Source: an optimization exercise on an open RTL-to-GDS flow (aim: small area). Production flows keep margins and buffers that such runs may drop.
Where RTL was checked, it was by simulation tests only, not by an equivalence proof against the original.
Not every run is shown, and edits may drop behaviour that the tests do not exercise.
The RTL of runs 6, 7 and 9 was laid out without a check of its function.
No driver is modelled on the clock port, so clock power and skew are understated where the tree is cut down; a real chip needs a root buffer or a tree.

**config.mk**
```make
export PLATFORM = sky130hd
export DESIGN_NAME = psdsqrt
export DESIGN_NICKNAME = psdsqrt
export VERILOG_FILES = /design/flow/design.v
export SDC_FILE = /design/flow/constraint.sdc
export NUM_CORES = 4
export LEC_CHECK = 0
export CAP_MARGIN = 20
export CORE_MARGIN = 2
export CORE_UTILIZATION = 40
export SLEW_MARGIN = 20
```
**constraint.sdc**
```tcl
create_clock -name core_clock -period 9.0 [get_ports {clock}]
set_input_delay 1.8000 -clock core_clock [delete_from_list [all_inputs] [get_ports {clock}]]
set_output_delay 1.8000 -clock core_clock [all_outputs]
set_load 0.01 [all_outputs]
```
**design.v**
```verilog
module psdsqrt(
    input clock,
    input reset,
    input start,
    input stop,
    input [NBITS-1:0] xin,
    output reg [NBITS/2-1:0] sqrt
);
parameter NBITS = 32;
reg [NBITS-1:0] reg_xin;
reg [NBITS/2-1:0] tempsqrt_A, tempsqrt_B;
wire [NBITS-1:0] sqtestsqrt;
wire [NBITS/2-1:0] mux1, mux2, mux3, testsqrt;
wire comparator;
assign mux1 = comparator ? testsqrt : tempsqrt_A;
assign mux2 = start ? 'h0 : mux1;
assign mux3 = start ? (1<<NBITS/2-1) : (tempsqrt_B >> 1);
assign testsqrt = tempsqrt_A | tempsqrt_B;
assign sqtestsqrt = testsqrt * testsqrt;
assign comparator = (reg_xin >= sqtestsqrt);
always @(posedge clock) begin
    if(reset) begin
        tempsqrt_B <= 'b0;
        tempsqrt_A <= 'b0;
    end
    else begin
        tempsqrt_A <= mux2;
        tempsqrt_B <= mux3;
    end
end
always @(posedge clock) begin
    if(reset)
        reg_xin <= 'b0;
    else if (start)
        reg_xin <= xin;
end
always @(posedge clock) begin
    if(reset)
        sqrt <= 'b0;
    else if (stop)
        sqrt <= tempsqrt_A;
end
endmodule
```
**run.sh**
```bash
#!/bin/bash
# synth_recipe.tcl (not shown) runs the flow's synth.tcl, then flattens the netlist and writes it again
# the make line also repeats each setting of config.mk as NAME=value (left out here)
make -C /OpenROAD-flow-scripts/flow DESIGN_CONFIG=/design/flow/config.mk WORK_HOME=/design/flow/orfs CLKGATE_MAP_FILE= SYNTH_SCRIPT=/design/flow/synth_recipe.tcl finish
```
==> run notes, run 1 <==
PostCTS Resize Cnt 0; sequential area share after synthesis 15.4%; outcome complete, no violations; Post-Synth XOR/XNOR Area 3.28%; Worst-path clk slew 60 ps; GRT Total Usage 19.3%; Crit Path Max Fanout 15; Synth Net Count 1469; count of unique library cells instantiated by Yosys 58; # setup viols final 0; WP data arrival 8370 ps; initial core utilization 40.4%; top area cells in the synthesized netlist fa_1, ha_1, dfxtp_1, inv_1, nor2_1; critical path class register to register; commonest cells in the netlist inv_1, fa_1, nor2_1, ha_1, nand2_1; Worst setup SP type register; r2r startpoint tempsqrt_A[8]; Slew Limit Fails 0; CTS hold repair buffers 0; Top FF cell, synth dfxtp_1; slowest CP cell fa_1; actual slew at the worst max-slew pin 991 ps; instance count of the mapped netlist 1144; CP Launch Point tempsqrt_A[8]; pin count of the biggest net entering global routing 51; root buffer cell clkbuf_16; grt met2 use 33.0%; first-pass GRT wire length 40800 um; most frequent cells in the layout inv_1, fa_1, nor2_1; GR Overflow Total 0; DIE WIDTH 165 um; Final WS setup 851 ps; routed len/inst 16.1 um; Fin Hold WS 476 ps; EDFF count, synth 0; Final nets 1512; core area 0.0258 sq mm; Antenna Cells 0; Worst R2R Path Depth 31; routed wire length 24500 um; setup TNS 0 ps; worst hold endpoint tempsqrt_B[6]; postcts setup bufs 0; Yosys reg bits 80; met3 global-route usage 2.40%; PortBufs 51; most common cell in the netlist inv_1; simple-gate portion of the synthesized area 12.1%; RSZ-0062 raised after global routing no; Fillers 2581; CP max stage delay 540 ps; reg-to-reg endpoint tempsqrt_A[9]; post-synthesis mux area share 4.61%; largest family of logic cells by synthesized area adder cells; 1st-pass router iterations 5; Tcrit/Tclk final 90.5%; vias per cell 5.03; layout cell share with drive strength beyond 1 5.03%; Top Usage Layer GRT met2; synthesized area 0.0104 sq mm; Min-Delay Path Depth 1; Clock Latency Late Sink 340 ps; initial antenna violation count 0; routability cong. 0.903; r2r setup slk 850 ps; HP Class register to register; normalized max-slew margin 33.7%; final clock skew 10.3 ps; async set-reset flop share out of synthesis 0%; IO Pins 52; CP Data Required Time 9220 ps; post-synth top area share 30.5%; 1st-iter DRT viols 453; area leader, netlist fa_1; Avg Cell Area, Syn 9.11 sq um; post-synthesis compound-gate area fraction 8.60%; CTS tree yes; critical path endpoint tempsqrt_A[9]; endpoints failing hold 0
-- run 1: routing by layer --
layer | share of wire, % | up-vias
met5 | 0 | -
met3 | 4.2 | 33
li1 | - | 3677
met1 | 45 | 3801
met4 | 1.6 | 0
met2 | 49 | 175
-- run 1: layout make-up --
class                   instances  area, sq um  share of cell area (%)
clock buffers                  10          229                    1.97
multi-input cells             794         7800                    67.2
flip-flops and latches         80         1600                    13.8
repair buffers                 66          613                    5.28
well taps                     335          419                    3.61
inverters                     236          886                    7.62
clock inverters                 6         68.8                   0.592
-- run 1: flip-flops by register name (all words and copies together), names as in the netlist --
register	cells
reg_xin	32
sqrt	16
tempsqrt_A	16
tempsqrt_B	16
-- run 1: critical path: cells and delay by family (launching register included) --
family | cells | cell delay (ps)
DFF | 1 | 330
buffers and inverters | 7 | 900
xor gates and xnor gates | 1 | 150
adders and majority gates | 8 | 3550
AOI/OAI and AO/OA | 9 | 1690
and+or+nand+nor | 6 | 1420
-- run 1: stage by stage --
stage / cells / cell area, sq um
finish: 1527 / 11600
global route: 1527 / 11600
CTS: 1527 / 11600
detailed placement: 1511 / 11300
global placement: 1511 / 11300
floorplan: 1144 / 10400
Run 1, placed cells, one colour a class:
Fill, decap, tap and diode cells in grey.
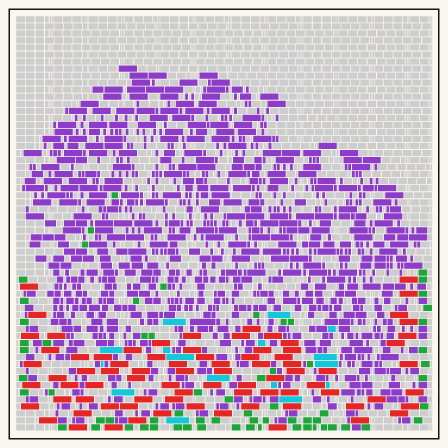
| class | colour | cells | share of their area |
|---|---|---|---|
| remaining buffers and delay cells | green | 66 | 5.5% |
| clock drivers and dummy loads | cyan | 16 | 2.7% |
| sequential cells | red | 80 | 14% |
| combinational and other logic | purple | 1030 | 78% |

Run 1, I/O nets highlighted:
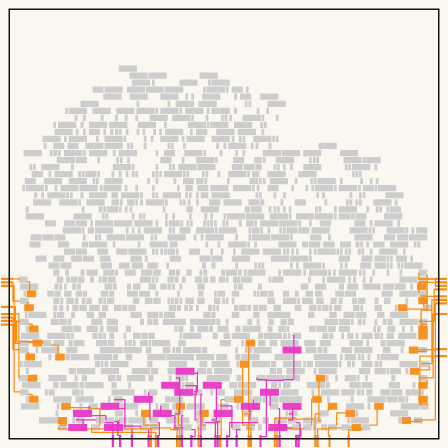
| port | colour | bits | direction | edge | end cells | buffers | wire |
|---|---|---|---|---|---|---|---|
| xin | orange | 32 | input | 14 bottom, 10 right, 8 left | 32 | 32 | 812 um |
| sqrt | magenta | 16 | output | bottom | 16 | 16 | 382 um |

Run 1, routed clock nets over the placement:
Bar = 50 um.
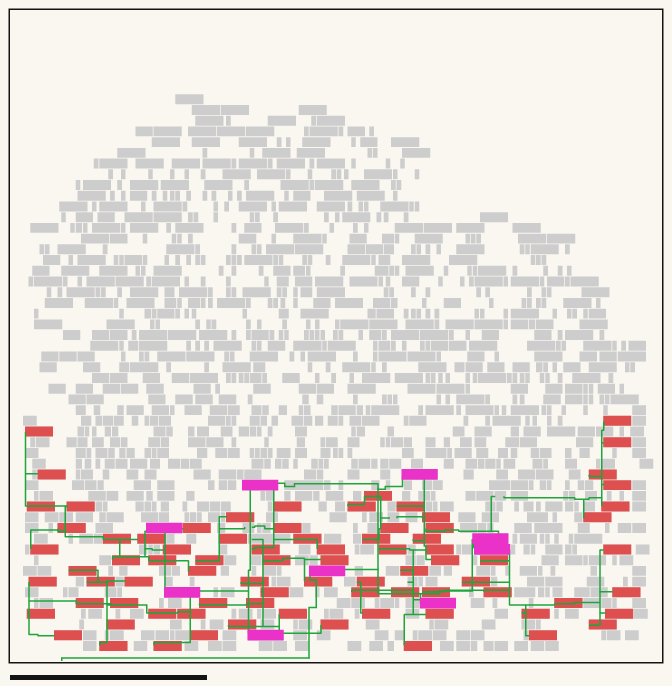
[flip-flops] red | count: 80
[clock wires] green | length: 1060 um
[clock drivers] magenta | count: 9
flops lie: a horizontal strip, bottom

==> run 2, diff against run 1 <==
==> design.v (replaced) <==
module psdsqrt(
    input clock,
    input reset,
    input start,
    input stop,
    input [31:0] xin,
    output reg [15:0] sqrt
);
reg [32:1] w;
reg [15:0] ql;
reg [3:0]  cnt;          
integer i;
wire [14:0] dec;
genvar g;
generate for (g = 0; g < 15; g = g + 1) begin : gdec
    assign dec[g] = (cnt == g);
end endgenerate
wire [16:0] d;
assign d[16:15] = ql[15:14];
generate for (g = 0; g < 15; g = g + 1) begin : gd
    if (g == 0) begin : z
        assign d[0] = dec[14];
    end else begin : nz
        assign d[g] = ql[g-1] | dec[14-g];
    end
end endgenerate
wire [17:0] diff = {1'b0, w[32:15]} - {1'b0, d};
wire s = ~diff[17] | w[32];
wire [31:15] sel = s ? diff[16:0] : w[31:15];
wire s0 = xin[31] | xin[30];
always @(posedge clock) begin
    if (start) begin
        w   <= {xin[31] & xin[30], xin[31] & ~xin[30], xin[29:0]};
        ql  <= {s0, 15'b0};
        cnt <= 4'd0;
    end else begin
        w   <= {sel, w[14:1], 1'b0};
        if (cnt != 4'd15)
            cnt <= cnt + 4'd1;
        for (i = 0; i < 15; i = i + 1)
            if (dec[14-i]) ql[i] <= s;
    end
end
always @(posedge clock) begin
    if (reset)
        sqrt <= 16'b0;
    else if (stop)
        sqrt <= ql;
end
endmodule
Run 2, worst path highlighted:
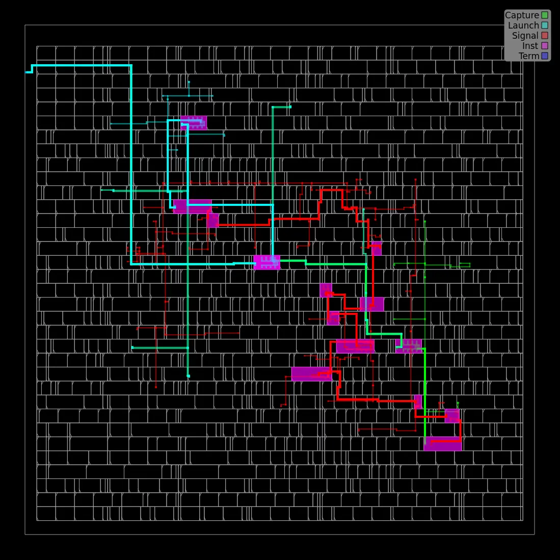
final cell count without fillers: 551
crit path time final: 3840 ps

Run 2, routed clock nets over the placement:
Bar = 20 um.
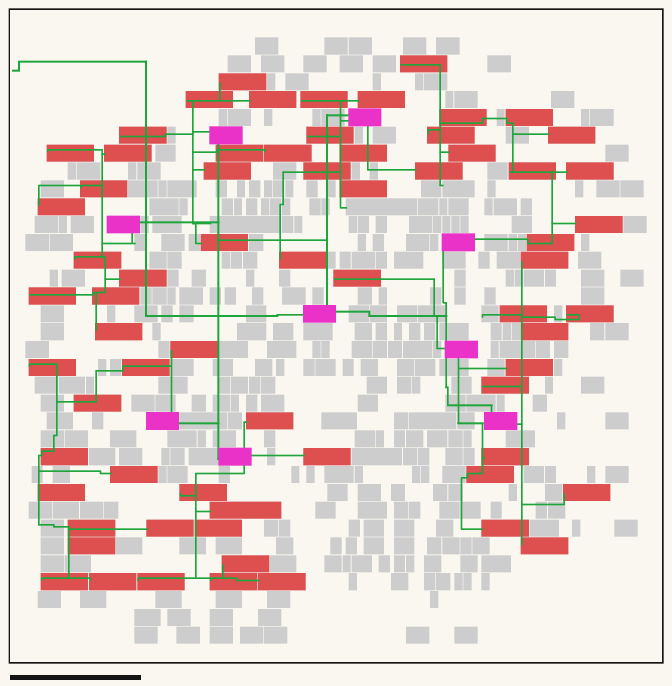
[clock drivers] magenta | count: 9
[clock wires] green | length: 909 um
[flip-flops] red | count: 68
routed clock nets: 10

==> run 2 against run 1 <==
Utilization rose by 4.9 points. Synthesized cell count is 65% lower. Non-clock buffer count fell by 14. Cell area shrank 62%. Sequential share of layout area rose by 18 points. Global-route usage decreased by 2.1 points. Routed wire length fell by 67%. Clock-buffer cell count unchanged. Die area fell by 64%. Critical endpoint is now w[29]. Largest cell class unchanged. Highest routed layer unchanged.
==> run notes, run 2 <==
instance count of the mapped netlist 402 (was 1144); PostCTS Resize Cnt 0 (unchanged); Tcrit/Tclk final 42.7% (was 90.5%); initial core utilization 41.5% (was 40.4%); 1st-iter DRT viols 115 (was 453); async set-reset flop share out of synthesis 0% (unchanged); first-pass GRT wire length 13600 um (was 40800 um); endpoints failing hold 0 (unchanged); vias per cell 5.29 (was 5.03); Worst-path clk slew 70 ps (was 60 ps); post-synth top area share 36.9% (was 30.5%); routed len/inst 14.5 um (was 16.1 um); Top FF cell, synth dfxtp_1 (unchanged); most frequent cells in the layout dfxtp_1, clkdlybuf4s50_1, nand2_1 (was inv_1, fa_1, nor2_1); CP Data Required Time 9270 ps (was 9220 ps); Min-Delay Path Depth 1 (unchanged); RSZ-0062 raised after global routing no (unchanged); # setup viols final 0 (unchanged); routability cong. 0.943 (was 0.903); final clock skew 10.1 ps (was 10.3 ps); Antenna Cells 0 (unchanged); most common cell in the netlist dfxtp_1 (was inv_1); IO Pins 52 (unchanged); flip-flop count of the largest register after layout 32 (unchanged); CP top delay family compound AO/OA/AOI/OAI gates (was adder cells); Synth Net Count 460 (was 1469); CTS tree yes (unchanged); critical path class register to register (unchanged); Avg Cell Area, Syn 9.04 sq um (was 9.11 sq um); top area cells in the synthesized netlist dfxtp_1, mux2i_1, ha_1, nand2_1, a21oi_1 (was fa_1, ha_1, dfxtp_1, inv_1, nor2_1); normalized max-slew margin 33.9% (was 33.7%); Finished Cell Area 0.00437 sq mm (was 0.0116 sq mm); core area 0.00876 sq mm (was 0.0258 sq mm); GR Overflow Total 0 (unchanged); Yosys reg bits 68 (was 80); Clock Latency Late Sink 350 ps (was 340 ps); DIE WIDTH 99.3 um (was 165 um); sequential area share after synthesis 37.7% (was 15.4%); Post-DP Area 0.00414 sq mm (was 0.0113 sq mm); metal3 WL 295 um (was 1020 um); # placed instances 535 (was 1511); slowest CP cell a31oi_4 (was fa_1); crit path buf inv count 0 (was 7); postcts setup bufs 0 (unchanged); r2r setup slk 5160 ps (was 850 ps); met3 global-route usage 3.87% (was 2.40%); HP Class register to register (unchanged); area leader, netlist dfxtp_1 (was fa_1); Largest regs w: 32 flops, ql: 16 flops, sqrt: 16 flops; commonest cells in the netlist dfxtp_1, nand2_1, nor2_1, a21oi_1, mux2i_1 (was inv_1, fa_1, nor2_1, ha_1, nand2_1); pin count of the biggest net entering global routing 60 (was 51); Fin Hold WS 457 ps (was 476 ps); root buffer cell clkbuf_8 (was clkbuf_16); CTS hold repair buffers 0 (unchanged); Crit Path Max Fanout 29 (was 15); grt met2 use 26.9% (was 33.0%); register area 0.00137 sq mm (was 0.00160 sq mm); Largest Register w (was reg_xin); layout cell share with drive strength beyond 1 12.2% (was 5.03%); max layer used met4 (unchanged); 1st-pass router iterations 5 (unchanged); Top Usage Layer GRT met2 (unchanged); WL met2 3660 um (was 12100 um); CP max stage delay 790 ps (was 540 ps); Worst R2R Path Depth 9 (was 31); setup TNS 0 ps (unchanged); met1 wire length 3920 um (was 11000 um); EDFF count, synth 1 (was 0); outcome complete, no violations (unchanged); GRT Total Usage 17.2% (was 19.3%)
## run 2: changes by cell type in the layout (fill, tap and decap cells not counted), sizes merged, moves of 12 or more
cell   before  now
xor2       17    5
a22o       15    0
mux2i      48   27
ha        130   21
fa        159    1
nand2      91   46
dfxtp      80   67
inv       231   10
and2       17    3
buf        17    2
xnor2      22    8
mux2        0   14
nor2      137   35
## run 2: cell families after synthesis
family                     share of synthesized area, %
xor gates and xnor gates                           3.13
adders and majority gates                          7.78
AOI/OAI and AO/OA                                  18.7
buffers and inverters                              4.75
and+or+nand+nor                                    16.1
DFF                                                37.7
muxes                                              11.8
## run 2: final timing paths
kind,start,endpoint
worst max-delay path,cnt[2],w[29]
worst min-delay path,w[3],w[4]
worst max register to register,cnt[2],w[29]
worst min register to register,w[3],w[4]
## run 2: layout make-up
| class | count | area share [%] |
|---|---|---|
| multi-input cells | 298 | 47.9 |
| clock inverters | 6 | 1.98 |
| clock buffers | 10 | 3.15 |
| well taps | 108 | 3.09 |
| repair buffers | 52 | 11.7 |
| inverters | 9 | 0.773 |
| flip-flops and latches | 68 | 31.4 |
==> run 3, diff against run 2 <==
==> design.v (replaced) <==
module psdsqrt(
    input clock,
    input reset,
    input start,
    input stop,
    input [31:0] xin,
    output reg [15:0] sqrt
);
reg [32:1] w;
reg [17:0] dm;           
wire [17:0] y;           
assign y[0] = 1'b1;
genvar g;
generate for (g = 1; g < 18; g = g + 1) begin : gy
    assign y[g] = y[g-1] & ~dm[g-1];
end endgenerate
wire [16:0] d = dm[17:1];
wire [17:0] sa = w[32:15];
wire [17:0] sb = ~{1'b0, d};
wire [18:0] cy;
wire [17:0] diff;
assign cy[0] = 1'b1;
generate for (g = 0; g < 18; g = g + 1) begin : gsub
    assign diff[g] = sa[g] ^ sb[g] ^ cy[g];
    assign cy[g+1] = (sa[g] & sb[g]) | (sa[g] & cy[g]) | (sb[g] & cy[g]);
end endgenerate
wire s = cy[18];
wire [31:15] sel = s ? diff[16:0] : w[31:15];
wire s0 = xin[31] | xin[30];
reg [17:0] dn;
integer i;
always @* begin
    dn[0] = dm[0] | dm[1];
    for (i = 1; i < 18; i = i + 1)
        dn[i] = y[i] ? (i < 17 ? dm[i+1] : 1'b0) : (y[i-1] ? s : dm[i]);
end
always @(posedge clock) begin
    if (start) begin
        w  <= {xin[31] & xin[30], xin[31] & ~xin[30], xin[29:0]};
        dm <= {s0, 1'b0, 1'b1, 15'b0};
    end else begin
        w  <= {sel, w[14:1], 1'b0};
        dm <= dn;
    end
end
always @(posedge clock) begin
    if (reset)
        sqrt <= 16'b0;
    else if (stop)
        sqrt <= dm[17:2];
end
endmodule
--- a/config.mk
+++ b/config.mk
@@ -8,4 +8,5 @@
 export CAP_MARGIN = 20
 export CORE_MARGIN = 2
 export CORE_UTILIZATION = 40
+export CTS_BUF_LIST = sky130_fd_sc_hd__clkbuf_2 sky130_fd_sc_hd__clkbuf_4
 export SLEW_MARGIN = 20
Run 3, routed clock nets over the placement:
Bar = 20 um.
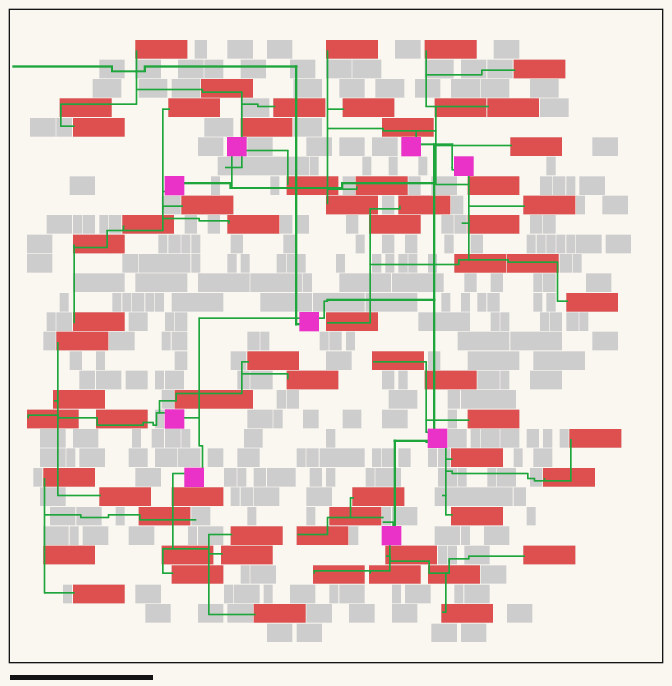
[clock wires] green | length: 867 um
[clock drivers] magenta | count: 9
[flip-flops] red | count: 66
flops lie: spread over the die

Run 3, I/O nets highlighted:
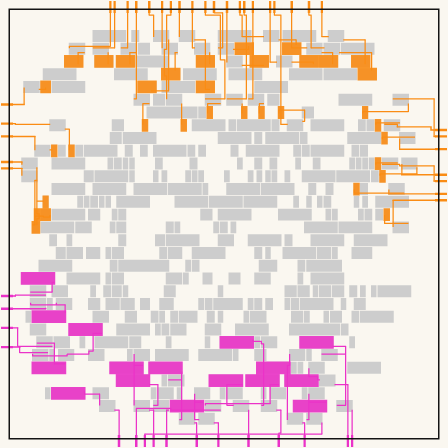
| port | colour | bits | direction | edge | end cells | buffers | wire |
|---|---|---|---|---|---|---|---|
| xin | orange | 32 | input | 20 top, 7 right, 5 left | 34 | 32 | 599 um |
| sqrt | magenta | 16 | output | 12 bottom, 4 left | 16 | 16 | 354 um |

==> run 3 against run 2 <==
Still clean on timing, DRC and antenna. Setup slack lost 3700 ps. First-iteration DRC count shrank 48%. Cell count shrank 14%. Critical path depth grew 13. Critical path type unchanged. Largest cell class unchanged.
==> run notes, run 3 <==
CP Launch Point dm[1] (was cnt[2]); Antenna Cells 0 (unchanged); endpoints failing hold 0 (unchanged); Crit path top cell by count fa_1; worst hold endpoint w[7] (was w[4]); setup TNS 0 ps (unchanged); normalized max-slew margin 38.9% (was 33.9%); final clock skew 10.4 ps (was 10.1 ps); number of global-route vias before repair 2117 (was 2896); vias per cell 4.87 (was 5.29); grt met2 use 22.7% (was 26.9%); routed wire length 5740 um (was 8010 um); Avg Cell Area, Syn 9.33 sq um (was 9.04 sq um); Clock Latency Late Sink 410 ps (was 350 ps); H-Tree Depth 3 (unchanged); MaxCap Viol Count 0 (unchanged); maximum root-to-sink buffer count 2 (unchanged); core area 0.00729 sq mm (was 0.00876 sq mm); # placed instances 456 (was 535); postcts setup bufs 0 (unchanged); Final WS setup 1500 ps (was 5160 ps); count of unique library cells instantiated by Yosys 38 (was 54); Fin Hold WS 465 ps (was 457 ps); hold wc startpoint w[6] (was w[3]); Min-Delay Path Depth 1 (unchanged); met1 wire length 2750 um (was 3920 um); # setup viols final 0 (unchanged); 1st-iter DRT viols 60 (was 115); grt met1 use 19.0% (was 23.1%); max layer used met4 (unchanged); pin count of the biggest net entering global routing 74 (was 60); routability cong. 0.765 (was 0.943); number of clock sinks 66 (was 68); Top FF cell, synth dfxtp_1 (unchanged); DIE WIDTH 91.2 um (was 99.3 um); slowest CP cell a2111o_1 (was a31oi_4); total number of vias 2298 (was 2917); actual slew at the worst max-slew pin 914 ps (was 992 ps); sequential area share after synthesis 43.8% (was 37.7%); Largest Register w (unchanged); Syn. warnings 1 (unchanged); Final ANT Viol Nets 0 (unchanged); routed len/inst 12.2 um (was 14.5 um); commonest cells in the netlist dfxtp_1, nor2_1, nand2_1, o21ai_0, mux2i_1 (was dfxtp_1, nand2_1, nor2_1, a21oi_1, mux2i_1); r2r setup slk 1500 ps (was 5160 ps); Tcrit/Tclk final 83.3% (was 42.7%); commonest non-fill, non-tap cell in the layout dfxtp_1 (unchanged); CTS tree yes (unchanged); outcome complete, no violations (unchanged); pre-CTS WS 1510 ps (was 5210 ps); crit path time final 7500 ps (was 3840 ps); Finished Cell Area 0.00376 sq mm (was 0.00437 sq mm); post-DP HPWL 3960 um (was 5750 um); Rows 31 (was 34); critical path class register to register (unchanged); Worst R2R Path Depth 22 (was 9); Synth-to-Final Area Change 23.6% (was 20.2%); DRC viols 0 (unchanged); PostCTS Resize Cnt 0 (unchanged); area leader, netlist dfxtp_1 (unchanged); CP Data Required Time 9340 ps (was 9270 ps); GRT Total Usage 14.7% (was 17.2%); post-synth top area share 42.8% (was 36.9%); first-pass GRT wire length 9760 um (was 13600 um); r2r startpoint dm[1] (was cnt[2]); chip height 91.2 um (was 99.3 um); Post-DP Area 0.00360 sq mm (was 0.00414 sq mm); Num CTS Buffers 9 (unchanged); layout cell share with drive strength beyond 1 10.2% (was 12.2%); final core utilization 51.6% (was 49.8%); reg-to-reg endpoint dm[6] (was w[29]); Largest regs w: 32 flops, dm: 18 flops, sqrt: 16 flops (was w: 32 flops, ql: 16 flops, sqrt: 16 flops); Top Usage Layer GRT met2 (unchanged); PortBufs 51 (unchanged); logic depth of the worst path, buffers included 22 (was 9); most common cell in the netlist dfxtp_1 (unchanged); initial core utilization 41.7% (was 41.5%); GR Overflow Total 0 (unchanged); Worst setup SP type register (unchanged); 1st-pass router iterations 4 (was 5); Fillers 724 (was 871); Final nets 421 (was 496); flip-flop count of the largest register after layout 32 (unchanged); CP top delay family adder cells (was compound AO/OA/AOI/OAI gates); Yosys reg bits 66 (was 68); endpoint class of the critical path register (unchanged); EDFF count, synth 1 (unchanged); RSZ-0062 raised after global routing no (unchanged); top area cells in the synthesized netlist dfxtp_1, fa_1, mux2i_1, o21ai_0, mux2_2 (was dfxtp_1, mux2i_1, ha_1, nand2_1, a21oi_1); final cell count without fillers 472 (was 551); root buffer cell clkbuf_4 (was clkbuf_8); critical path endpoint dm[6] (was w[29]); full die area 0.00832 sq mm (was 0.00987 sq mm); Synth Net Count 379 (was 460); IO Pins 52 (unchanged); Crit Path Max Fanout 19 (was 29); crit path buf inv count 2 (was 0); async set-reset flop share out of synthesis 0% (unchanged); metal3 WL 198 um (was 295 um); initial antenna violation count 0 (unchanged); CTS hold repair buffers 0 (unchanged); instance count of the mapped netlist 326 (was 402); worst-path cell chain ha_1 -> fa_1 -> fa_1 -> fa_1 -> fa_1 -> fa_1 -> fa_1 -> fa_1 -> fa_1 -> fa_1 -> fa_1 -> fa_1 -> fa_1 -> fa_1 -> fa_1 -> fa_1 -> inv_1 -> fa_1 -> nor2_1 -> buf_4 -> a2111o_1 -> a21oi_1 (was nor2b_1 -> a21oi_1 -> ha_1 -> nand4_1 -> o22ai_1 -> a211oi_4 -> a31oi_4 -> nand2_1 -> o211ai_1); WL met2 2700 um (was 3660 um); met3 global-route usage 4.81% (was 3.87%); synthesized area 0.00304 sq mm (was 0.00363 sq mm); Worst-path clk slew 100 ps (was 70 ps); WP data arrival 7830 ps (was 4110 ps); Max Clock Freq 0.133 GHz (was 0.260 GHz); CP max stage delay 410 ps (was 790 ps); HP Class register to register (unchanged); Slew Limit Fails 0 (unchanged); most frequent cells in the layout dfxtp_1, clkdlybuf4s50_1, nor2_1 (was dfxtp_1, clkdlybuf4s50_1, nand2_1)
run 3: changes by cell type in the layout (fill, tap and decap cells not counted), sizes merged, moves of 6 or more:
cell	change
nand2	-6
nor2	+6
o211ai	-6
xnor2	-8
a31oi	-10
a21o	-8
ha	-20
a21oi	-26
inv	+8
nand3	-17
and3	-6
o21ai	+27
fa	+15
run 3: cells by family (layout without fill, tap and decap cells):
family / count (synthesis) / in the layout / synth area share (%)
compound gates: 67 / 67 / 12.9
fa+ha+maj: 17 / 17 / 10.9
flops: 66 / 66 / 43.8
mux: 36 / 36 / 12.4
simple gates: 100 / 100 / 15.1
buf+inv: 40 / 87 / 4.94
run 3: area by class of cell:
cell class | count | area [sq um] | area share (%)
Tap cell | 99 | 124 | 3.29
Timing Repair Buffer | 53 | 520 | 13.8
Sequential cell | 66 | 1330 | 35.4
Multi-Input combinational cell | 220 | 1560 | 41.5
Clock inverter | 6 | 81.3 | 2.16
Clock buffer | 10 | 75.1 | 2.00
Inverter | 18 | 67.6 | 1.80
==> run 4, diff against run 3 <==
--- a/config.mk
+++ b/config.mk
@@ -8,5 +8,4 @@
 export CAP_MARGIN = 20
 export CORE_MARGIN = 2
 export CORE_UTILIZATION = 40
-export CTS_BUF_LIST = sky130_fd_sc_hd__clkbuf_2 sky130_fd_sc_hd__clkbuf_4
 export SLEW_MARGIN = 20
Run 4, routed clock nets over the placement:
Bar = 20 um.
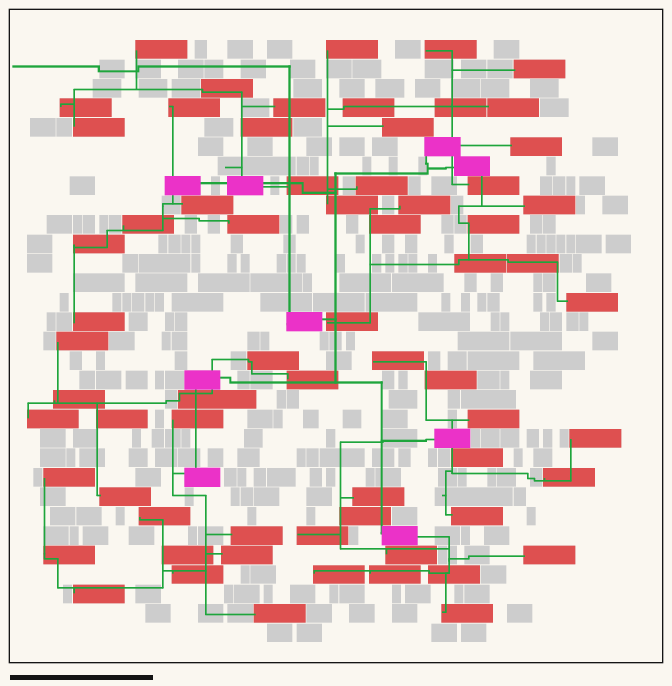
[clock wires] green | length: 859 um
[flip-flops] red | count: 66
[clock drivers] magenta | count: 9
flops lie: spread over the die

Run 4, I/O nets highlighted:
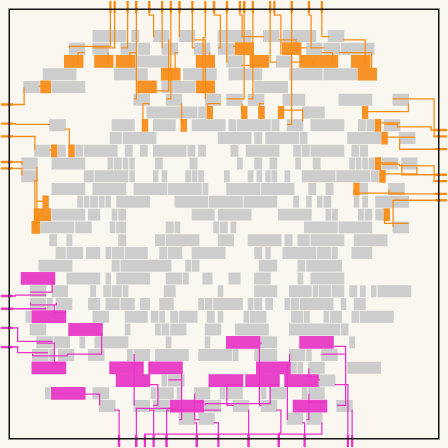
| port | colour | bits | direction | edge | end cells | buffers | wire |
|---|---|---|---|---|---|---|---|
| xin | orange | 32 | input | 20 top, 7 right, 5 left | 34 | 32 | 589 um |
| sqrt | magenta | 16 | output | 12 bottom, 4 left | 16 | 16 | 351 um |

==> run 4 against run 3 <==
Worst hold slack lost 10 ps. Register-to-register slack is essentially flat. Global-route usage grew 0.053 points. Clock skew fell by 0.80 ps. Setup slack gained 5.6 ps. Critical path type unchanged. Largest cell class unchanged.
==> run notes, run 4 <==
adder-cell share of the synthesized area 10.9% (unchanged); post-synth top area share 42.8% (unchanged); final clock skew 9.62 ps (was 10.4 ps); crit path time final 7490 ps (was 7500 ps); Yosys reg bits 66 (unchanged); GRT Total Usage 14.8% (was 14.7%); number of global-route vias before repair 2135 (was 2117); number of clock sinks 66 (unchanged); final cell count without fillers 472 (unchanged); final core utilization 52.4% (was 51.6%); Slew Limit Fails 0 (unchanged); reg-to-reg endpoint dm[6] (unchanged); worst hold endpoint w[7] (unchanged); Post-Synth XOR/XNOR Area 0% (unchanged); PortBufs 51 (unchanged); commonest cells in the netlist dfxtp_1, nor2_1, nand2_1, o21ai_0, mux2i_1 (unchanged); area leader, netlist dfxtp_1 (unchanged); EDFF count, synth 1 (unchanged); post-synthesis mux area share 12.4% (unchanged); Min-Delay Path Depth 1 (unchanged); endpoint class of the critical path register (unchanged); CP Data Required Time 9260 ps (was 9340 ps); pin count of the biggest net entering global routing 74 (unchanged); normalized max-slew margin 38.6% (was 38.9%); Final nets 421 (unchanged); Crit Path Max Fanout 19 (unchanged); actual slew at the worst max-slew pin 917 ps (was 914 ps); Worst R2R Path Depth 22 (unchanged); slowest CP cell a2111o_1 (unchanged); vias per cell 4.84 (was 4.87); routed len/inst 12.2 um (about the same); r2r startpoint dm[1] (unchanged); routability cong. 0.765 (unchanged); top area cells in the synthesized netlist dfxtp_1, fa_1, mux2i_1, o21ai_0, mux2_2 (unchanged); Max Clock Freq 0.133 GHz (about the same); hold wc startpoint w[6] (unchanged); routed wire length 5750 um (was 5740 um); setup TNS 0 ps (unchanged); commonest non-fill, non-tap cell in the layout dfxtp_1 (unchanged); PostCTS Resize Cnt 0 (unchanged); worst-path cell chain ha_1 -> fa_1 -> fa_1 -> fa_1 -> fa_1 -> fa_1 -> fa_1 -> fa_1 -> fa_1 -> fa_1 -> fa_1 -> fa_1 -> fa_1 -> fa_1 -> fa_1 -> fa_1 -> inv_1 -> fa_1 -> nor2_1 -> buf_4 -> a2111o_1 -> a21oi_1 (unchanged); DRC viols 0 (unchanged); simple-gate portion of the synthesized area 15.1% (unchanged); RSZ-0062 raised after global routing no (unchanged); chip height 91.2 um (unchanged); Rows 31 (unchanged); maximum root-to-sink buffer count 2 (unchanged); MaxCap Viol Count 0 (unchanged); Worst setup SP type register (unchanged); Post-DP Area 0.00360 sq mm (unchanged); Tcrit/Tclk final 83.3% (about the same); Finished Cell Area 0.00382 sq mm (was 0.00376 sq mm); Synth Net Count 379 (unchanged); critical path class register to register (unchanged); IO Pins 52 (unchanged); Antenna Cells 0 (unchanged); GR Overflow Total 0 (unchanged); Worst-path clk slew 70 ps (was 100 ps); Clock Latency Late Sink 340 ps (was 410 ps); CTS hold repair buffers 0 (unchanged); pre-CTS WS 1510 ps (unchanged); WP data arrival 7750 ps (was 7830 ps); Avg Cell Area, Syn 9.33 sq um (unchanged); HP Class register to register (unchanged); Final ANT Viol Nets 0 (unchanged); Largest Register w (unchanged); count of unique library cells instantiated by Yosys 38 (unchanged); root buffer cell clkbuf_8 (was clkbuf_4); Fin Hold WS 455 ps (was 465 ps); # setup viols final 0 (unchanged); Num CTS Buffers 9 (unchanged); Synth-to-Final Area Change 25.7% (was 23.6%); sequential area share after synthesis 43.8% (unchanged); layout cell share with drive strength beyond 1 10.2% (unchanged); Crit path top cell by count fa_1 (unchanged); full die area 0.00832 sq mm (unchanged); 1st-iter DRT viols 79 (was 60); post-DP HPWL 3960 um (unchanged); H-Tree Depth 3 (unchanged); largest family of logic cells by synthesized area simple AND/OR/NAND/NOR gates (unchanged); postcts setup bufs 0 (unchanged); CP max stage delay 420 ps (was 410 ps); CP Launch Point dm[1] (unchanged); initial core utilization 41.7% (unchanged); most frequent cells in the layout dfxtp_1, clkdlybuf4s50_1, nor2_1 (unchanged); instance count of the mapped netlist 326 (unchanged); 1st-pass router iterations 4 (unchanged); Syn. warnings 1 (unchanged); Top FF cell, synth dfxtp_1 (unchanged); DIE WIDTH 91.2 um (unchanged); Fillers 723 (was 724); # placed instances 456 (unchanged); synthesized area 0.00304 sq mm (unchanged); endpoints failing hold 0 (unchanged); CP top delay family adder cells (unchanged); crit path buf inv count 2 (unchanged); Final WS setup 1510 ps (was 1500 ps); initial antenna violation count 0 (unchanged); outcome complete, no violations (unchanged); r2r setup slk 1510 ps (was 1500 ps); logic depth of the worst path, buffers included 22 (unchanged); flip-flop count of the largest register after layout 32 (unchanged); core area 0.00729 sq mm (unchanged); first-pass GRT wire length 9870 um (was 9760 um); CTS tree yes (unchanged); async set-reset flop share out of synthesis 0% (unchanged); post-synthesis compound-gate area fraction 12.9% (unchanged); critical path endpoint dm[6] (unchanged); total number of vias 2285 (was 2298); most common cell in the netlist dfxtp_1 (unchanged); Largest regs w: 32 flops, dm: 18 flops, sqrt: 16 flops (unchanged)
[run 4: cell counts after synthesis]
Identical to the previous run, type by type.
[run 4: kinds of logic after synthesis]
logic type	Yosys count
AND/OR/NAND/NOR	100
AO/OA/AOI/OAI	67
flip-flops	66
buffers and inverters	40
multiplexers	36
adder cells (fa/ha/maj)	17
[run 4: cell type report]
type	instances	area [sq um]	area share (%)
multi-input combinational	220	1560	40.8
clock inverter	5	77.6	2.03
clock buffer	11	141	3.70
sequential	66	1330	34.8
tap	99	124	3.24
inverter	18	67.6	1.77
timing repair buffer	53	520	13.6
[run 4: layer usage]
metal,vias to the layer above,global-route usage (%),wire length (um)
met5,-,0,0
met3,9,4.32,187
met2,27,23.3,2770
li1,1187,-,-
met4,0,6.06,86
met1,1062,19.0,2710
==> run 5, diff against run 4 <==
==> flow/run.sh (new file) <==
#!/bin/bash
# Standard ORFS layout with two changes: port buffers use the smallest buffer
# cell, and clock tree synthesis uses small clock buffers and no dummy loads.
# Settings are in flow/extra.mk, appended to the standard flow's config.mk.
set -e
cat flow/extra.mk >> config.mk
bash standard.sh > standard.log 2>&1
==> flow/extra.mk (new file) <==
export BUFFER_PORTS_ARGS = -buffer_cell sky130_fd_sc_hd__buf_1
export CTS_ARGS = -sink_clustering_enable -repair_clock_nets -buf_list sky130_fd_sc_hd__clkbuf_4 -root_buf sky130_fd_sc_hd__clkbuf_4 -dont_use_dummy_load
==> standard.sh (new file) <==
#!/bin/bash
# synth_recipe.tcl (not shown) runs the flow's synth.tcl, then flattens the netlist and writes it again
# the make line also repeats each setting of config.mk as NAME=value (left out here)
make -C /OpenROAD-flow-scripts/flow DESIGN_CONFIG=/design/flow/config.mk WORK_HOME=/design/flow/orfs CLKGATE_MAP_FILE= SYNTH_SCRIPT=/design/flow/synth_recipe.tcl "${@:-finish}"
--- a/config.mk
+++ b/config.mk
@@ -9,3 +9,5 @@
 export CORE_MARGIN = 2
 export CORE_UTILIZATION = 40
 export SLEW_MARGIN = 20
+export BUFFER_PORTS_ARGS = -buffer_cell sky130_fd_sc_hd__buf_1
+export CTS_ARGS = -sink_clustering_enable -repair_clock_nets -buf_list sky130_fd_sc_hd__clkbuf_4 -root_buf sky130_fd_sc_hd__clkbuf_4 -dont_use_dummy_load
removed: run.sh
Run 5, sizing map:
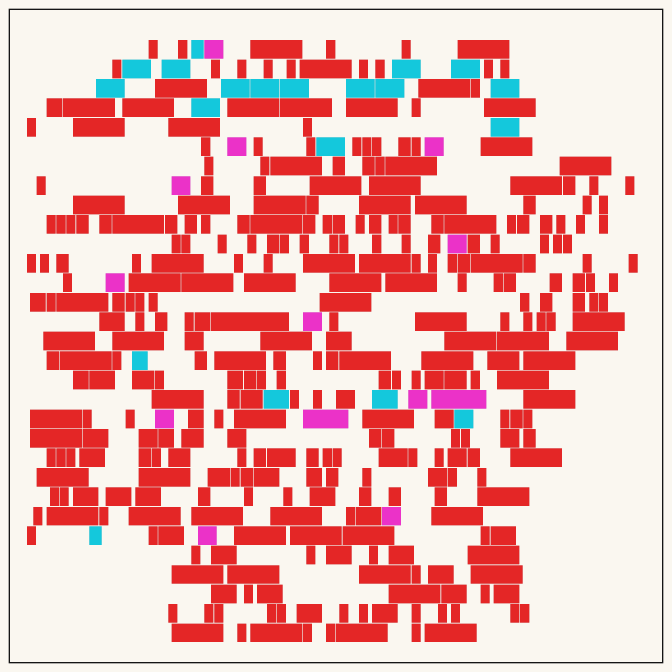
| size | colour | cells | most used |
|---|---|---|---|
| _3 and _4 cells | magenta | 13 | clkbuf_4 |
| _0 and _1 cells | red | 333 | dfxtp_1 |
| _2 cells | cyan | 20 | mux2_2 |

Run 5, worst path highlighted:
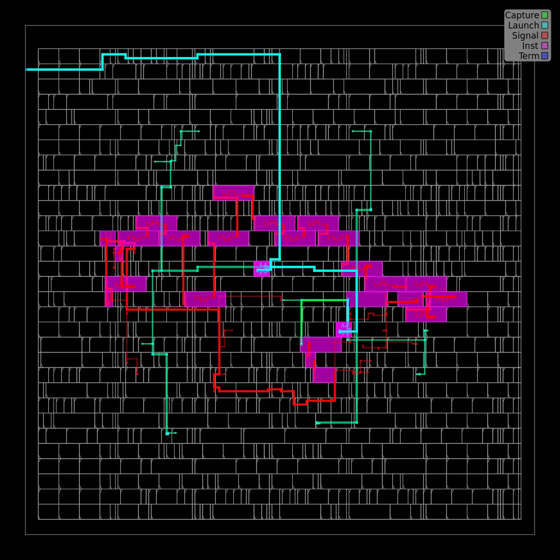
setup TNS: 0 ps
final core utilization: 46.1%
crit path time final: 7510 ps
final cell count without fillers: 465

==> run 5 against run 4 <==
Cell area shrank 12%. Global-route usage fell by 0.21 points. Flip-flop and latch count stayed put. Via count is 0.83% lower. Synthesized area is the same. Setup slack got worse by 20 ps. Register-to-register slack lost 20 ps. Largest cell class unchanged. Synthesized cell count did not move. Still clean. Critical endpoint unchanged. Routed wire length fell by 0.42%.
==> run notes, run 5 <==
WP data arrival 7820 ps (was 7750 ps); most frequent cells in the layout dfxtp_1, buf_1, nor2_1 (was dfxtp_1, clkdlybuf4s50_1, nor2_1); post-synth top area share 42.8% (unchanged); Largest regs w: 32 flops, dm: 18 flops, sqrt: 16 flops (unchanged); routed wire length 5730 um (was 5750 um); RSZ-0062 raised after global routing no (unchanged); Seq/total area 39.6% (was 34.8%); pin count of the biggest net entering global routing 74 (unchanged); Fin Hold WS 452 ps (was 455 ps); CP max stage delay 410 ps (was 420 ps); Avg Cell Area, Syn 9.33 sq um (unchanged); CTS tree yes (unchanged); inverters 18 (unchanged); multi-input combinational area share 46.4% (was 40.8%); vias per cell 4.87 (was 4.84); largest family of logic cells by synthesized area simple AND/OR/NAND/NOR gates (unchanged); register area 0.00133 sq mm (unchanged); PortBufs 51 (unchanged); initial core utilization 41.7% (unchanged); r2r startpoint dm[1] (unchanged); Slew Limit Fails 0 (unchanged); Max Clock Freq 0.133 GHz (about the same); adder-cell share of the synthesized area 10.9% (unchanged); endpoint class of the critical path register (unchanged); worst hold endpoint w[10] (was w[7]); Crit Path Max Fanout 19 (unchanged); GRT Total Usage 14.6% (was 14.8%); Synth Net Count 379 (unchanged); Final ANT Viol Nets 0 (unchanged); final clock skew 26.8 ps (was 9.62 ps); # setup viols final 0 (unchanged); flip-flop count of the largest register after layout 32 (unchanged); number of global-route vias before repair 2051 (was 2135); NonClk Buf Share 6.22% (was 13.6%); endpoints failing hold 0 (unchanged); IO Pins 52 (unchanged); Worst-path clk slew 100 ps (was 70 ps); async set-reset flop share out of synthesis 0% (unchanged); actual slew at the worst max-slew pin 701 ps (was 917 ps); Synth-to-Final Area Change 10.4% (was 25.7%); pre-CTS WS 1460 ps (was 1510 ps); post-DP HPWL 3990 um (was 3960 um); commonest cells in the netlist dfxtp_1, nor2_1, nand2_1, o21ai_0, mux2i_1 (unchanged); Final WS setup 1490 ps (was 1510 ps); outcome complete, no violations (unchanged); reg-to-reg endpoint dm[6] (unchanged); Yosys reg bits 66 (unchanged); Syn. warnings 1 (unchanged); multi-input gates 220 (unchanged); CTS hold repair buffers 0 (unchanged); Fillers 790 (was 723); chip height 91.2 um (unchanged); Seq cells 66 (unchanged); 1st-iter DRT viols 70 (was 79); Crit path top cell by count fa_1 (unchanged); slowest CP cell a2111o_1 (unchanged); crit path buf inv count 2 (unchanged); Antenna Cells 0 (unchanged); clk tree area frac 2.01% (was 5.73%); TAP cells 99 (unchanged); routed len/inst 12.3 um (was 12.2 um); count of unique library cells instantiated by Yosys 38 (unchanged); H-Tree Depth 3 (unchanged); top area cells in the synthesized netlist dfxtp_1, fa_1, mux2i_1, o21ai_0, mux2_2 (unchanged); CP top delay family adder cells (unchanged); PostCTS Resize Cnt 0 (unchanged); Min-Delay Path Depth 1 (unchanged); synthesized area 0.00304 sq mm (unchanged); initial antenna violation count 0 (unchanged); hold wc startpoint w[9] (was w[6]); worst-path cell chain ha_1 -> fa_1 -> fa_1 -> fa_1 -> fa_1 -> fa_1 -> fa_1 -> fa_1 -> fa_1 -> fa_1 -> fa_1 -> fa_1 -> fa_1 -> fa_1 -> fa_1 -> fa_1 -> inv_1 -> fa_1 -> nor2_1 -> buf_4 -> a2111o_1 -> a21oi_1 (unchanged); normalized max-slew margin 53.3% (was 38.6%); Tcrit/Tclk final 83.5% (was 83.3%); layout cell share with drive strength beyond 1 9.02% (was 10.2%); total number of vias 2266 (was 2285); Worst setup SP type register (unchanged); postcts setup bufs 0 (unchanged); number of clock sinks 66 (unchanged); critical path class register to register (unchanged); critical path endpoint dm[6] (unchanged); CLK BUF 9 (was 11); simple-gate portion of the synthesized area 15.1% (unchanged); CP Launch Point dm[1] (unchanged); CP Data Required Time 9310 ps (was 9260 ps); post-synthesis compound-gate area fraction 12.9% (unchanged); HP Class register to register (unchanged); Top FF cell, synth dfxtp_1 (unchanged); Rows 31 (unchanged); full die area 0.00832 sq mm (unchanged); r2r setup slk 1490 ps (was 1510 ps); sequential area share after synthesis 43.8% (unchanged); 1st-pass router iterations 4 (unchanged); commonest non-fill, non-tap cell in the layout dfxtp_1 (unchanged); root buffer cell clkbuf_4 (was clkbuf_8); Non-clk bufs 53 (unchanged); area leader, netlist dfxtp_1 (unchanged); Clock Latency Late Sink 400 ps (was 340 ps); routability cong. 0.819 (was 0.765); area of the multi-input gates 0.00156 sq mm (unchanged); Worst R2R Path Depth 22 (unchanged); Num CTS Buffers 9 (unchanged); logic depth of the worst path, buffers included 22 (unchanged); core area 0.00729 sq mm (unchanged); Largest cell class multi-input combinational cells (unchanged); most common cell in the netlist dfxtp_1 (unchanged); Largest Register w (unchanged); # placed instances 456 (unchanged); EDFF count, synth 1 (unchanged); GR Overflow Total 0 (unchanged); instance count of the mapped netlist 326 (unchanged); DRC viols 0 (unchanged); first-pass GRT wire length 9580 um (was 9870 um); MaxCap Viol Count 0 (unchanged); maximum root-to-sink buffer count 2 (unchanged); Post-Synth XOR/XNOR Area 0% (unchanged); Final nets 421 (unchanged); DIE WIDTH 91.2 um (unchanged); post-synthesis mux area share 12.4% (unchanged)
-- run 5: per-layer routing --
| layer | routed length [um] | GRT usage, % | vias up |
|---|---|---|---|
| met5 | 0 | 0 | - |
| met4 | 104 | 8.71 | 0 |
| met3 | 188 | 3.24 | 10 |
| met2 | 2710 | 22.2 | 31 |
| met1 | 2730 | 18.9 | 1042 |
| li1 | - | - | 1183 |
-- run 5: through the flow --
| stage | utilization, % | instance area [sq um] |
|---|---|---|
| 2_1_floorplan | - | 3040 |
| 3_3_place_gp | 45.1 | 3290 |
| 3_5_place_dp | 45.1 | 3290 |
| 4_1_cts | 46.1 | 3360 |
| 5_1_grt | 46.1 | 3360 |
| 6_report | 46.1 | 3360 |
==> run 6, diff against run 5 <==
==> design.v (replaced) <==
module psdsqrt(
    input clock,
    input reset,
    input start,
    input stop,
    input [31:0] xin,
    output reg [15:0] sqrt
);
reg [32:0] w;
reg [15:0] ql;
wire [15:0] z;
wire [14:0] m;
assign z[0] = 1'b1;
genvar g;
generate for (g = 0; g < 15; g = g + 1) begin : gm
    assign m[g]   = w[g] & z[g];
    assign z[g+1] = z[g] & ~w[g];
end endgenerate
wire [16:0] d;
assign d[0] = m[14];
generate for (g = 1; g < 15; g = g + 1) begin : gd
    assign d[g] = ql[g-1] | m[14-g];
end endgenerate
assign d[16:15] = ql[15:14];
wire [17:0] sa = w[32:15];
wire [17:0] sb = ~{1'b0, d};
wire [18:0] cy;
wire [17:0] diff;
assign cy[0] = 1'b1;
generate for (g = 0; g < 18; g = g + 1) begin : gsub
    assign diff[g]  = sa[g] ^ sb[g] ^ cy[g];
    assign cy[g+1] = (sa[g] & sb[g]) | (sa[g] & cy[g]) | (sb[g] & cy[g]);
end endgenerate
wire s = cy[18];
wire [31:15] sel = s ? diff[16:0] : w[31:15];
wire s0 = xin[31] | xin[30];
integer i;
always @(posedge clock) begin
    if (start) begin
        w  <= {xin[31] & xin[30], xin[31] & ~xin[30], xin[29:0], 1'b1};
        ql <= {s0, 15'b0};
    end else begin
        w  <= {sel, w[14:0], 1'b0};
        for (i = 0; i < 15; i = i + 1)
            if (m[14-i]) ql[i] <= s;
    end
end
always @(posedge clock) begin
    if (reset)
        sqrt <= 16'b0;
    else if (stop)
        sqrt <= ql;
end
endmodule
Run 6, routed clock nets over the placement:
Bar = 20 um.
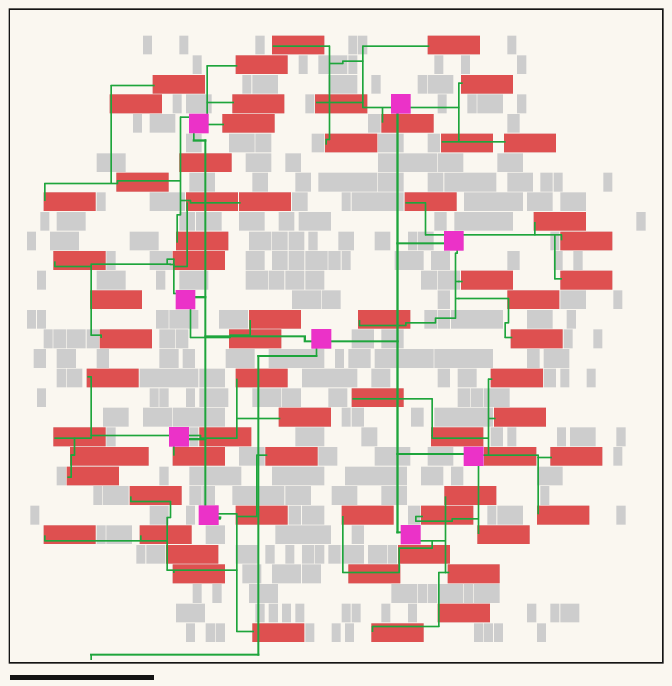
[clock wires] green | length: 832 um
[clock drivers] magenta | count: 9
[flip-flops] red | count: 65
flops lie: spread over the die
routed clock nets: 10

Run 6, sizing map:
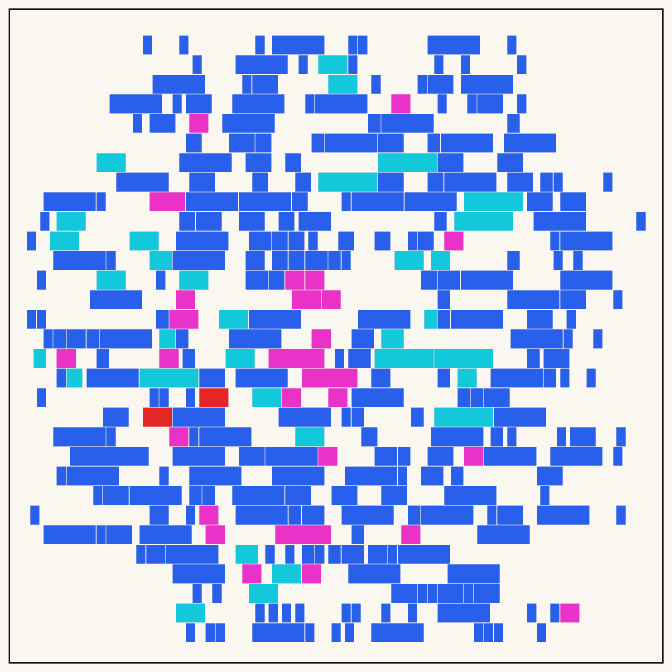
| size | colour | cells | most used |
|---|---|---|---|
| _0 and _1 cells | blue | 277 | dfxtp_1 |
| _6 and larger | red | 2 | buf_6 |
| _2 cells | cyan | 33 | mux2_2 |
| _3 and _4 cells | magenta | 27 | buf_4 |

==> run 6 against run 5 <==
Highest routed layer unchanged. Utilization is 1.6 points higher. Cell area rose by 3.0%. First-iteration DRC count rose by 100%. Setup slack got worse by 1200 ps. Global-route usage up 1.9 points. Flip-flop and latch count shrank 1. Routed wire length is 11% higher. Non-clock buffer count rose by 13. Fmax is 13% lower.
==> run notes, run 6 <==
outcome complete, no violations (unchanged); count of unique library cells instantiated by Yosys 37 (was 38); grt met1 use 23.4% (was 18.9%); Top FF cell, synth dfxtp_1 (unchanged); instance count of the mapped netlist 281 (was 326); DIE WIDTH 90.6 um (was 91.2 um); WP data arrival 8920 ps (was 7820 ps); Largest regs w: 33 flops, ql: 16 flops, sqrt: 16 flops (was w: 32 flops, dm: 18 flops, sqrt: 16 flops); async set-reset flop share out of synthesis 0% (unchanged); initial antenna violation count 0 (unchanged); Rows 31 (unchanged); actual slew at the worst max-slew pin 881 ps (was 701 ps); 1st-pass router iterations 4 (unchanged); clk tree area frac 1.95% (was 2.01%); max layer used met4 (unchanged); H-Tree Depth 3 (unchanged); Non-clk bufs 66 (was 53); post-synth top area share 42.8% (about the same); multi-input gates 192 (was 220); crit path buf inv count 4 (was 2); critical path class register to register (unchanged); core area 0.00725 sq mm (was 0.00729 sq mm); Avg Cell Area, Syn 10.7 sq um (was 9.33 sq um); grt met2 use 23.4% (was 22.2%); inverters 7 (was 18); first-pass GRT wire length 10500 um (was 9580 um); # setup viols final 0 (unchanged); Synth Net Count 334 (was 379); CP Data Required Time 9250 ps (was 9310 ps); number of clock sinks 65 (was 66); CLK BUF 9 (unchanged); commonest non-fill, non-tap cell in the layout dfxtp_1 (unchanged); final clock skew 17.6 ps (was 26.8 ps); post-DP HPWL 4420 um (was 3990 um); vias per cell 4.92 (was 4.87); Slew Limit Fails 0 (unchanged); CTS hold repair buffers 0 (unchanged); DRC viols 0 (unchanged); MaxCap Viol Count 0 (unchanged); WL met2 2780 um (was 2710 um); most common cell in the netlist dfxtp_1 (unchanged); Crit Path Max Fanout 3 (was 19); met3 global-route usage 3.26% (was 3.24%); routability cong. 0.778 (was 0.819); Largest Register w (unchanged); setup TNS 0 ps (unchanged); Num CTS Buffers 9 (unchanged); Antenna Cells 0 (unchanged); Top Usage Layer GRT met1 (was met2); Fin Hold WS 499 ps (was 452 ps); GRT Total Usage 16.4% (was 14.6%); synthesized area 0.00300 sq mm (was 0.00304 sq mm); Tcrit/Tclk final 96.3% (was 83.5%); final cell count without fillers 438 (was 465); Final nets 394 (was 421); root buffer cell clkbuf_4 (unchanged); HP Class register to register (unchanged); CP top delay family adder cells (unchanged); metal3 WL 178 um (was 188 um); Finished Cell Area 0.00346 sq mm (was 0.00336 sq mm); EDFF count, synth 1 (unchanged); Synth-to-Final Area Change 15.5% (was 10.4%); NonClk Buf Share 8.97% (was 6.22%); chip height 90.6 um (was 91.2 um); GR Overflow Total 0 (unchanged); initial core utilization 41.3% (was 41.7%); Seq cells 65 (was 66); routed wire length 6360 um (was 5730 um); Seq/total area 37.9% (was 39.6%); CTS tree yes (unchanged); Fillers 734 (was 790); pre-CTS WS -42.4 ps (was 1460 ps); Final ANT Viol Nets 0 (unchanged); number of global-route vias before repair 2122 (was 2051); total number of vias 2153 (was 2266); layout cell share with drive strength beyond 1 18.3% (was 9.02%); endpoints failing hold 0 (unchanged); register area 0.00131 sq mm (was 0.00133 sq mm); area of the multi-input gates 0.00162 sq mm (was 0.00156 sq mm); met1 wire length 3250 um (was 2730 um); Syn. warnings 1 (unchanged); top area cells in the synthesized netlist dfxtp_1, mux2i_1, fa_1, mux2_2, nor2_1 (was dfxtp_1, fa_1, mux2i_1, o21ai_0, mux2_2); Post-DP Area 0.00332 sq mm (was 0.00329 sq mm); pin count of the biggest net entering global routing 68 (was 74); Max Clock Freq 0.115 GHz (was 0.133 GHz); sequential area share after synthesis 43.8% (about the same); commonest cells in the netlist dfxtp_1, mux2i_1, nor2_1, o21ai_0, fa_1 (was dfxtp_1, nor2_1, nand2_1, o21ai_0, mux2i_1); normalized max-slew margin 41.2% (was 53.3%); # placed instances 427 (was 456); routed len/inst 14.5 um (was 12.3 um); full die area 0.00820 sq mm (was 0.00832 sq mm); Yosys reg bits 65 (was 66); Worst-path clk slew 90 ps (was 100 ps); IO Pins 52 (unchanged); TAP cells 99 (unchanged); CP max stage delay 560 ps (was 410 ps); Worst setup SP type register (unchanged); crit path time final 8670 ps (was 7510 ps); endpoint class of the critical path register (unchanged); final core utilization 47.7% (was 46.1%); PortBufs 51 (unchanged); maximum root-to-sink buffer count 2 (unchanged); 1st-iter DRT viols 143 (was 70); Final WS setup 335 ps (was 1490 ps); multi-input combinational area share 46.9% (was 46.4%); Clock Latency Late Sink 400 ps (about the same); Largest cell class multi-input combinational cells (unchanged); flip-flop count of the largest register after layout 33 (was 32); slowest CP cell or4_4 (was a2111o_1); most frequent cells in the layout dfxtp_1, buf_1, mux2i_1 (was dfxtp_1, buf_1, nor2_1); area leader, netlist dfxtp_1 (unchanged)
-- run 6: what timing repair did --
item | in CTS | in global routing
gates resized for setup | 3 | 13
endpoints found under the hold margin | 0 | 0
pin swaps | 2 | 1
setup buffers | 1 | 0
endpoints found under the setup margin | 18 | 32
cloned | 0 | 1
-- run 6: path summary, 6_finish.rpt --
path,from,to,slack [ps],depth (start not counted)
setup reg to reg,w[4],w[31],330,27
hold reg to reg,sqrt[8],sqrt[8],500,2
setup / recovery,w[4],w[31],330,27
hold / removal,sqrt[8],sqrt[8],500,2
-- run 6: logic make-up (layout without fill, tap and decap cells) --
logic type,Yosys count,count (layout),synth area share (%)
adders and majority gates,17,17,11.1
buffers and inverters,24,82,3.76
and+or+nand+nor,81,81,15.2
AOI/OAI and AO/OA,43,43,8.52
muxes,51,51,17.7
DFF,65,65,43.8
==> run 7, diff against run 6 <==
==> flow/extra.mk (replaced) <==
export BUFFER_PORTS_ARGS = -buffer_cell sky130_fd_sc_hd__buf_1
export CTS_ARGS = -sink_clustering_enable -repair_clock_nets -buf_list sky130_fd_sc_hd__clkbuf_4 -root_buf sky130_fd_sc_hd__clkbuf_4 -sink_clustering_size 25 -sink_clustering_max_diameter 200 -dont_use_dummy_load
--- a/config.mk
+++ b/config.mk
@@ -10,4 +10,4 @@
 export CORE_UTILIZATION = 40
 export SLEW_MARGIN = 20
 export BUFFER_PORTS_ARGS = -buffer_cell sky130_fd_sc_hd__buf_1
-export CTS_ARGS = -sink_clustering_enable -repair_clock_nets -buf_list sky130_fd_sc_hd__clkbuf_4 -root_buf sky130_fd_sc_hd__clkbuf_4 -dont_use_dummy_load
+export CTS_ARGS = -sink_clustering_enable -repair_clock_nets -buf_list sky130_fd_sc_hd__clkbuf_4 -root_buf sky130_fd_sc_hd__clkbuf_4 -sink_clustering_size 25 -sink_clustering_max_diameter 200 -dont_use_dummy_load
Run 7, placed cells, one colour a class:
Fill, decap, tap and diode cells in grey.
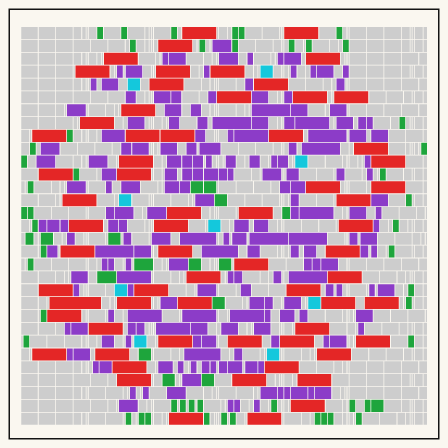
| class | colour | cells | share of their area |
|---|---|---|---|
| remaining buffers and delay cells | green | 66 | 9.3% |
| clock drivers | cyan | 9 | 2.0% |
| sequential cells | red | 65 | 39% |
| combinational and other logic | purple | 199 | 49% |

Run 7, I/O nets highlighted:
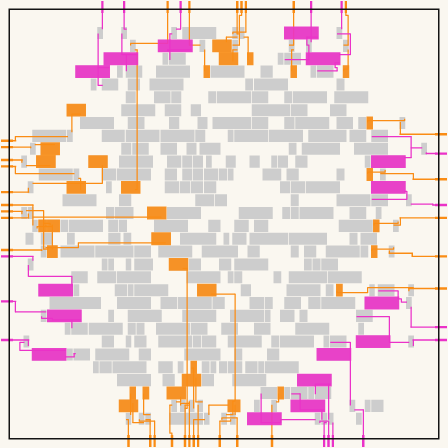
| port | colour | bits | direction | edge | end cells | buffers | wire |
|---|---|---|---|---|---|---|---|
| sqrt | magenta | 16 | output | 5 top, 4 bottom, 4 right, 3 left | 16 | 16 | 300 um |
| xin | orange | 32 | input | 11 bottom, 9 left, 7 top, 5 right | 33 | 32 | 565 um |

==> run 7 against run 6 <==
Clock-buffer cell count did not move. Cell area stayed put. First-iteration DRC count unchanged. Non-clock buffer count unchanged.
==> run notes, run 7 <==
logic depth of the worst path, buffers included 27 (unchanged); endpoints failing hold 0 (unchanged); reg-to-reg endpoint w[31] (unchanged); CTS tree yes (unchanged); WP data arrival 8920 ps (about the same); H-Tree Depth 3 (unchanged); r2r setup slk 330 ps (about the same); Final nets 394 (unchanged); number of clock sinks 65 (unchanged); Post-Synth XOR/XNOR Area 0% (unchanged); GRT Total Usage 16.4% (unchanged); Final ANT Viol Nets 0 (unchanged); slowest CP cell or4_4 (unchanged); r2r startpoint w[4] (unchanged); layout cell share with drive strength beyond 1 18.3% (unchanged); CP Launch Point w[4] (unchanged); critical path endpoint w[31] (unchanged); instance count of the mapped netlist 281 (unchanged); vias per cell 4.92 (unchanged); Synth Net Count 334 (unchanged); endpoint class of the critical path register (unchanged); grt met2 use 23.4% (unchanged); CP max stage delay 560 ps (about the same); CP Data Required Time 9250 ps (about the same); Slew Limit Fails 0 (unchanged); adder-cell share of the synthesized area 11.1% (unchanged); Syn. warnings 1 (unchanged); final clock skew 17.6 ps (unchanged); MaxCap Viol Count 0 (unchanged); CP top delay family adder cells (unchanged); most common cell in the netlist dfxtp_1 (unchanged); Top Usage Layer GRT met1 (unchanged); flip-flop count of the largest register after layout 33 (unchanged); Post-DP Area 0.00332 sq mm (unchanged); Avg Cell Area, Syn 10.7 sq um (unchanged); outcome complete, no violations (unchanged); commonest cells in the netlist dfxtp_1, mux2i_1, nor2_1, o21ai_0, fa_1 (unchanged); PostCTS Resize Cnt 3 (unchanged); commonest non-fill, non-tap cell in the layout dfxtp_1 (unchanged); Largest Register w (unchanged); number of global-route vias before repair 2122 (unchanged); DRC viols 0 (unchanged); grt met1 use 23.4% (unchanged); GR Overflow Total 0 (unchanged); Min-Delay Path Depth 2 (unchanged); normalized max-slew margin 41.2% (unchanged); maximum root-to-sink buffer count 2 (unchanged); Worst-path clk slew 90 ps (about the same); initial core utilization 41.3% (unchanged); Yosys reg bits 65 (unchanged); Max Clock Freq 0.115 GHz (unchanged); 1st-pass router iterations 4 (unchanged); Worst R2R Path Depth 27 (unchanged); met3 global-route usage 3.26% (unchanged); simple-gate portion of the synthesized area 15.2% (unchanged); IO Pins 52 (unchanged); actual slew at the worst max-slew pin 881 ps (unchanged); core area 0.00725 sq mm (unchanged); total number of vias 2153 (unchanged); Largest regs w: 33 flops, ql: 16 flops, sqrt: 16 flops (unchanged); worst hold endpoint sqrt[8] (unchanged); Rows 31 (unchanged); Fin Hold WS 499 ps (unchanged); top area cells in the synthesized netlist dfxtp_1, mux2i_1, fa_1, mux2_2, nor2_1 (unchanged); HP Class register to register (unchanged); crit path buf inv count 4 (unchanged); Crit Path Max Fanout 3 (unchanged); post-synthesis mux area share 17.7% (unchanged); Worst setup SP type register (unchanged); Finished Cell Area 0.00346 sq mm (unchanged); PortBufs 51 (unchanged); most frequent cells in the layout dfxtp_1, buf_1, mux2i_1 (unchanged); postcts setup bufs 1 (unchanged); post-DP HPWL 4420 um (unchanged); EDFF count, synth 1 (unchanged); hold wc startpoint sqrt[8] (unchanged); largest family of logic cells by synthesized area multiplexers (unchanged); crit path time final 8670 ps (unchanged); chip height 90.6 um (unchanged); post-synthesis compound-gate area fraction 8.52% (unchanged); final cell count without fillers 438 (unchanged); CTS hold repair buffers 0 (unchanged); # placed instances 427 (unchanged); routability cong. 0.778 (unchanged); synthesized area 0.00300 sq mm (unchanged); 1st-iter DRT viols 143 (unchanged); # setup viols final 0 (unchanged); Tcrit/Tclk final 96.3% (unchanged); first-pass GRT wire length 10500 um (unchanged); Num CTS Buffers 9 (unchanged); Antenna Cells 0 (unchanged); critical path class register to register (unchanged); sequential area share after synthesis 43.8% (unchanged); Clock Latency Late Sink 400 ps (about the same); area leader, netlist dfxtp_1 (unchanged); Synth-to-Final Area Change 15.5% (unchanged); initial antenna violation count 0 (unchanged); root buffer cell clkbuf_4 (unchanged)
[run 7: stage by stage]
stage	utilization, %	TNS, ps	setup slack, ps
after floorplan	-	0	30.2
after global placement	45.8	0	40.5
after detailed placement	45.8	-186	-42.4
after CTS	47.0	0	2.96
after global routing	47.7	-166	-51.8
final	47.7	0	335
[run 7: per-layer routing]
| layer | wire length, um | vias to the layer above | share of wire (%) |
|---|---|---|---|
| met5 | 0 | - | 0 |
| met4 | 152 | 0 | 2.4 |
| met3 | 178 | 12 | 2.8 |
| met2 | 2780 | 35 | 44 |
| met1 | 3250 | 1006 | 51 |
| li1 | - | 1100 | - |
[run 7: area by class of cell]
class | count | area (sq um)
clock buffer | 9 | 67.6
fill | 734 | 3790
timing repair buffer | 66 | 310
sequential | 65 | 1310
tap | 99 | 124
multi-input combinational | 192 | 1620
inverter | 7 | 26.3
==> run 8, diff against run 7 <==
==> design.v (replaced) <==
module psdsqrt(
    input clock,
    input reset,
    input start,
    input stop,
    input [31:0] xin,
    output reg [15:0] sqrt
);
reg [32:1] w;
reg [15:0] ql;
reg [3:0]  cnt;          
integer i;
wire [14:0] dec;
genvar g;
generate for (g = 0; g < 15; g = g + 1) begin : gdec
    assign dec[g] = (cnt == g);
end endgenerate
wire [16:0] d;
assign d[16:15] = ql[15:14];
generate for (g = 0; g < 15; g = g + 1) begin : gd
    if (g == 0) begin : z
        assign d[0] = dec[14];
    end else begin : nz
        assign d[g] = ql[g-1] | dec[14-g];
    end
end endgenerate
wire [17:0] sa = w[32:15];
wire [17:0] sb = ~{1'b0, d};
wire [18:0] cy;
wire [17:0] diff;
assign cy[0] = 1'b1;
generate for (g = 0; g < 18; g = g + 1) begin : gsub
    assign diff[g] = sa[g] ^ sb[g] ^ cy[g];
    assign cy[g+1] = (sa[g] & sb[g]) | (sa[g] & cy[g]) | (sb[g] & cy[g]);
end endgenerate
wire s = cy[18];
wire [31:15] sel = s ? diff[16:0] : w[31:15];
wire s0 = xin[31] | xin[30];
always @(posedge clock) begin
    if (start) begin
        w   <= {xin[31] & xin[30], xin[31] & ~xin[30], xin[29:0]};
        ql  <= {s0, 15'b0};
        cnt <= 4'd0;
    end else begin
        w   <= {sel, w[14:1], 1'b0};
        if (cnt != 4'd15)
            cnt <= cnt + 4'd1;
        for (i = 0; i < 15; i = i + 1)
            if (dec[14-i]) ql[i] <= s;
    end
end
always @(posedge clock) begin
    if (reset)
        sqrt <= 16'b0;
    else if (stop)
        sqrt <= ql;
end
endmodule
==> flow/extra.mk (replaced) <==
export BUFFER_PORTS_ARGS = -buffer_cell sky130_fd_sc_hd__buf_1
export CTS_ARGS = -sink_clustering_enable -repair_clock_nets -buf_list sky130_fd_sc_hd__clkbuf_4 -root_buf sky130_fd_sc_hd__clkbuf_4 -dont_use_dummy_load
==> config.mk (replaced) <==
export PLATFORM = sky130hd
export DESIGN_NAME = psdsqrt
export DESIGN_NICKNAME = psdsqrt
export VERILOG_FILES = /design/flow/design.v
export SDC_FILE = /design/flow/constraint.sdc
export NUM_CORES = 4
export LEC_CHECK = 0
export CAP_MARGIN = 20
export CORE_MARGIN = 2
export CORE_UTILIZATION = 40
export SLEW_MARGIN = 20
export BUFFER_PORTS_ARGS = -buffer_cell sky130_fd_sc_hd__buf_1
export CTS_ARGS = -sink_clustering_enable -repair_clock_nets -buf_list sky130_fd_sc_hd__clkbuf_4 -root_buf sky130_fd_sc_hd__clkbuf_4 -dont_use_dummy_load
Run 8, placed cells, one colour a class:
Fill, decap, tap and diode cells in grey.
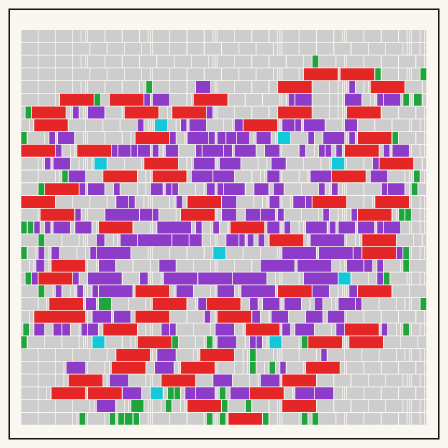
| class | colour | cells | share of their area |
|---|---|---|---|
| combinational and other logic | purple | 198 | 49% |
| clock drivers | cyan | 9 | 2.1% |
| sequential cells | red | 68 | 43% |
| remaining buffers and delay cells | green | 53 | 6.5% |

Run 8, worst path highlighted:
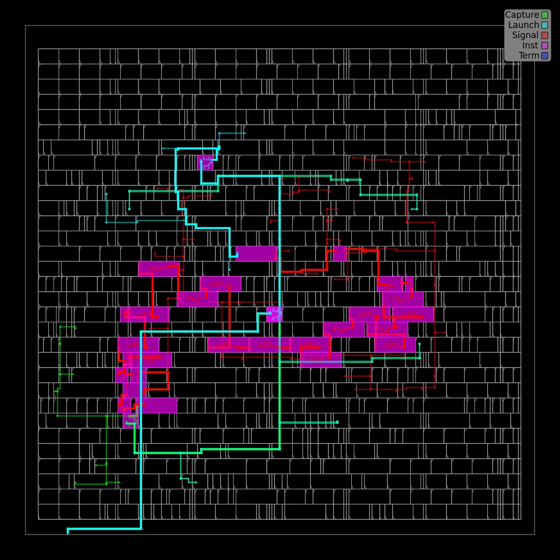
Final WS setup: 734 ps
final core utilization: 45.9%
final cell count without fillers: 427
crit path time final: 8270 ps

==> run 8 against run 7 <==
Critical path type unchanged. Clock-buffer cell count unchanged. Cell count down 2.5%. Fmax increased by 4.8%. Critical path depth fell by 2. Flip-flop and latch count is 3 higher. Still clean.
==> run notes, run 8 <==
register area 0.00137 sq mm (was 0.00131 sq mm); CP top delay family adder cells (unchanged); full die area 0.00832 sq mm (was 0.00820 sq mm); IO Pins 52 (unchanged); CP Data Required Time 9330 ps (was 9250 ps); Antenna Cells 0 (unchanged); Post-DP Area 0.00328 sq mm (was 0.00332 sq mm); DRC viols 0 (unchanged); flip-flop count of the largest register after layout 32 (was 33); Post-Synth XOR/XNOR Area 0.288% (was 0%); 1st-pass router iterations 4 (unchanged); Yosys reg bits 68 (was 65); Max Clock Freq 0.121 GHz (was 0.115 GHz); crit path buf inv count 4 (unchanged); PostCTS Resize Cnt 0 (was 3); most frequent cells in the layout dfxtp_1, buf_1, nor2_1 (was dfxtp_1, buf_1, mux2i_1); Largest regs w: 32 flops, ql: 16 flops, sqrt: 16 flops (was w: 33 flops, ql: 16 flops, sqrt: 16 flops); Tcrit/Tclk final 91.8% (was 96.3%); slowest CP cell dfxtp_1 (was or4_4); Final nets 387 (was 394); final clock skew 24.7 ps (was 17.6 ps); most common cell in the netlist dfxtp_1 (unchanged); async set-reset flop share out of synthesis 0% (unchanged); r2r setup slk 730 ps (was 330 ps); postcts setup bufs 0 (was 1); core area 0.00729 sq mm (was 0.00725 sq mm); number of clock sinks 68 (was 65); vias per cell 4.69 (was 4.92); H-Tree Depth 3 (unchanged); adder-cell share of the synthesized area 12.6% (was 11.1%); 1st-iter DRT viols 96 (was 143); CLK BUF 9 (unchanged); PortBufs 51 (unchanged); synthesized area 0.00304 sq mm (was 0.00300 sq mm); critical path class register to register (unchanged); Num CTS Buffers 9 (unchanged); pre-CTS WS 732 ps (was -42.4 ps); Seq cells 68 (was 65); normalized max-slew margin 51.7% (was 41.2%); sequential area share after synthesis 45.1% (was 43.8%); Largest Register w (unchanged); # setup viols final 0 (unchanged); outcome complete, no violations (unchanged); Rows 31 (unchanged); Seq/total area 41.0% (was 37.9%); Worst-path clk slew 100 ps (was 90 ps); Largest cell class multi-input combinational cells (unchanged); Synth-to-Final Area Change 9.99% (was 15.5%); inverters 8 (was 7); RSZ-0062 raised after global routing no; Fin Hold WS 456 ps (was 499 ps); multi-input combinational area share 46.2% (was 46.9%); endpoints failing hold 0 (unchanged); routed wire length 5480 um (was 6360 um); actual slew at the worst max-slew pin 725 ps (was 881 ps); EDFF count, synth 1 (unchanged); post-DP HPWL 3900 um (was 4420 um); post-synthesis compound-gate area fraction 7.07% (was 8.52%); clk tree area frac 2.02% (was 1.95%); pin count of the biggest net entering global routing 69 (was 68); routability cong. 0.815 (was 0.778); Crit path top cell by count fa_1; area leader, netlist dfxtp_1 (unchanged); GRT Total Usage 14.6% (was 16.4%); commonest cells in the netlist dfxtp_1, nor2_1, mux2i_1, fa_1, mux2_2 (was dfxtp_1, mux2i_1, nor2_1, o21ai_0, fa_1); total number of vias 2003 (was 2153); initial antenna violation count 0 (unchanged)
## run 8: changes by cell type in the layout (fill, tap and decap cells not counted), sizes merged, moves of 4 or more
cell and change:
nor2b -6, a21oi -12, ha +4, buf -14
o21ai -4, and3b +8, nor2 +21, nand2b -6
a311oi -5, a211oi +12, nand4 -5, nor4b -4
## run 8: per-layer routing
| metal | vias to the layer above | wire [um] | GRT usage [%] |
|---|---|---|---|
| met5 | - | 0 | 0 |
| met4 | 0 | 84 | 4.92 |
| met3 | 7 | 276 | 7.14 |
| met2 | 42 | 2390 | 20.7 |
| met1 | 910 | 2730 | 19.2 |
| li1 | 1044 | - | - |
## run 8: cell families after synthesis
group           after synthesis
mux                          49
xor+xnor                      1
flops                        68
fa+ha+maj                    21
simple gates                 87
compound gates               32
buf+inv                      24
## run 8: worst paths after layout
| check | start | to | cells after the start |
|---|---|---|---|
| setup / recovery | cnt[2] | w[31] | 25 |
| hold / removal | w[8] | w[9] | 1 |
| setup reg to reg | cnt[2] | w[31] | 25 |
| hold reg to reg | w[8] | w[9] | 1 |
==> run 9: a larger rewrite; changed files in full <==
==> design.v <==
module psdsqrt(
    input clock,
    input reset,
    input start,
    input stop,
    input [31:0] xin,
    output reg [15:0] sqrt
);
reg [32:15] w;
reg [15:0]  qx;
reg [3:0]   cnt;         
wire [14:0] e, v;
genvar g;
generate for (g = 0; g < 15; g = g + 1) begin : gdec
    assign e[g] = (cnt == 14 - g);
    assign v[g] = (cnt >= 15 - g);
end endgenerate
wire [16:0] d;
assign d[0] = e[0];
generate for (g = 1; g < 15; g = g + 1) begin : gd
    assign d[g] = (qx[g-1] & v[g-1]) | e[g];
end endgenerate
assign d[16:15] = {qx[15], qx[14] & v[14]};
wire [17:0] sa = w[32:15];
wire [17:0] sb = ~{1'b0, d};
wire [18:0] cy;
wire [17:0] diff;
assign cy[0] = 1'b1;
generate for (g = 0; g < 18; g = g + 1) begin : gsub
    assign diff[g]  = sa[g] ^ sb[g] ^ cy[g];
    assign cy[g+1] = (sa[g] & sb[g]) | (sa[g] & cy[g]) | (sb[g] & cy[g]);
end endgenerate
wire s = cy[18];
wire [31:15] sel = s ? diff[16:0] : w[31:15];
wire rd = ~|(e & qx[14:0]);    
wire s0 = xin[31] | xin[30];
integer i;
always @(posedge clock) begin
    if (start) begin
        w   <= {xin[31] & xin[30], xin[31] & ~xin[30], xin[29:14]};
        qx  <= {s0, ~xin[13:0], 1'b0};
        cnt <= 4'd0;
    end else begin
        w   <= {sel[31:16], sel[15], rd};
        if (cnt != 4'd15)
            cnt <= cnt + 4'd1;
        for (i = 0; i < 15; i = i + 1)
            if (e[i]) qx[i] <= s;
    end
end
always @(posedge clock) begin
    if (reset)
        sqrt <= 16'b0;
    else if (stop)
        sqrt <= qx;
end
endmodule
==> flow/run.sh <==
#!/bin/bash
# Standard ORFS layout with three changes:
#  - port buffers use the smallest buffer cell (flow/extra.mk),
#  - clock tree synthesis adds no dummy loads (flow/extra.mk),
#  - after CTS, flow/clk.tcl removes the root clock buffer when it only drives
#    the four leaf buffers and sizes each clock buffer to the smallest cell that
#    keeps the flip-flop clock slew below target.
# Each tool's output goes to a log file of its own in this folder.
set -e
cat flow/extra.mk >> config.mk
bash standard.sh cts > standard_to_cts.log 2>&1
RES=orfs/results/sky130hd/psdsqrt/base
cat > clk_run.tcl <<TCL
read_liberty $FLOW_HOME/platforms/sky130hd/lib/sky130_fd_sc_hd__tt_025C_1v80.lib
read_db $RES/4_cts.odb
read_sdc $RES/4_cts.sdc
source $FLOW_HOME/platforms/sky130hd/setRC.tcl
source flow/clk.tcl
detailed_placement
check_placement -verbose
write_db $RES/4_cts.odb
TCL
CLK_SLEW_TARGET=0.115 openroad -no_init -exit clk_run.tcl > clk_trim.log 2>&1
bash standard.sh finish > standard_finish.log 2>&1
==> flow/clk.tcl <==
proc clk_bufs {} {
  set r {}
  foreach i [[ord::get_db_block] getInsts] {
    if {[string match *clkbuf* [[$i getMaster] getName]] && [string match clkbuf_*clock* [$i getName]]} { lappend r $i }
  }
  return $r
}
proc out_net {i} { foreach it [$i getITerms] { if {[$it isOutputSignal]} { return [$it getNet] } } }
proc in_net {i} { foreach it [$i getITerms] { if {[$it isInputSignal]} { return [$it getNet] } } }
set block [ord::get_db_block]
set clk [$block findNet clock]
foreach b [clk_bufs] {
  if {[in_net $b] != $clk} continue
  set on [out_net $b]
  set loads {}
  foreach it [$on getITerms] { if {[$it getInst] != $b} { lappend loads $it } }
  set nbuf 0
  foreach it $loads { if {[string match *clkbuf* [[[$it getInst] getMaster] getName]]} { incr nbuf } }
  if {$nbuf == [llength $loads] && $nbuf <= 4} {
    puts "removing root [$b getName] ($nbuf loads)"
    foreach it $loads { $it disconnect; $it connect $clk }
    foreach it [$b getITerms] { $it disconnect }
    odb::dbInst_destroy $b
    odb::dbNet_destroy $on
  }
}
estimate_parasitics -placement
proc worst_slew {b} {
  set w 0
  foreach it [[out_net $b] getITerms] {
    if {[$it getInst] == $b} continue
    set p [get_pins [[$it getInst] getName]/[[$it getMTerm] getName]]
    set s [get_property $p slew_max]
    if {$s > $w} { set w $s }
  }
  return $w
}
set lib_sizes {sky130_fd_sc_hd__clkbuf_2 sky130_fd_sc_hd__clkbuf_4 sky130_fd_sc_hd__clkbuf_8 sky130_fd_sc_hd__clkbuf_16}
foreach b [clk_bufs] {
  set name [$b getName]
  foreach m $lib_sizes {
    replace_cell [get_cells $name] [get_lib_cells */$m]
    estimate_parasitics -placement
    set w [worst_slew [[ord::get_db_block] findInst $name]]
    if {$w < $::env(CLK_SLEW_TARGET)} break
  }
  puts "buffer $name -> $m (slew $w)"
}
==> flow/extra.mk <==
export BUFFER_PORTS_ARGS = -buffer_cell sky130_fd_sc_hd__buf_1
export CTS_ARGS = -sink_clustering_enable -repair_clock_nets -dont_use_dummy_load -root_buf sky130_fd_sc_hd__clkbuf_8 -buf_list sky130_fd_sc_hd__clkbuf_8
==> config.mk <==
export PLATFORM = sky130hd
export DESIGN_NAME = psdsqrt
export DESIGN_NICKNAME = psdsqrt
export VERILOG_FILES = /design/flow/design.v
export SDC_FILE = /design/flow/constraint.sdc
export NUM_CORES = 4
export LEC_CHECK = 0
export CAP_MARGIN = 20
export CORE_MARGIN = 2
export CORE_UTILIZATION = 40
export SLEW_MARGIN = 20
export BUFFER_PORTS_ARGS = -buffer_cell sky130_fd_sc_hd__buf_1
export CTS_ARGS = -sink_clustering_enable -repair_clock_nets -dont_use_dummy_load -root_buf sky130_fd_sc_hd__clkbuf_8 -buf_list sky130_fd_sc_hd__clkbuf_8
Run 9, placed cells, one colour a class:
Fill, decap, tap and diode cells in grey.
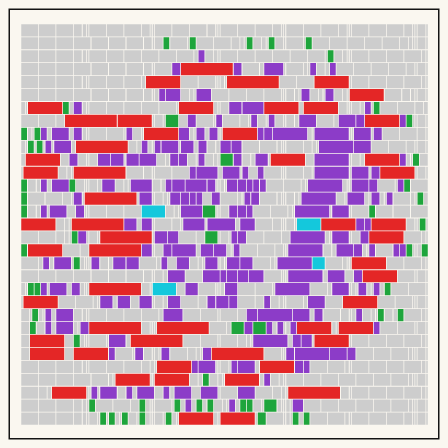
| class | colour | cells | share of their area |
|---|---|---|---|
| sequential cells | red | 54 | 39% |
| combinational and other logic | purple | 217 | 51% |
| clock drivers | cyan | 4 | 1.6% |
| remaining buffers and delay cells | green | 58 | 7.8% |

Run 9, worst path highlighted:
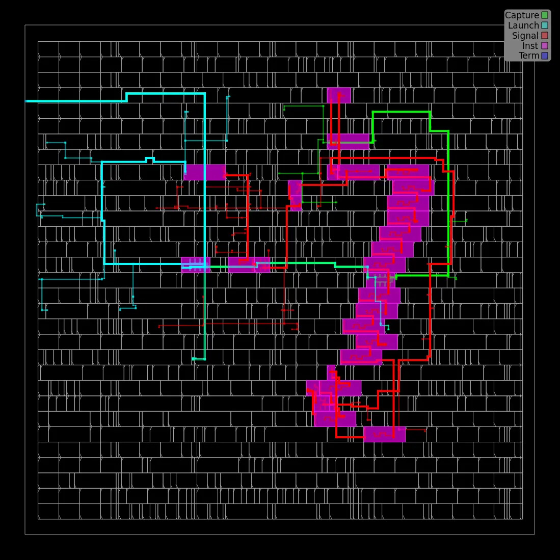
Final WS setup: 606 ps
final cell count without fillers: 432
crit path time final: 8390 ps
final core utilization: 45.1%

==> run 9 against run 8 <==
Still clean. Register-to-register slack got worse by 130 ps. Non-clock buffer count increased by 5. Global-route usage increased by 1.1 points. Fmax decreased by 1.5%. Sequential share of layout area decreased by 3.1 points. Clock skew about the same. Utilization decreased by 0.81 points.
==> run notes, run 9 <==
full die area 0.00809 sq mm (was 0.00832 sq mm); # setup viols final 0 (unchanged); Worst setup SP type register (unchanged); Avg Cell Area, Syn 9.95 sq um (was 10.8 sq um); chip height 90.0 um (was 91.2 um); Synth-to-Final Area Change 10.1% (was 9.99%); sequential area share after synthesis 41.7% (was 45.1%); MaxCap Viol Count 0 (unchanged); CP Data Required Time 9040 ps (was 9330 ps); routed len/inst 14.3 um (was 12.8 um); core area 0.00721 sq mm (was 0.00729 sq mm); Clock Latency Late Sink 160 ps (was 410 ps); most common cell in the netlist dfxtp_1 (unchanged); Worst-path clk slew 100 ps (about the same); actual slew at the worst max-slew pin 1080 ps (was 725 ps); number of global-route vias before repair 2043 (was 1930); normalized max-slew margin 28.0% (was 51.7%); instance count of the mapped netlist 297 (was 282); PortBufs 51 (unchanged); post-synth top area share 26.4% (was 44.1%); Rows 31 (unchanged); hold wc startpoint sqrt[0] (was w[8]); Yosys reg bits 54 (was 68); crit path buf inv count 4 (unchanged); count of unique library cells instantiated by Yosys 39 (was 30); 1st-iter DRT viols 164 (was 96); Crit Path Max Fanout 20 (was 32); total number of vias 2161 (was 2003); Tcrit/Tclk final 93.3% (was 91.8%); GR Overflow Total 0 (unchanged); flip-flop count of the largest register after layout 18 (was 32); Final nets 392 (was 387); Crit path top cell by count fa_1 (unchanged); GRT Total Usage 15.7% (was 14.6%); critical path class register to register (unchanged); outcome complete, no violations (unchanged); CP Launch Point cnt[1] (was cnt[2]); EDFF count, synth 15 (was 1); metal3 WL 269 um (was 276 um); RSZ-0062 raised after global routing no (unchanged); Top FF cell, synth dfxtp_1 (unchanged); Antenna Cells 0 (unchanged); Final ANT Viol Nets 0 (unchanged); routed wire length 6160 um (was 5480 um); WL met2 2640 um (was 2390 um); 1st-pass router iterations 4 (unchanged); number of clock sinks 54 (was 68); most frequent cells in the layout buf_1, dfxtp_1, mux2i_1 (was dfxtp_1, buf_1, nor2_1); initial antenna violation count 0 (unchanged); setup TNS 0 ps (unchanged); endpoints failing hold 0 (unchanged); DIE WIDTH 90.0 um (was 91.2 um); area leader, netlist dfxtp_1 (unchanged); IO Pins 52 (unchanged); top area cells in the synthesized netlist dfxtp_1, edfxtp_1, mux2i_1, fa_1, o21ai_0 (was dfxtp_1, mux2i_1, fa_1, mux2_2, nor2_1); slowest CP cell dfxtp_1 (unchanged); pre-CTS WS 637 ps (was 732 ps); Largest regs w: 18 flops, qx: 16 flops, sqrt: 16 flops (was w: 32 flops, ql: 16 flops, sqrt: 16 flops); DRC viols 0 (unchanged); final clock skew 25.0 ps (was 24.7 ps); WP data arrival 8430 ps (was 8590 ps); postcts setup bufs 0 (unchanged); CP max stage delay 550 ps (was 660 ps); Synth Net Count 354 (was 339); pin count of the biggest net entering global routing 70 (was 69); max layer used met4 (unchanged); routability cong. 0.835 (was 0.815); endpoint class of the critical path register (unchanged); initial core utilization 41.0% (was 41.7%); Largest Register w (unchanged); synthesized area 0.00296 sq mm (was 0.00304 sq mm); commonest non-fill, non-tap cell in the layout buf_1 (was dfxtp_1); layout cell share with drive strength beyond 1 6.31% (was 11.9%); first-pass GRT wire length 10300 um (was 9350 um)
## run 9: kinds of logic after synthesis
group	after synthesis	synth area share, %
flops	54	41.7
fa+ha+maj	21	13.0
mux	36	12.3
simple gates	69	10.3
buf+inv	37	5.55
compound gates	79	17.0
xor+xnor	1	0.296
## run 9: routing by layer
metal / vias up / global-route usage [%]
met2: 43 / 22.3
met5: - / 0
met3: 9 / 3.02
li1: 1102 / -
met1: 1007 / 24.0
met4: 0 / 4.87
## run 9: worst paths after layout
check | end | cells past startpoint | slack, ps
max | w[16] | 26 | 610
min | sqrt[0] | 2 | 500
max reg2reg | w[16] | 26 | 610
min reg2reg | sqrt[0] | 2 | 500
## run 9: area by class of cell
type	count	area, sq um
multi-input cells	206	1560
clock buffers	4	48.8
inverters	11	41.3
repair buffers	58	245
well taps	99	124
flip-flops and latches	54	1230
fillers	754	3960
## run 9: through the flow
stage	instance area, sq um	std cells	util, %
floorplan	2960	297	-
global placement	3200	428	44.4
detailed placement	3200	428	44.4
CTS	3270	433	45.4
global route	3250	432	45.1
finish	3250	432	45.1
==> run 10, diff against run 9 <==
--- a/design.v
+++ b/design.v
@@ -7,7 +7,8 @@
     output reg [15:0] sqrt
 );
 reg [32:15] w;
-reg [15:0]  qx;
+reg [15:0]  qn;           
+wire [15:0] qx = ~qn;
 reg [3:0]   cnt;         
 wire [14:0] e, v;
 genvar g;
@@ -32,20 +33,20 @@
 end endgenerate
 wire s = cy[18];
 wire [31:15] sel = s ? diff[16:0] : w[31:15];
-wire rd = ~|(e & qx[14:0]);    
+wire rd = |(e & qx[14:0]);
 wire s0 = xin[31] | xin[30];
 integer i;
 always @(posedge clock) begin
     if (start) begin
         w   <= {xin[31] & xin[30], xin[31] & ~xin[30], xin[29:14]};
-        qx  <= {s0, ~xin[13:0], 1'b0};
+        qn  <= ~{s0, xin[13:0], 1'b0};
         cnt <= 4'd0;
     end else begin
         w   <= {sel[31:16], sel[15], rd};
         if (cnt != 4'd15)
             cnt <= cnt + 4'd1;
         for (i = 0; i < 15; i = i + 1)
-            if (e[i]) qx[i] <= s;
+            if (e[i]) qn[i] <= ~s;
     end
 end
 always @(posedge clock) begin
Run 10, placed cells, one colour a class:
Fill, decap, tap and diode cells in grey.
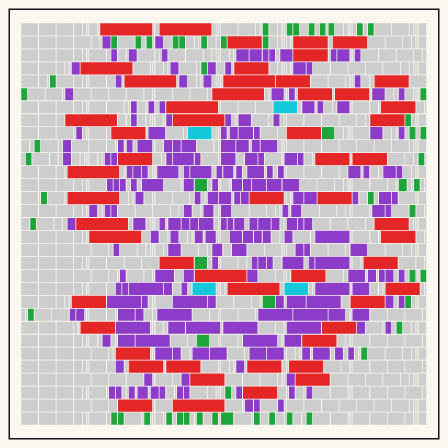
| class | colour | cells | share of their area |
|---|---|---|---|
| remaining buffers and delay cells | green | 57 | 7.7% |
| clock drivers | cyan | 4 | 1.8% |
| sequential cells | red | 54 | 40% |
| combinational and other logic | purple | 233 | 50% |

Run 10, worst path highlighted:
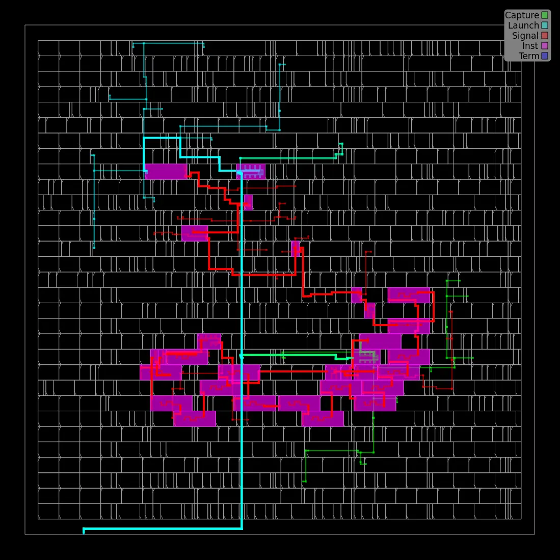
final cell count without fillers: 447
crit path time final: 8510 ps

==> run 10 against run 9 <==
Utilization fell by 0.24 points. Setup slack got worse by 110 ps. Critical path type unchanged. Synthesized area shrank 0.47%. Synthesized cell count grew 4.0%. Cell area shrank 1.1%. Clock skew shrank 13 ps. Still clean.
==> run notes, run 10 <==
routed wire length 6600 um (was 6160 um); Synth Net Count 366 (was 354); commonest non-fill, non-tap cell in the layout buf_1 (unchanged); outcome complete, no violations (unchanged); Yosys reg bits 54 (unchanged); chip height 89.8 um (was 90.0 um); CP max stage delay 440 ps (was 550 ps); r2r startpoint cnt[1] (unchanged); Top FF cell, synth dfxtp_1 (unchanged); commonest cells in the netlist nand2_1, dfxtp_1, o21ai_0, nor2_1, mux2i_1 (was dfxtp_1, mux2i_1, nand2_1, nor2_1, o21ai_0); hold wc startpoint sqrt[13] (was sqrt[0]); CP Data Required Time 9070 ps (was 9040 ps); number of clock sinks 54 (unchanged); actual slew at the worst max-slew pin 823 ps (was 1080 ps); most common cell in the netlist nand2_1 (was dfxtp_1); Syn. warnings 1 (unchanged); Post-DP Area 0.00316 sq mm (was 0.00320 sq mm); CP Launch Point cnt[1] (unchanged); RSZ-0062 raised after global routing no (unchanged); Crit path top cell by count fa_1 (unchanged); Avg Cell Area, Syn 9.52 sq um (was 9.95 sq um); largest family of logic cells by synthesized area compound AO/OA/AOI/OAI gates (unchanged); routability cong. 0.898 (was 0.835); number of global-route vias before repair 2179 (was 2043); GR Overflow Total 0 (unchanged); async set-reset flop share out of synthesis 0% (unchanged); Max Clock Freq 0.118 GHz (was 0.119 GHz); pin count of the biggest net entering global routing 43 (was 70); endpoint class of the critical path register (unchanged); first-pass GRT wire length 10700 um (was 10300 um); Rows 31 (unchanged); MaxCap Viol Count 0 (unchanged); final clock skew 12.2 ps (was 25.0 ps); Largest Register w (unchanged); endpoints failing hold 0 (unchanged); 1st-pass router iterations 4 (unchanged); Largest regs w: 18 flops, qn: 16 flops, sqrt: 16 flops (was w: 18 flops, qx: 16 flops, sqrt: 16 flops); PostCTS Resize Cnt 0 (unchanged); setup TNS 0 ps (unchanged); sequential area share after synthesis 42.2% (was 41.7%); count of unique library cells instantiated by Yosys 39 (unchanged); routed len/inst 14.8 um (was 14.3 um); CP top delay family adder cells (unchanged); postcts setup bufs 0 (unchanged); 1st-iter DRT viols 217 (was 164); area leader, netlist dfxtp_1 (unchanged); adder-cell share of the synthesized area 13.0% (about the same); normalized max-slew margin 45.0% (was 28.0%); pre-CTS WS 513 ps (was 637 ps); DIE WIDTH 89.8 um (was 90.0 um); vias per cell 5.04 (was 5.00); HP Class register to register (unchanged); DRC viols 0 (unchanged); # placed instances 443 (was 428); layout cell share with drive strength beyond 1 4.60% (was 6.31%); core area 0.00718 sq mm (was 0.00721 sq mm); Final ANT Viol Nets 0 (unchanged); most frequent cells in the layout buf_1, nand2_1, dfxtp_1 (was buf_1, dfxtp_1, mux2i_1); Tcrit/Tclk final 94.5% (was 93.3%); Worst-path clk slew 90 ps (was 100 ps); Final nets 407 (was 392); Clock Latency Late Sink 150 ps (was 160 ps); simple-gate portion of the synthesized area 14.1% (was 10.3%); Final WS setup 493 ps (was 606 ps); PortBufs 51 (unchanged); critical path class register to register (unchanged); # setup viols final 0 (unchanged); crit path buf inv count 5 (was 4); Post-Synth XOR/XNOR Area 0.298% (was 0.296%); flip-flop count of the largest register after layout 18 (unchanged); top area cells in the synthesized netlist dfxtp_1, edfxtp_1, fa_1, mux2i_1, o21ai_0 (was dfxtp_1, edfxtp_1, mux2i_1, fa_1, o21ai_0); GRT Total Usage 16.3% (was 15.7%); full die area 0.00806 sq mm (was 0.00809 sq mm); Finished Cell Area 0.00322 sq mm (was 0.00325 sq mm); Slew Limit Fails 0 (unchanged); WP data arrival 8580 ps (was 8430 ps); IO Pins 52 (unchanged); CTS hold repair buffers 0 (unchanged); synthesized area 0.00294 sq mm (was 0.00296 sq mm); Fillers 734 (was 754); slowest CP cell fa_1 (was dfxtp_1); total number of vias 2254 (was 2161); Crit Path Max Fanout 12 (was 20); post-synthesis mux area share 6.85% (was 12.3%); Worst setup SP type register (unchanged); Synth-to-Final Area Change 9.40% (was 10.1%); Fin Hold WS 481 ps (was 502 ps); final core utilization 44.8% (was 45.1%); instance count of the mapped netlist 309 (was 297); post-synth top area share 25.9% (was 26.4%); post-synthesis compound-gate area fraction 16.8% (was 17.0%); post-DP HPWL 4980 um (was 4550 um); Antenna Cells 0 (unchanged); EDFF count, synth 16 (was 15); initial core utilization 41.0% (about the same); initial antenna violation count 0 (unchanged)
[run 10: changes by cell type in the layout (fill, tap and decap cells not counted), moves of 3 or more]
cell      delta
a211oi_1    +16
a21o_1      -15
a21oi_1      -8
a31oi_1      -3
inv_1        +3
mux2i_1     -15
nand2_1     +15
nor2_1       +6
o21ai_0     +11
o22ai_1      +7
[run 10: layer usage]
layer	vias to the layer above	wire length [um]	GRT usage, %
li1	1146	-	-
met1	1028	3060	23.0
met2	70	3090	26.2
met3	10	351	2.77
met5	-	0	0
met4	0	108	4.36
[run 10: area by class of cell]
type | count | area [sq um] | area share, %
Tap cell | 99 | 124 | 3.85
Multi-Input combinational cell | 218 | 1500 | 46.7
Timing Repair Buffer | 57 | 238 | 7.39
Sequential cell | 54 | 1240 | 38.6
Clock buffer | 4 | 55.1 | 1.71
Inverter | 15 | 56.3 | 1.75
[run 10: path summary, 6_finish.rpt]
check,endpoint,slack (ps),depth (start not counted)
worst max register to register,w[16],490,27
worst max-delay path,w[16],490,27
worst min register to register,sqrt[13],480,2
worst min-delay path,sqrt[13],480,2
[run 10: tightest hold or removal path, cell delays in order (launching register included)]
cell	delay, ps
dfxtp_1	320
nor2_1	80
a211oi_1	50
==> run 11, diff against run 10 <==
--- a/config.mk
+++ b/config.mk
@@ -5,9 +5,10 @@
 export SDC_FILE = /design/flow/constraint.sdc
 export NUM_CORES = 4
 export LEC_CHECK = 0
-export CAP_MARGIN = 20
+export CAP_MARGIN = 0
 export CORE_MARGIN = 2
 export CORE_UTILIZATION = 40
-export SLEW_MARGIN = 20
+export GPL_TIMING_DRIVEN = 0
+export SLEW_MARGIN = 0
 export BUFFER_PORTS_ARGS = -buffer_cell sky130_fd_sc_hd__buf_1
 export CTS_ARGS = -sink_clustering_enable -repair_clock_nets -dont_use_dummy_load -root_buf sky130_fd_sc_hd__clkbuf_8 -buf_list sky130_fd_sc_hd__clkbuf_8
Run 11, I/O nets highlighted:
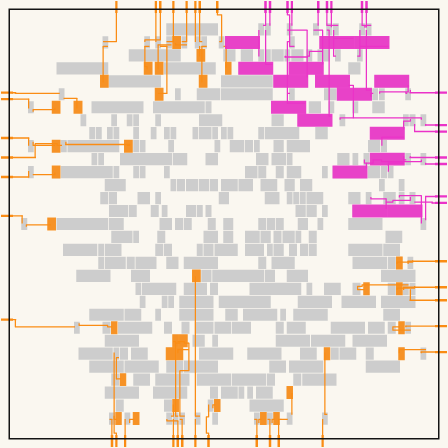
| port | colour | bits | direction | edge | end cells | buffers | wire |
|---|---|---|---|---|---|---|---|
| xin | orange | 32 | input | 12 bottom, 8 top, 7 left, 5 right | 34 | 32 | 454 um |
| sqrt | magenta | 16 | output | 9 top, 7 right | 16 | 16 | 277 um |

Run 11, routed clock nets over the placement:
Bar = 20 um.
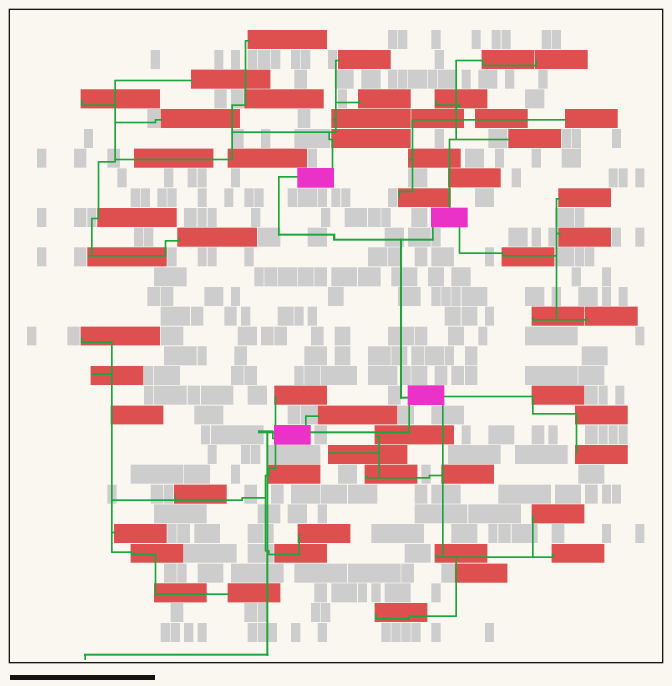
[clock drivers] magenta | count: 4
[clock wires] green | length: 642 um
[flip-flops] red | count: 54
routed clock nets: 5

==> run 11 against run 10 <==
Sequential share of layout area is 1.2 points lower. Utilization rose by 1.5 points. Non-clock buffer count is 17 higher.
==> run notes, run 11 <==
endpoints failing hold 0 (unchanged); Post-DP Area 0.00325 sq mm (was 0.00316 sq mm); Worst-path clk slew 90 ps (about the same); grt met2 use 28.9% (was 26.2%); largest family of logic cells by synthesized area compound AO/OA/AOI/OAI gates (unchanged); instance count of the mapped netlist 309 (unchanged); RSZ-0062 raised after global routing no (unchanged); total number of vias 2369 (was 2254); routed wire length 7090 um (was 6600 um); GR Overflow Total 0 (unchanged); post-synth top area share 25.9% (unchanged); Fin Hold WS 481 ps (about the same); outcome complete, no violations (unchanged); # placed instances 458 (was 443); 1st-iter DRT viols 140 (was 217); Top Usage Layer GRT met2 (unchanged); Largest regs w: 18 flops, qn: 16 flops, sqrt: 16 flops (unchanged); normalized max-slew margin 64.6% (was 45.0%); initial core utilization 41.0% (unchanged); actual slew at the worst max-slew pin 531 ps (was 823 ps); most common cell in the netlist nand2_1 (unchanged); setup TNS 0 ps (unchanged); final core utilization 46.3% (was 44.8%); flip-flop count of the largest register after layout 18 (unchanged); IO Pins 52 (unchanged); core area 0.00718 sq mm (unchanged); chip height 89.8 um (unchanged); Rows 31 (unchanged); final cell count without fillers 464 (was 447); met3 global-route usage 2.51% (was 2.77%); 1st-pass router iterations 4 (unchanged); Final WS setup 490 ps (was 493 ps); number of global-route vias before repair 2234 (was 2179); Final ANT Viol Nets 0 (unchanged); initial antenna violation count 0 (unchanged); max layer used met4 (unchanged); top area cells in the synthesized netlist dfxtp_1, edfxtp_1, fa_1, mux2i_1, o21ai_0 (unchanged); CP max stage delay 440 ps (about the same); Finished Cell Area 0.00332 sq mm (was 0.00322 sq mm); most frequent cells in the layout buf_1, nand2_1, dfxtp_1 (unchanged); Max Clock Freq 0.118 GHz (about the same); grt met1 use 26.1% (was 23.0%); metal3 WL 394 um (was 351 um); EDFF count, synth 16 (unchanged); DRC viols 0 (unchanged); full die area 0.00806 sq mm (unchanged); commonest non-fill, non-tap cell in the layout buf_1 (unchanged); Antenna Cells 0 (unchanged); Crit path top cell by count fa_1 (unchanged); first-pass GRT wire length 11600 um (was 10700 um); postcts setup bufs 0 (unchanged); Post-Synth XOR/XNOR Area 0.298% (unchanged); post-synthesis mux area share 6.85% (unchanged); # setup viols final 0 (unchanged); crit path time final 8510 ps (about the same); number of clock sinks 54 (unchanged); Synth Net Count 366 (unchanged); WL met2 3340 um (was 3090 um); synthesized area 0.00294 sq mm (unchanged); area leader, netlist dfxtp_1 (unchanged); MaxCap Viol Count 0 (unchanged); async set-reset flop share out of synthesis 0% (unchanged); Slew Limit Fails 0 (unchanged); routability cong. 0.931 (was 0.898); final clock skew 10.2 ps (was 12.2 ps); endpoint class of the critical path register (unchanged); post-DP HPWL 5520 um (was 4980 um); Largest Register w (unchanged); Yosys reg bits 54 (unchanged); CP top delay family adder cells (unchanged); count of unique library cells instantiated by Yosys 39 (unchanged); GRT Total Usage 18.1% (was 16.3%); WP data arrival 8500 ps (was 8580 ps); DIE WIDTH 89.8 um (unchanged); post-synthesis compound-gate area fraction 16.8% (unchanged); met1 wire length 3270 um (was 3060 um); HP Class register to register (unchanged); routed len/inst 15.3 um (was 14.8 um); slowest CP cell fa_1 (unchanged); Tcrit/Tclk final 94.6% (was 94.5%); vias per cell 5.11 (was 5.04); Top FF cell, synth dfxtp_1 (unchanged); Syn. warnings 1 (unchanged); PostCTS Resize Cnt 0 (unchanged); pin count of the biggest net entering global routing 16 (was 43); sequential area share after synthesis 42.2% (unchanged); Crit Path Max Fanout 10 (was 12); pre-CTS WS 235 ps (was 513 ps); Synth-to-Final Area Change 13.0% (was 9.40%); adder-cell share of the synthesized area 13.0% (unchanged); Final nets 424 (was 407); Avg Cell Area, Syn 9.52 sq um (unchanged); crit path buf inv count 6 (was 5); commonest cells in the netlist nand2_1, dfxtp_1, o21ai_0, nor2_1, mux2i_1 (unchanged); Clock Latency Late Sink 150 ps (about the same); CP Data Required Time 8990 ps (was 9070 ps); layout cell share with drive strength beyond 1 5.75% (was 4.60%); CTS hold repair buffers 0 (unchanged); PortBufs 50 (was 51); Worst setup SP type register (unchanged); simple-gate portion of the synthesized area 14.1% (unchanged); critical path class register to register (unchanged)
run 11: path summary, 6_finish.rpt:
path / start / end / slack, ps / cells after the start
max reg2reg: cnt[1] / qn[8] / 490 / 28
min reg2reg: sqrt[14] / sqrt[14] / 480 / 2
min: sqrt[14] / sqrt[14] / 480 / 2
max: cnt[1] / qn[8] / 490 / 28
run 11: cell type report:
| type | count | area, sq um |
|---|---|---|
| flip-flops and latches | 54 | 1240 |
| fillers | 715 | 3850 |
| multi-input cells | 218 | 1500 |
| repair buffers | 52 | 203 |
| clock buffers | 4 | 55.1 |
| well taps | 99 | 124 |
| plain buffers | 22 | 140 |
| inverters | 15 | 56.3 |
run 11: cell families (layout without fill, tap and decap cells):
family	count (synthesis)	count (layout)
simple gates	94	94
mux	20	20
compound gates	82	82
flops	54	54
xor+xnor	1	1
fa+ha+maj	21	21
buf+inv	37	93

==> notes/layouts.md <==
Pictures saved along the way, in no particular order.

Worst path highlighted.
picture 1
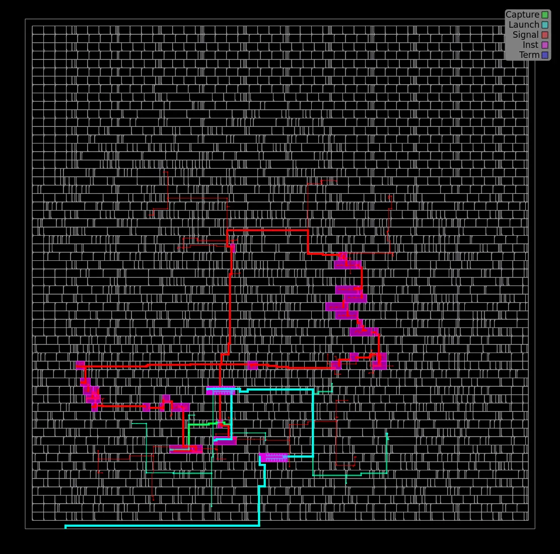
picture 2
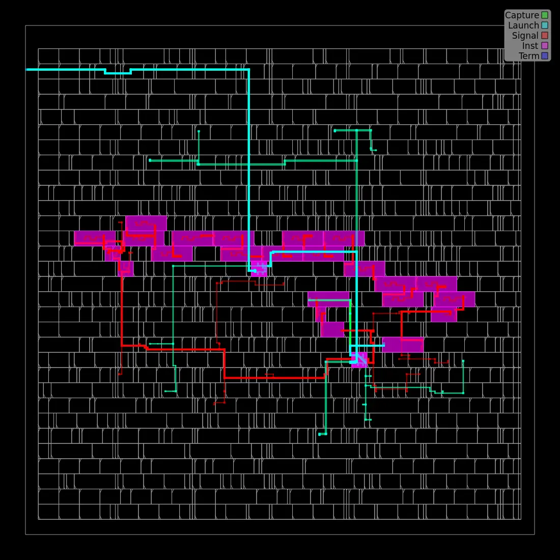
picture 3
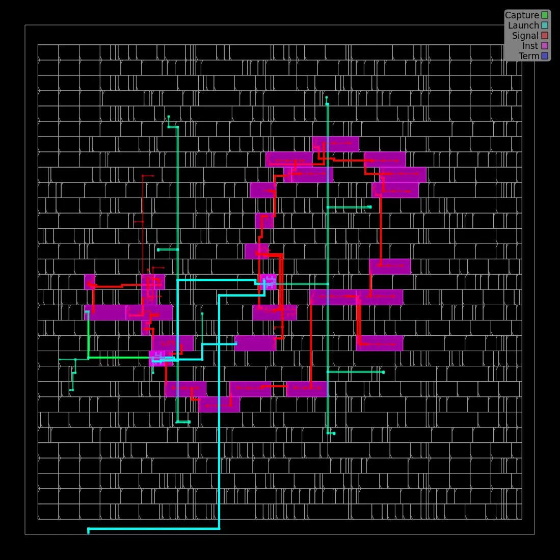
Of these, most cells: picture 1
Run 3 is picture 2.
Run 1 is picture 1.
Run 7 is picture 3.


## Gallery

Placed cells, one colour a class.
Fill, decap, tap and diode cells in grey.
image #1
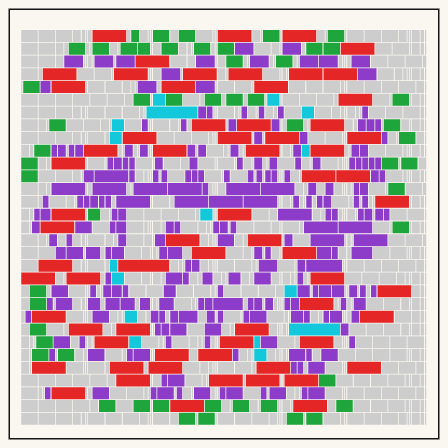
image #2
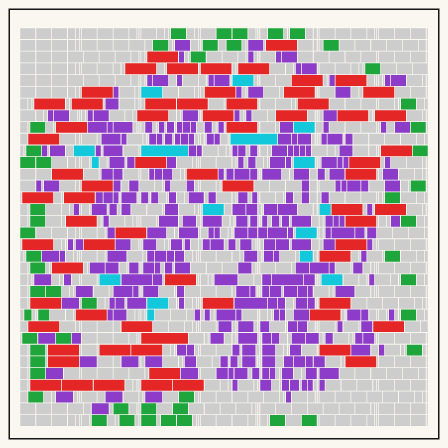
image #3
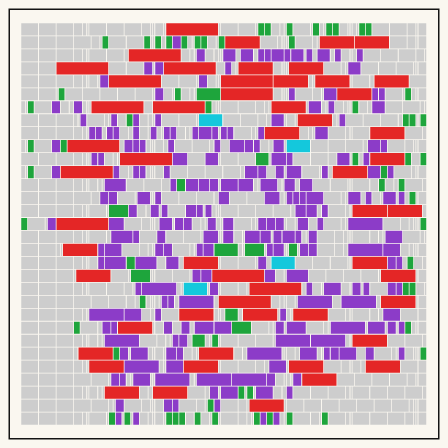
- most cells: image #2
- fewest sequential cells: image #3
- image #1 = run 3
- image #2 = run 2
- image #3 = run 11

Key to image #1:
| class | colour | cells | share of their area |
|---|---|---|---|
| remaining buffers and delay cells | green | 53 | 14% |
| sequential cells | red | 66 | 37% |
| combinational and other logic | purple | 238 | 45% |
| clock drivers and dummy loads | cyan | 16 | 4.3% |

[re-timing with driven ports]
How much do the figures lean on ideal ports? The routed layouts below were timed once more, with nothing changed but the port constraints.
Step 1: set_driving_cell puts a clkbuf_16 on clock and a buf_2 on each other input, an assumption about the parent block.
Step 2 adds t to the input delays and takes it off the output delays; t is the mean of the earliest and latest rising clock arrival at the registers after step 1. Input paths then give back, and output paths get back, about the clock's delay inside the block.
Slacks: ideal ports / drivers / drivers and shift; pairs: ideal ports / drivers.
| run | shift t [ns] | setup WS [ns] | worst setup path at the end | cell pins on the clock port's net |
|---|---|---|---|---|
| run 1 | 0.369 | 0.851 / 0.851 / 0.851 | register to register | 1 |
| run 2 | 0.374 | 5.158 / 5.158 / 5.158 | register to register | 1 |
| run 3 | 0.427 | 1.501 / 1.501 / 1.501 | register to register | 1 |
| run 4 | 0.359 | 1.507 / 1.507 / 1.507 | register to register | 1 |
| run 5 | 0.416 | 1.487 / 1.487 / 1.487 | register to register | 1 |
| run 6 | 0.421 | 0.335 / 0.335 / 0.335 | register to register | 1 |
| run 7 | 0.421 | 0.335 / 0.335 / 0.335 | register to register | 1 |
| run 8 | 0.427 | 0.734 / 0.734 / 0.734 | register to register | 1 |
| run 9 | 0.206 | 0.606 / 0.606 / 0.606 | register to register | 4 |
| run 10 | 0.202 | 0.493 / 0.493 / 0.493 | register to register | 4 |
| run 11 | 0.203 | 0.490 / 0.490 / 0.490 | register to register | 4 |
After both steps every run listed still meets setup and hold.
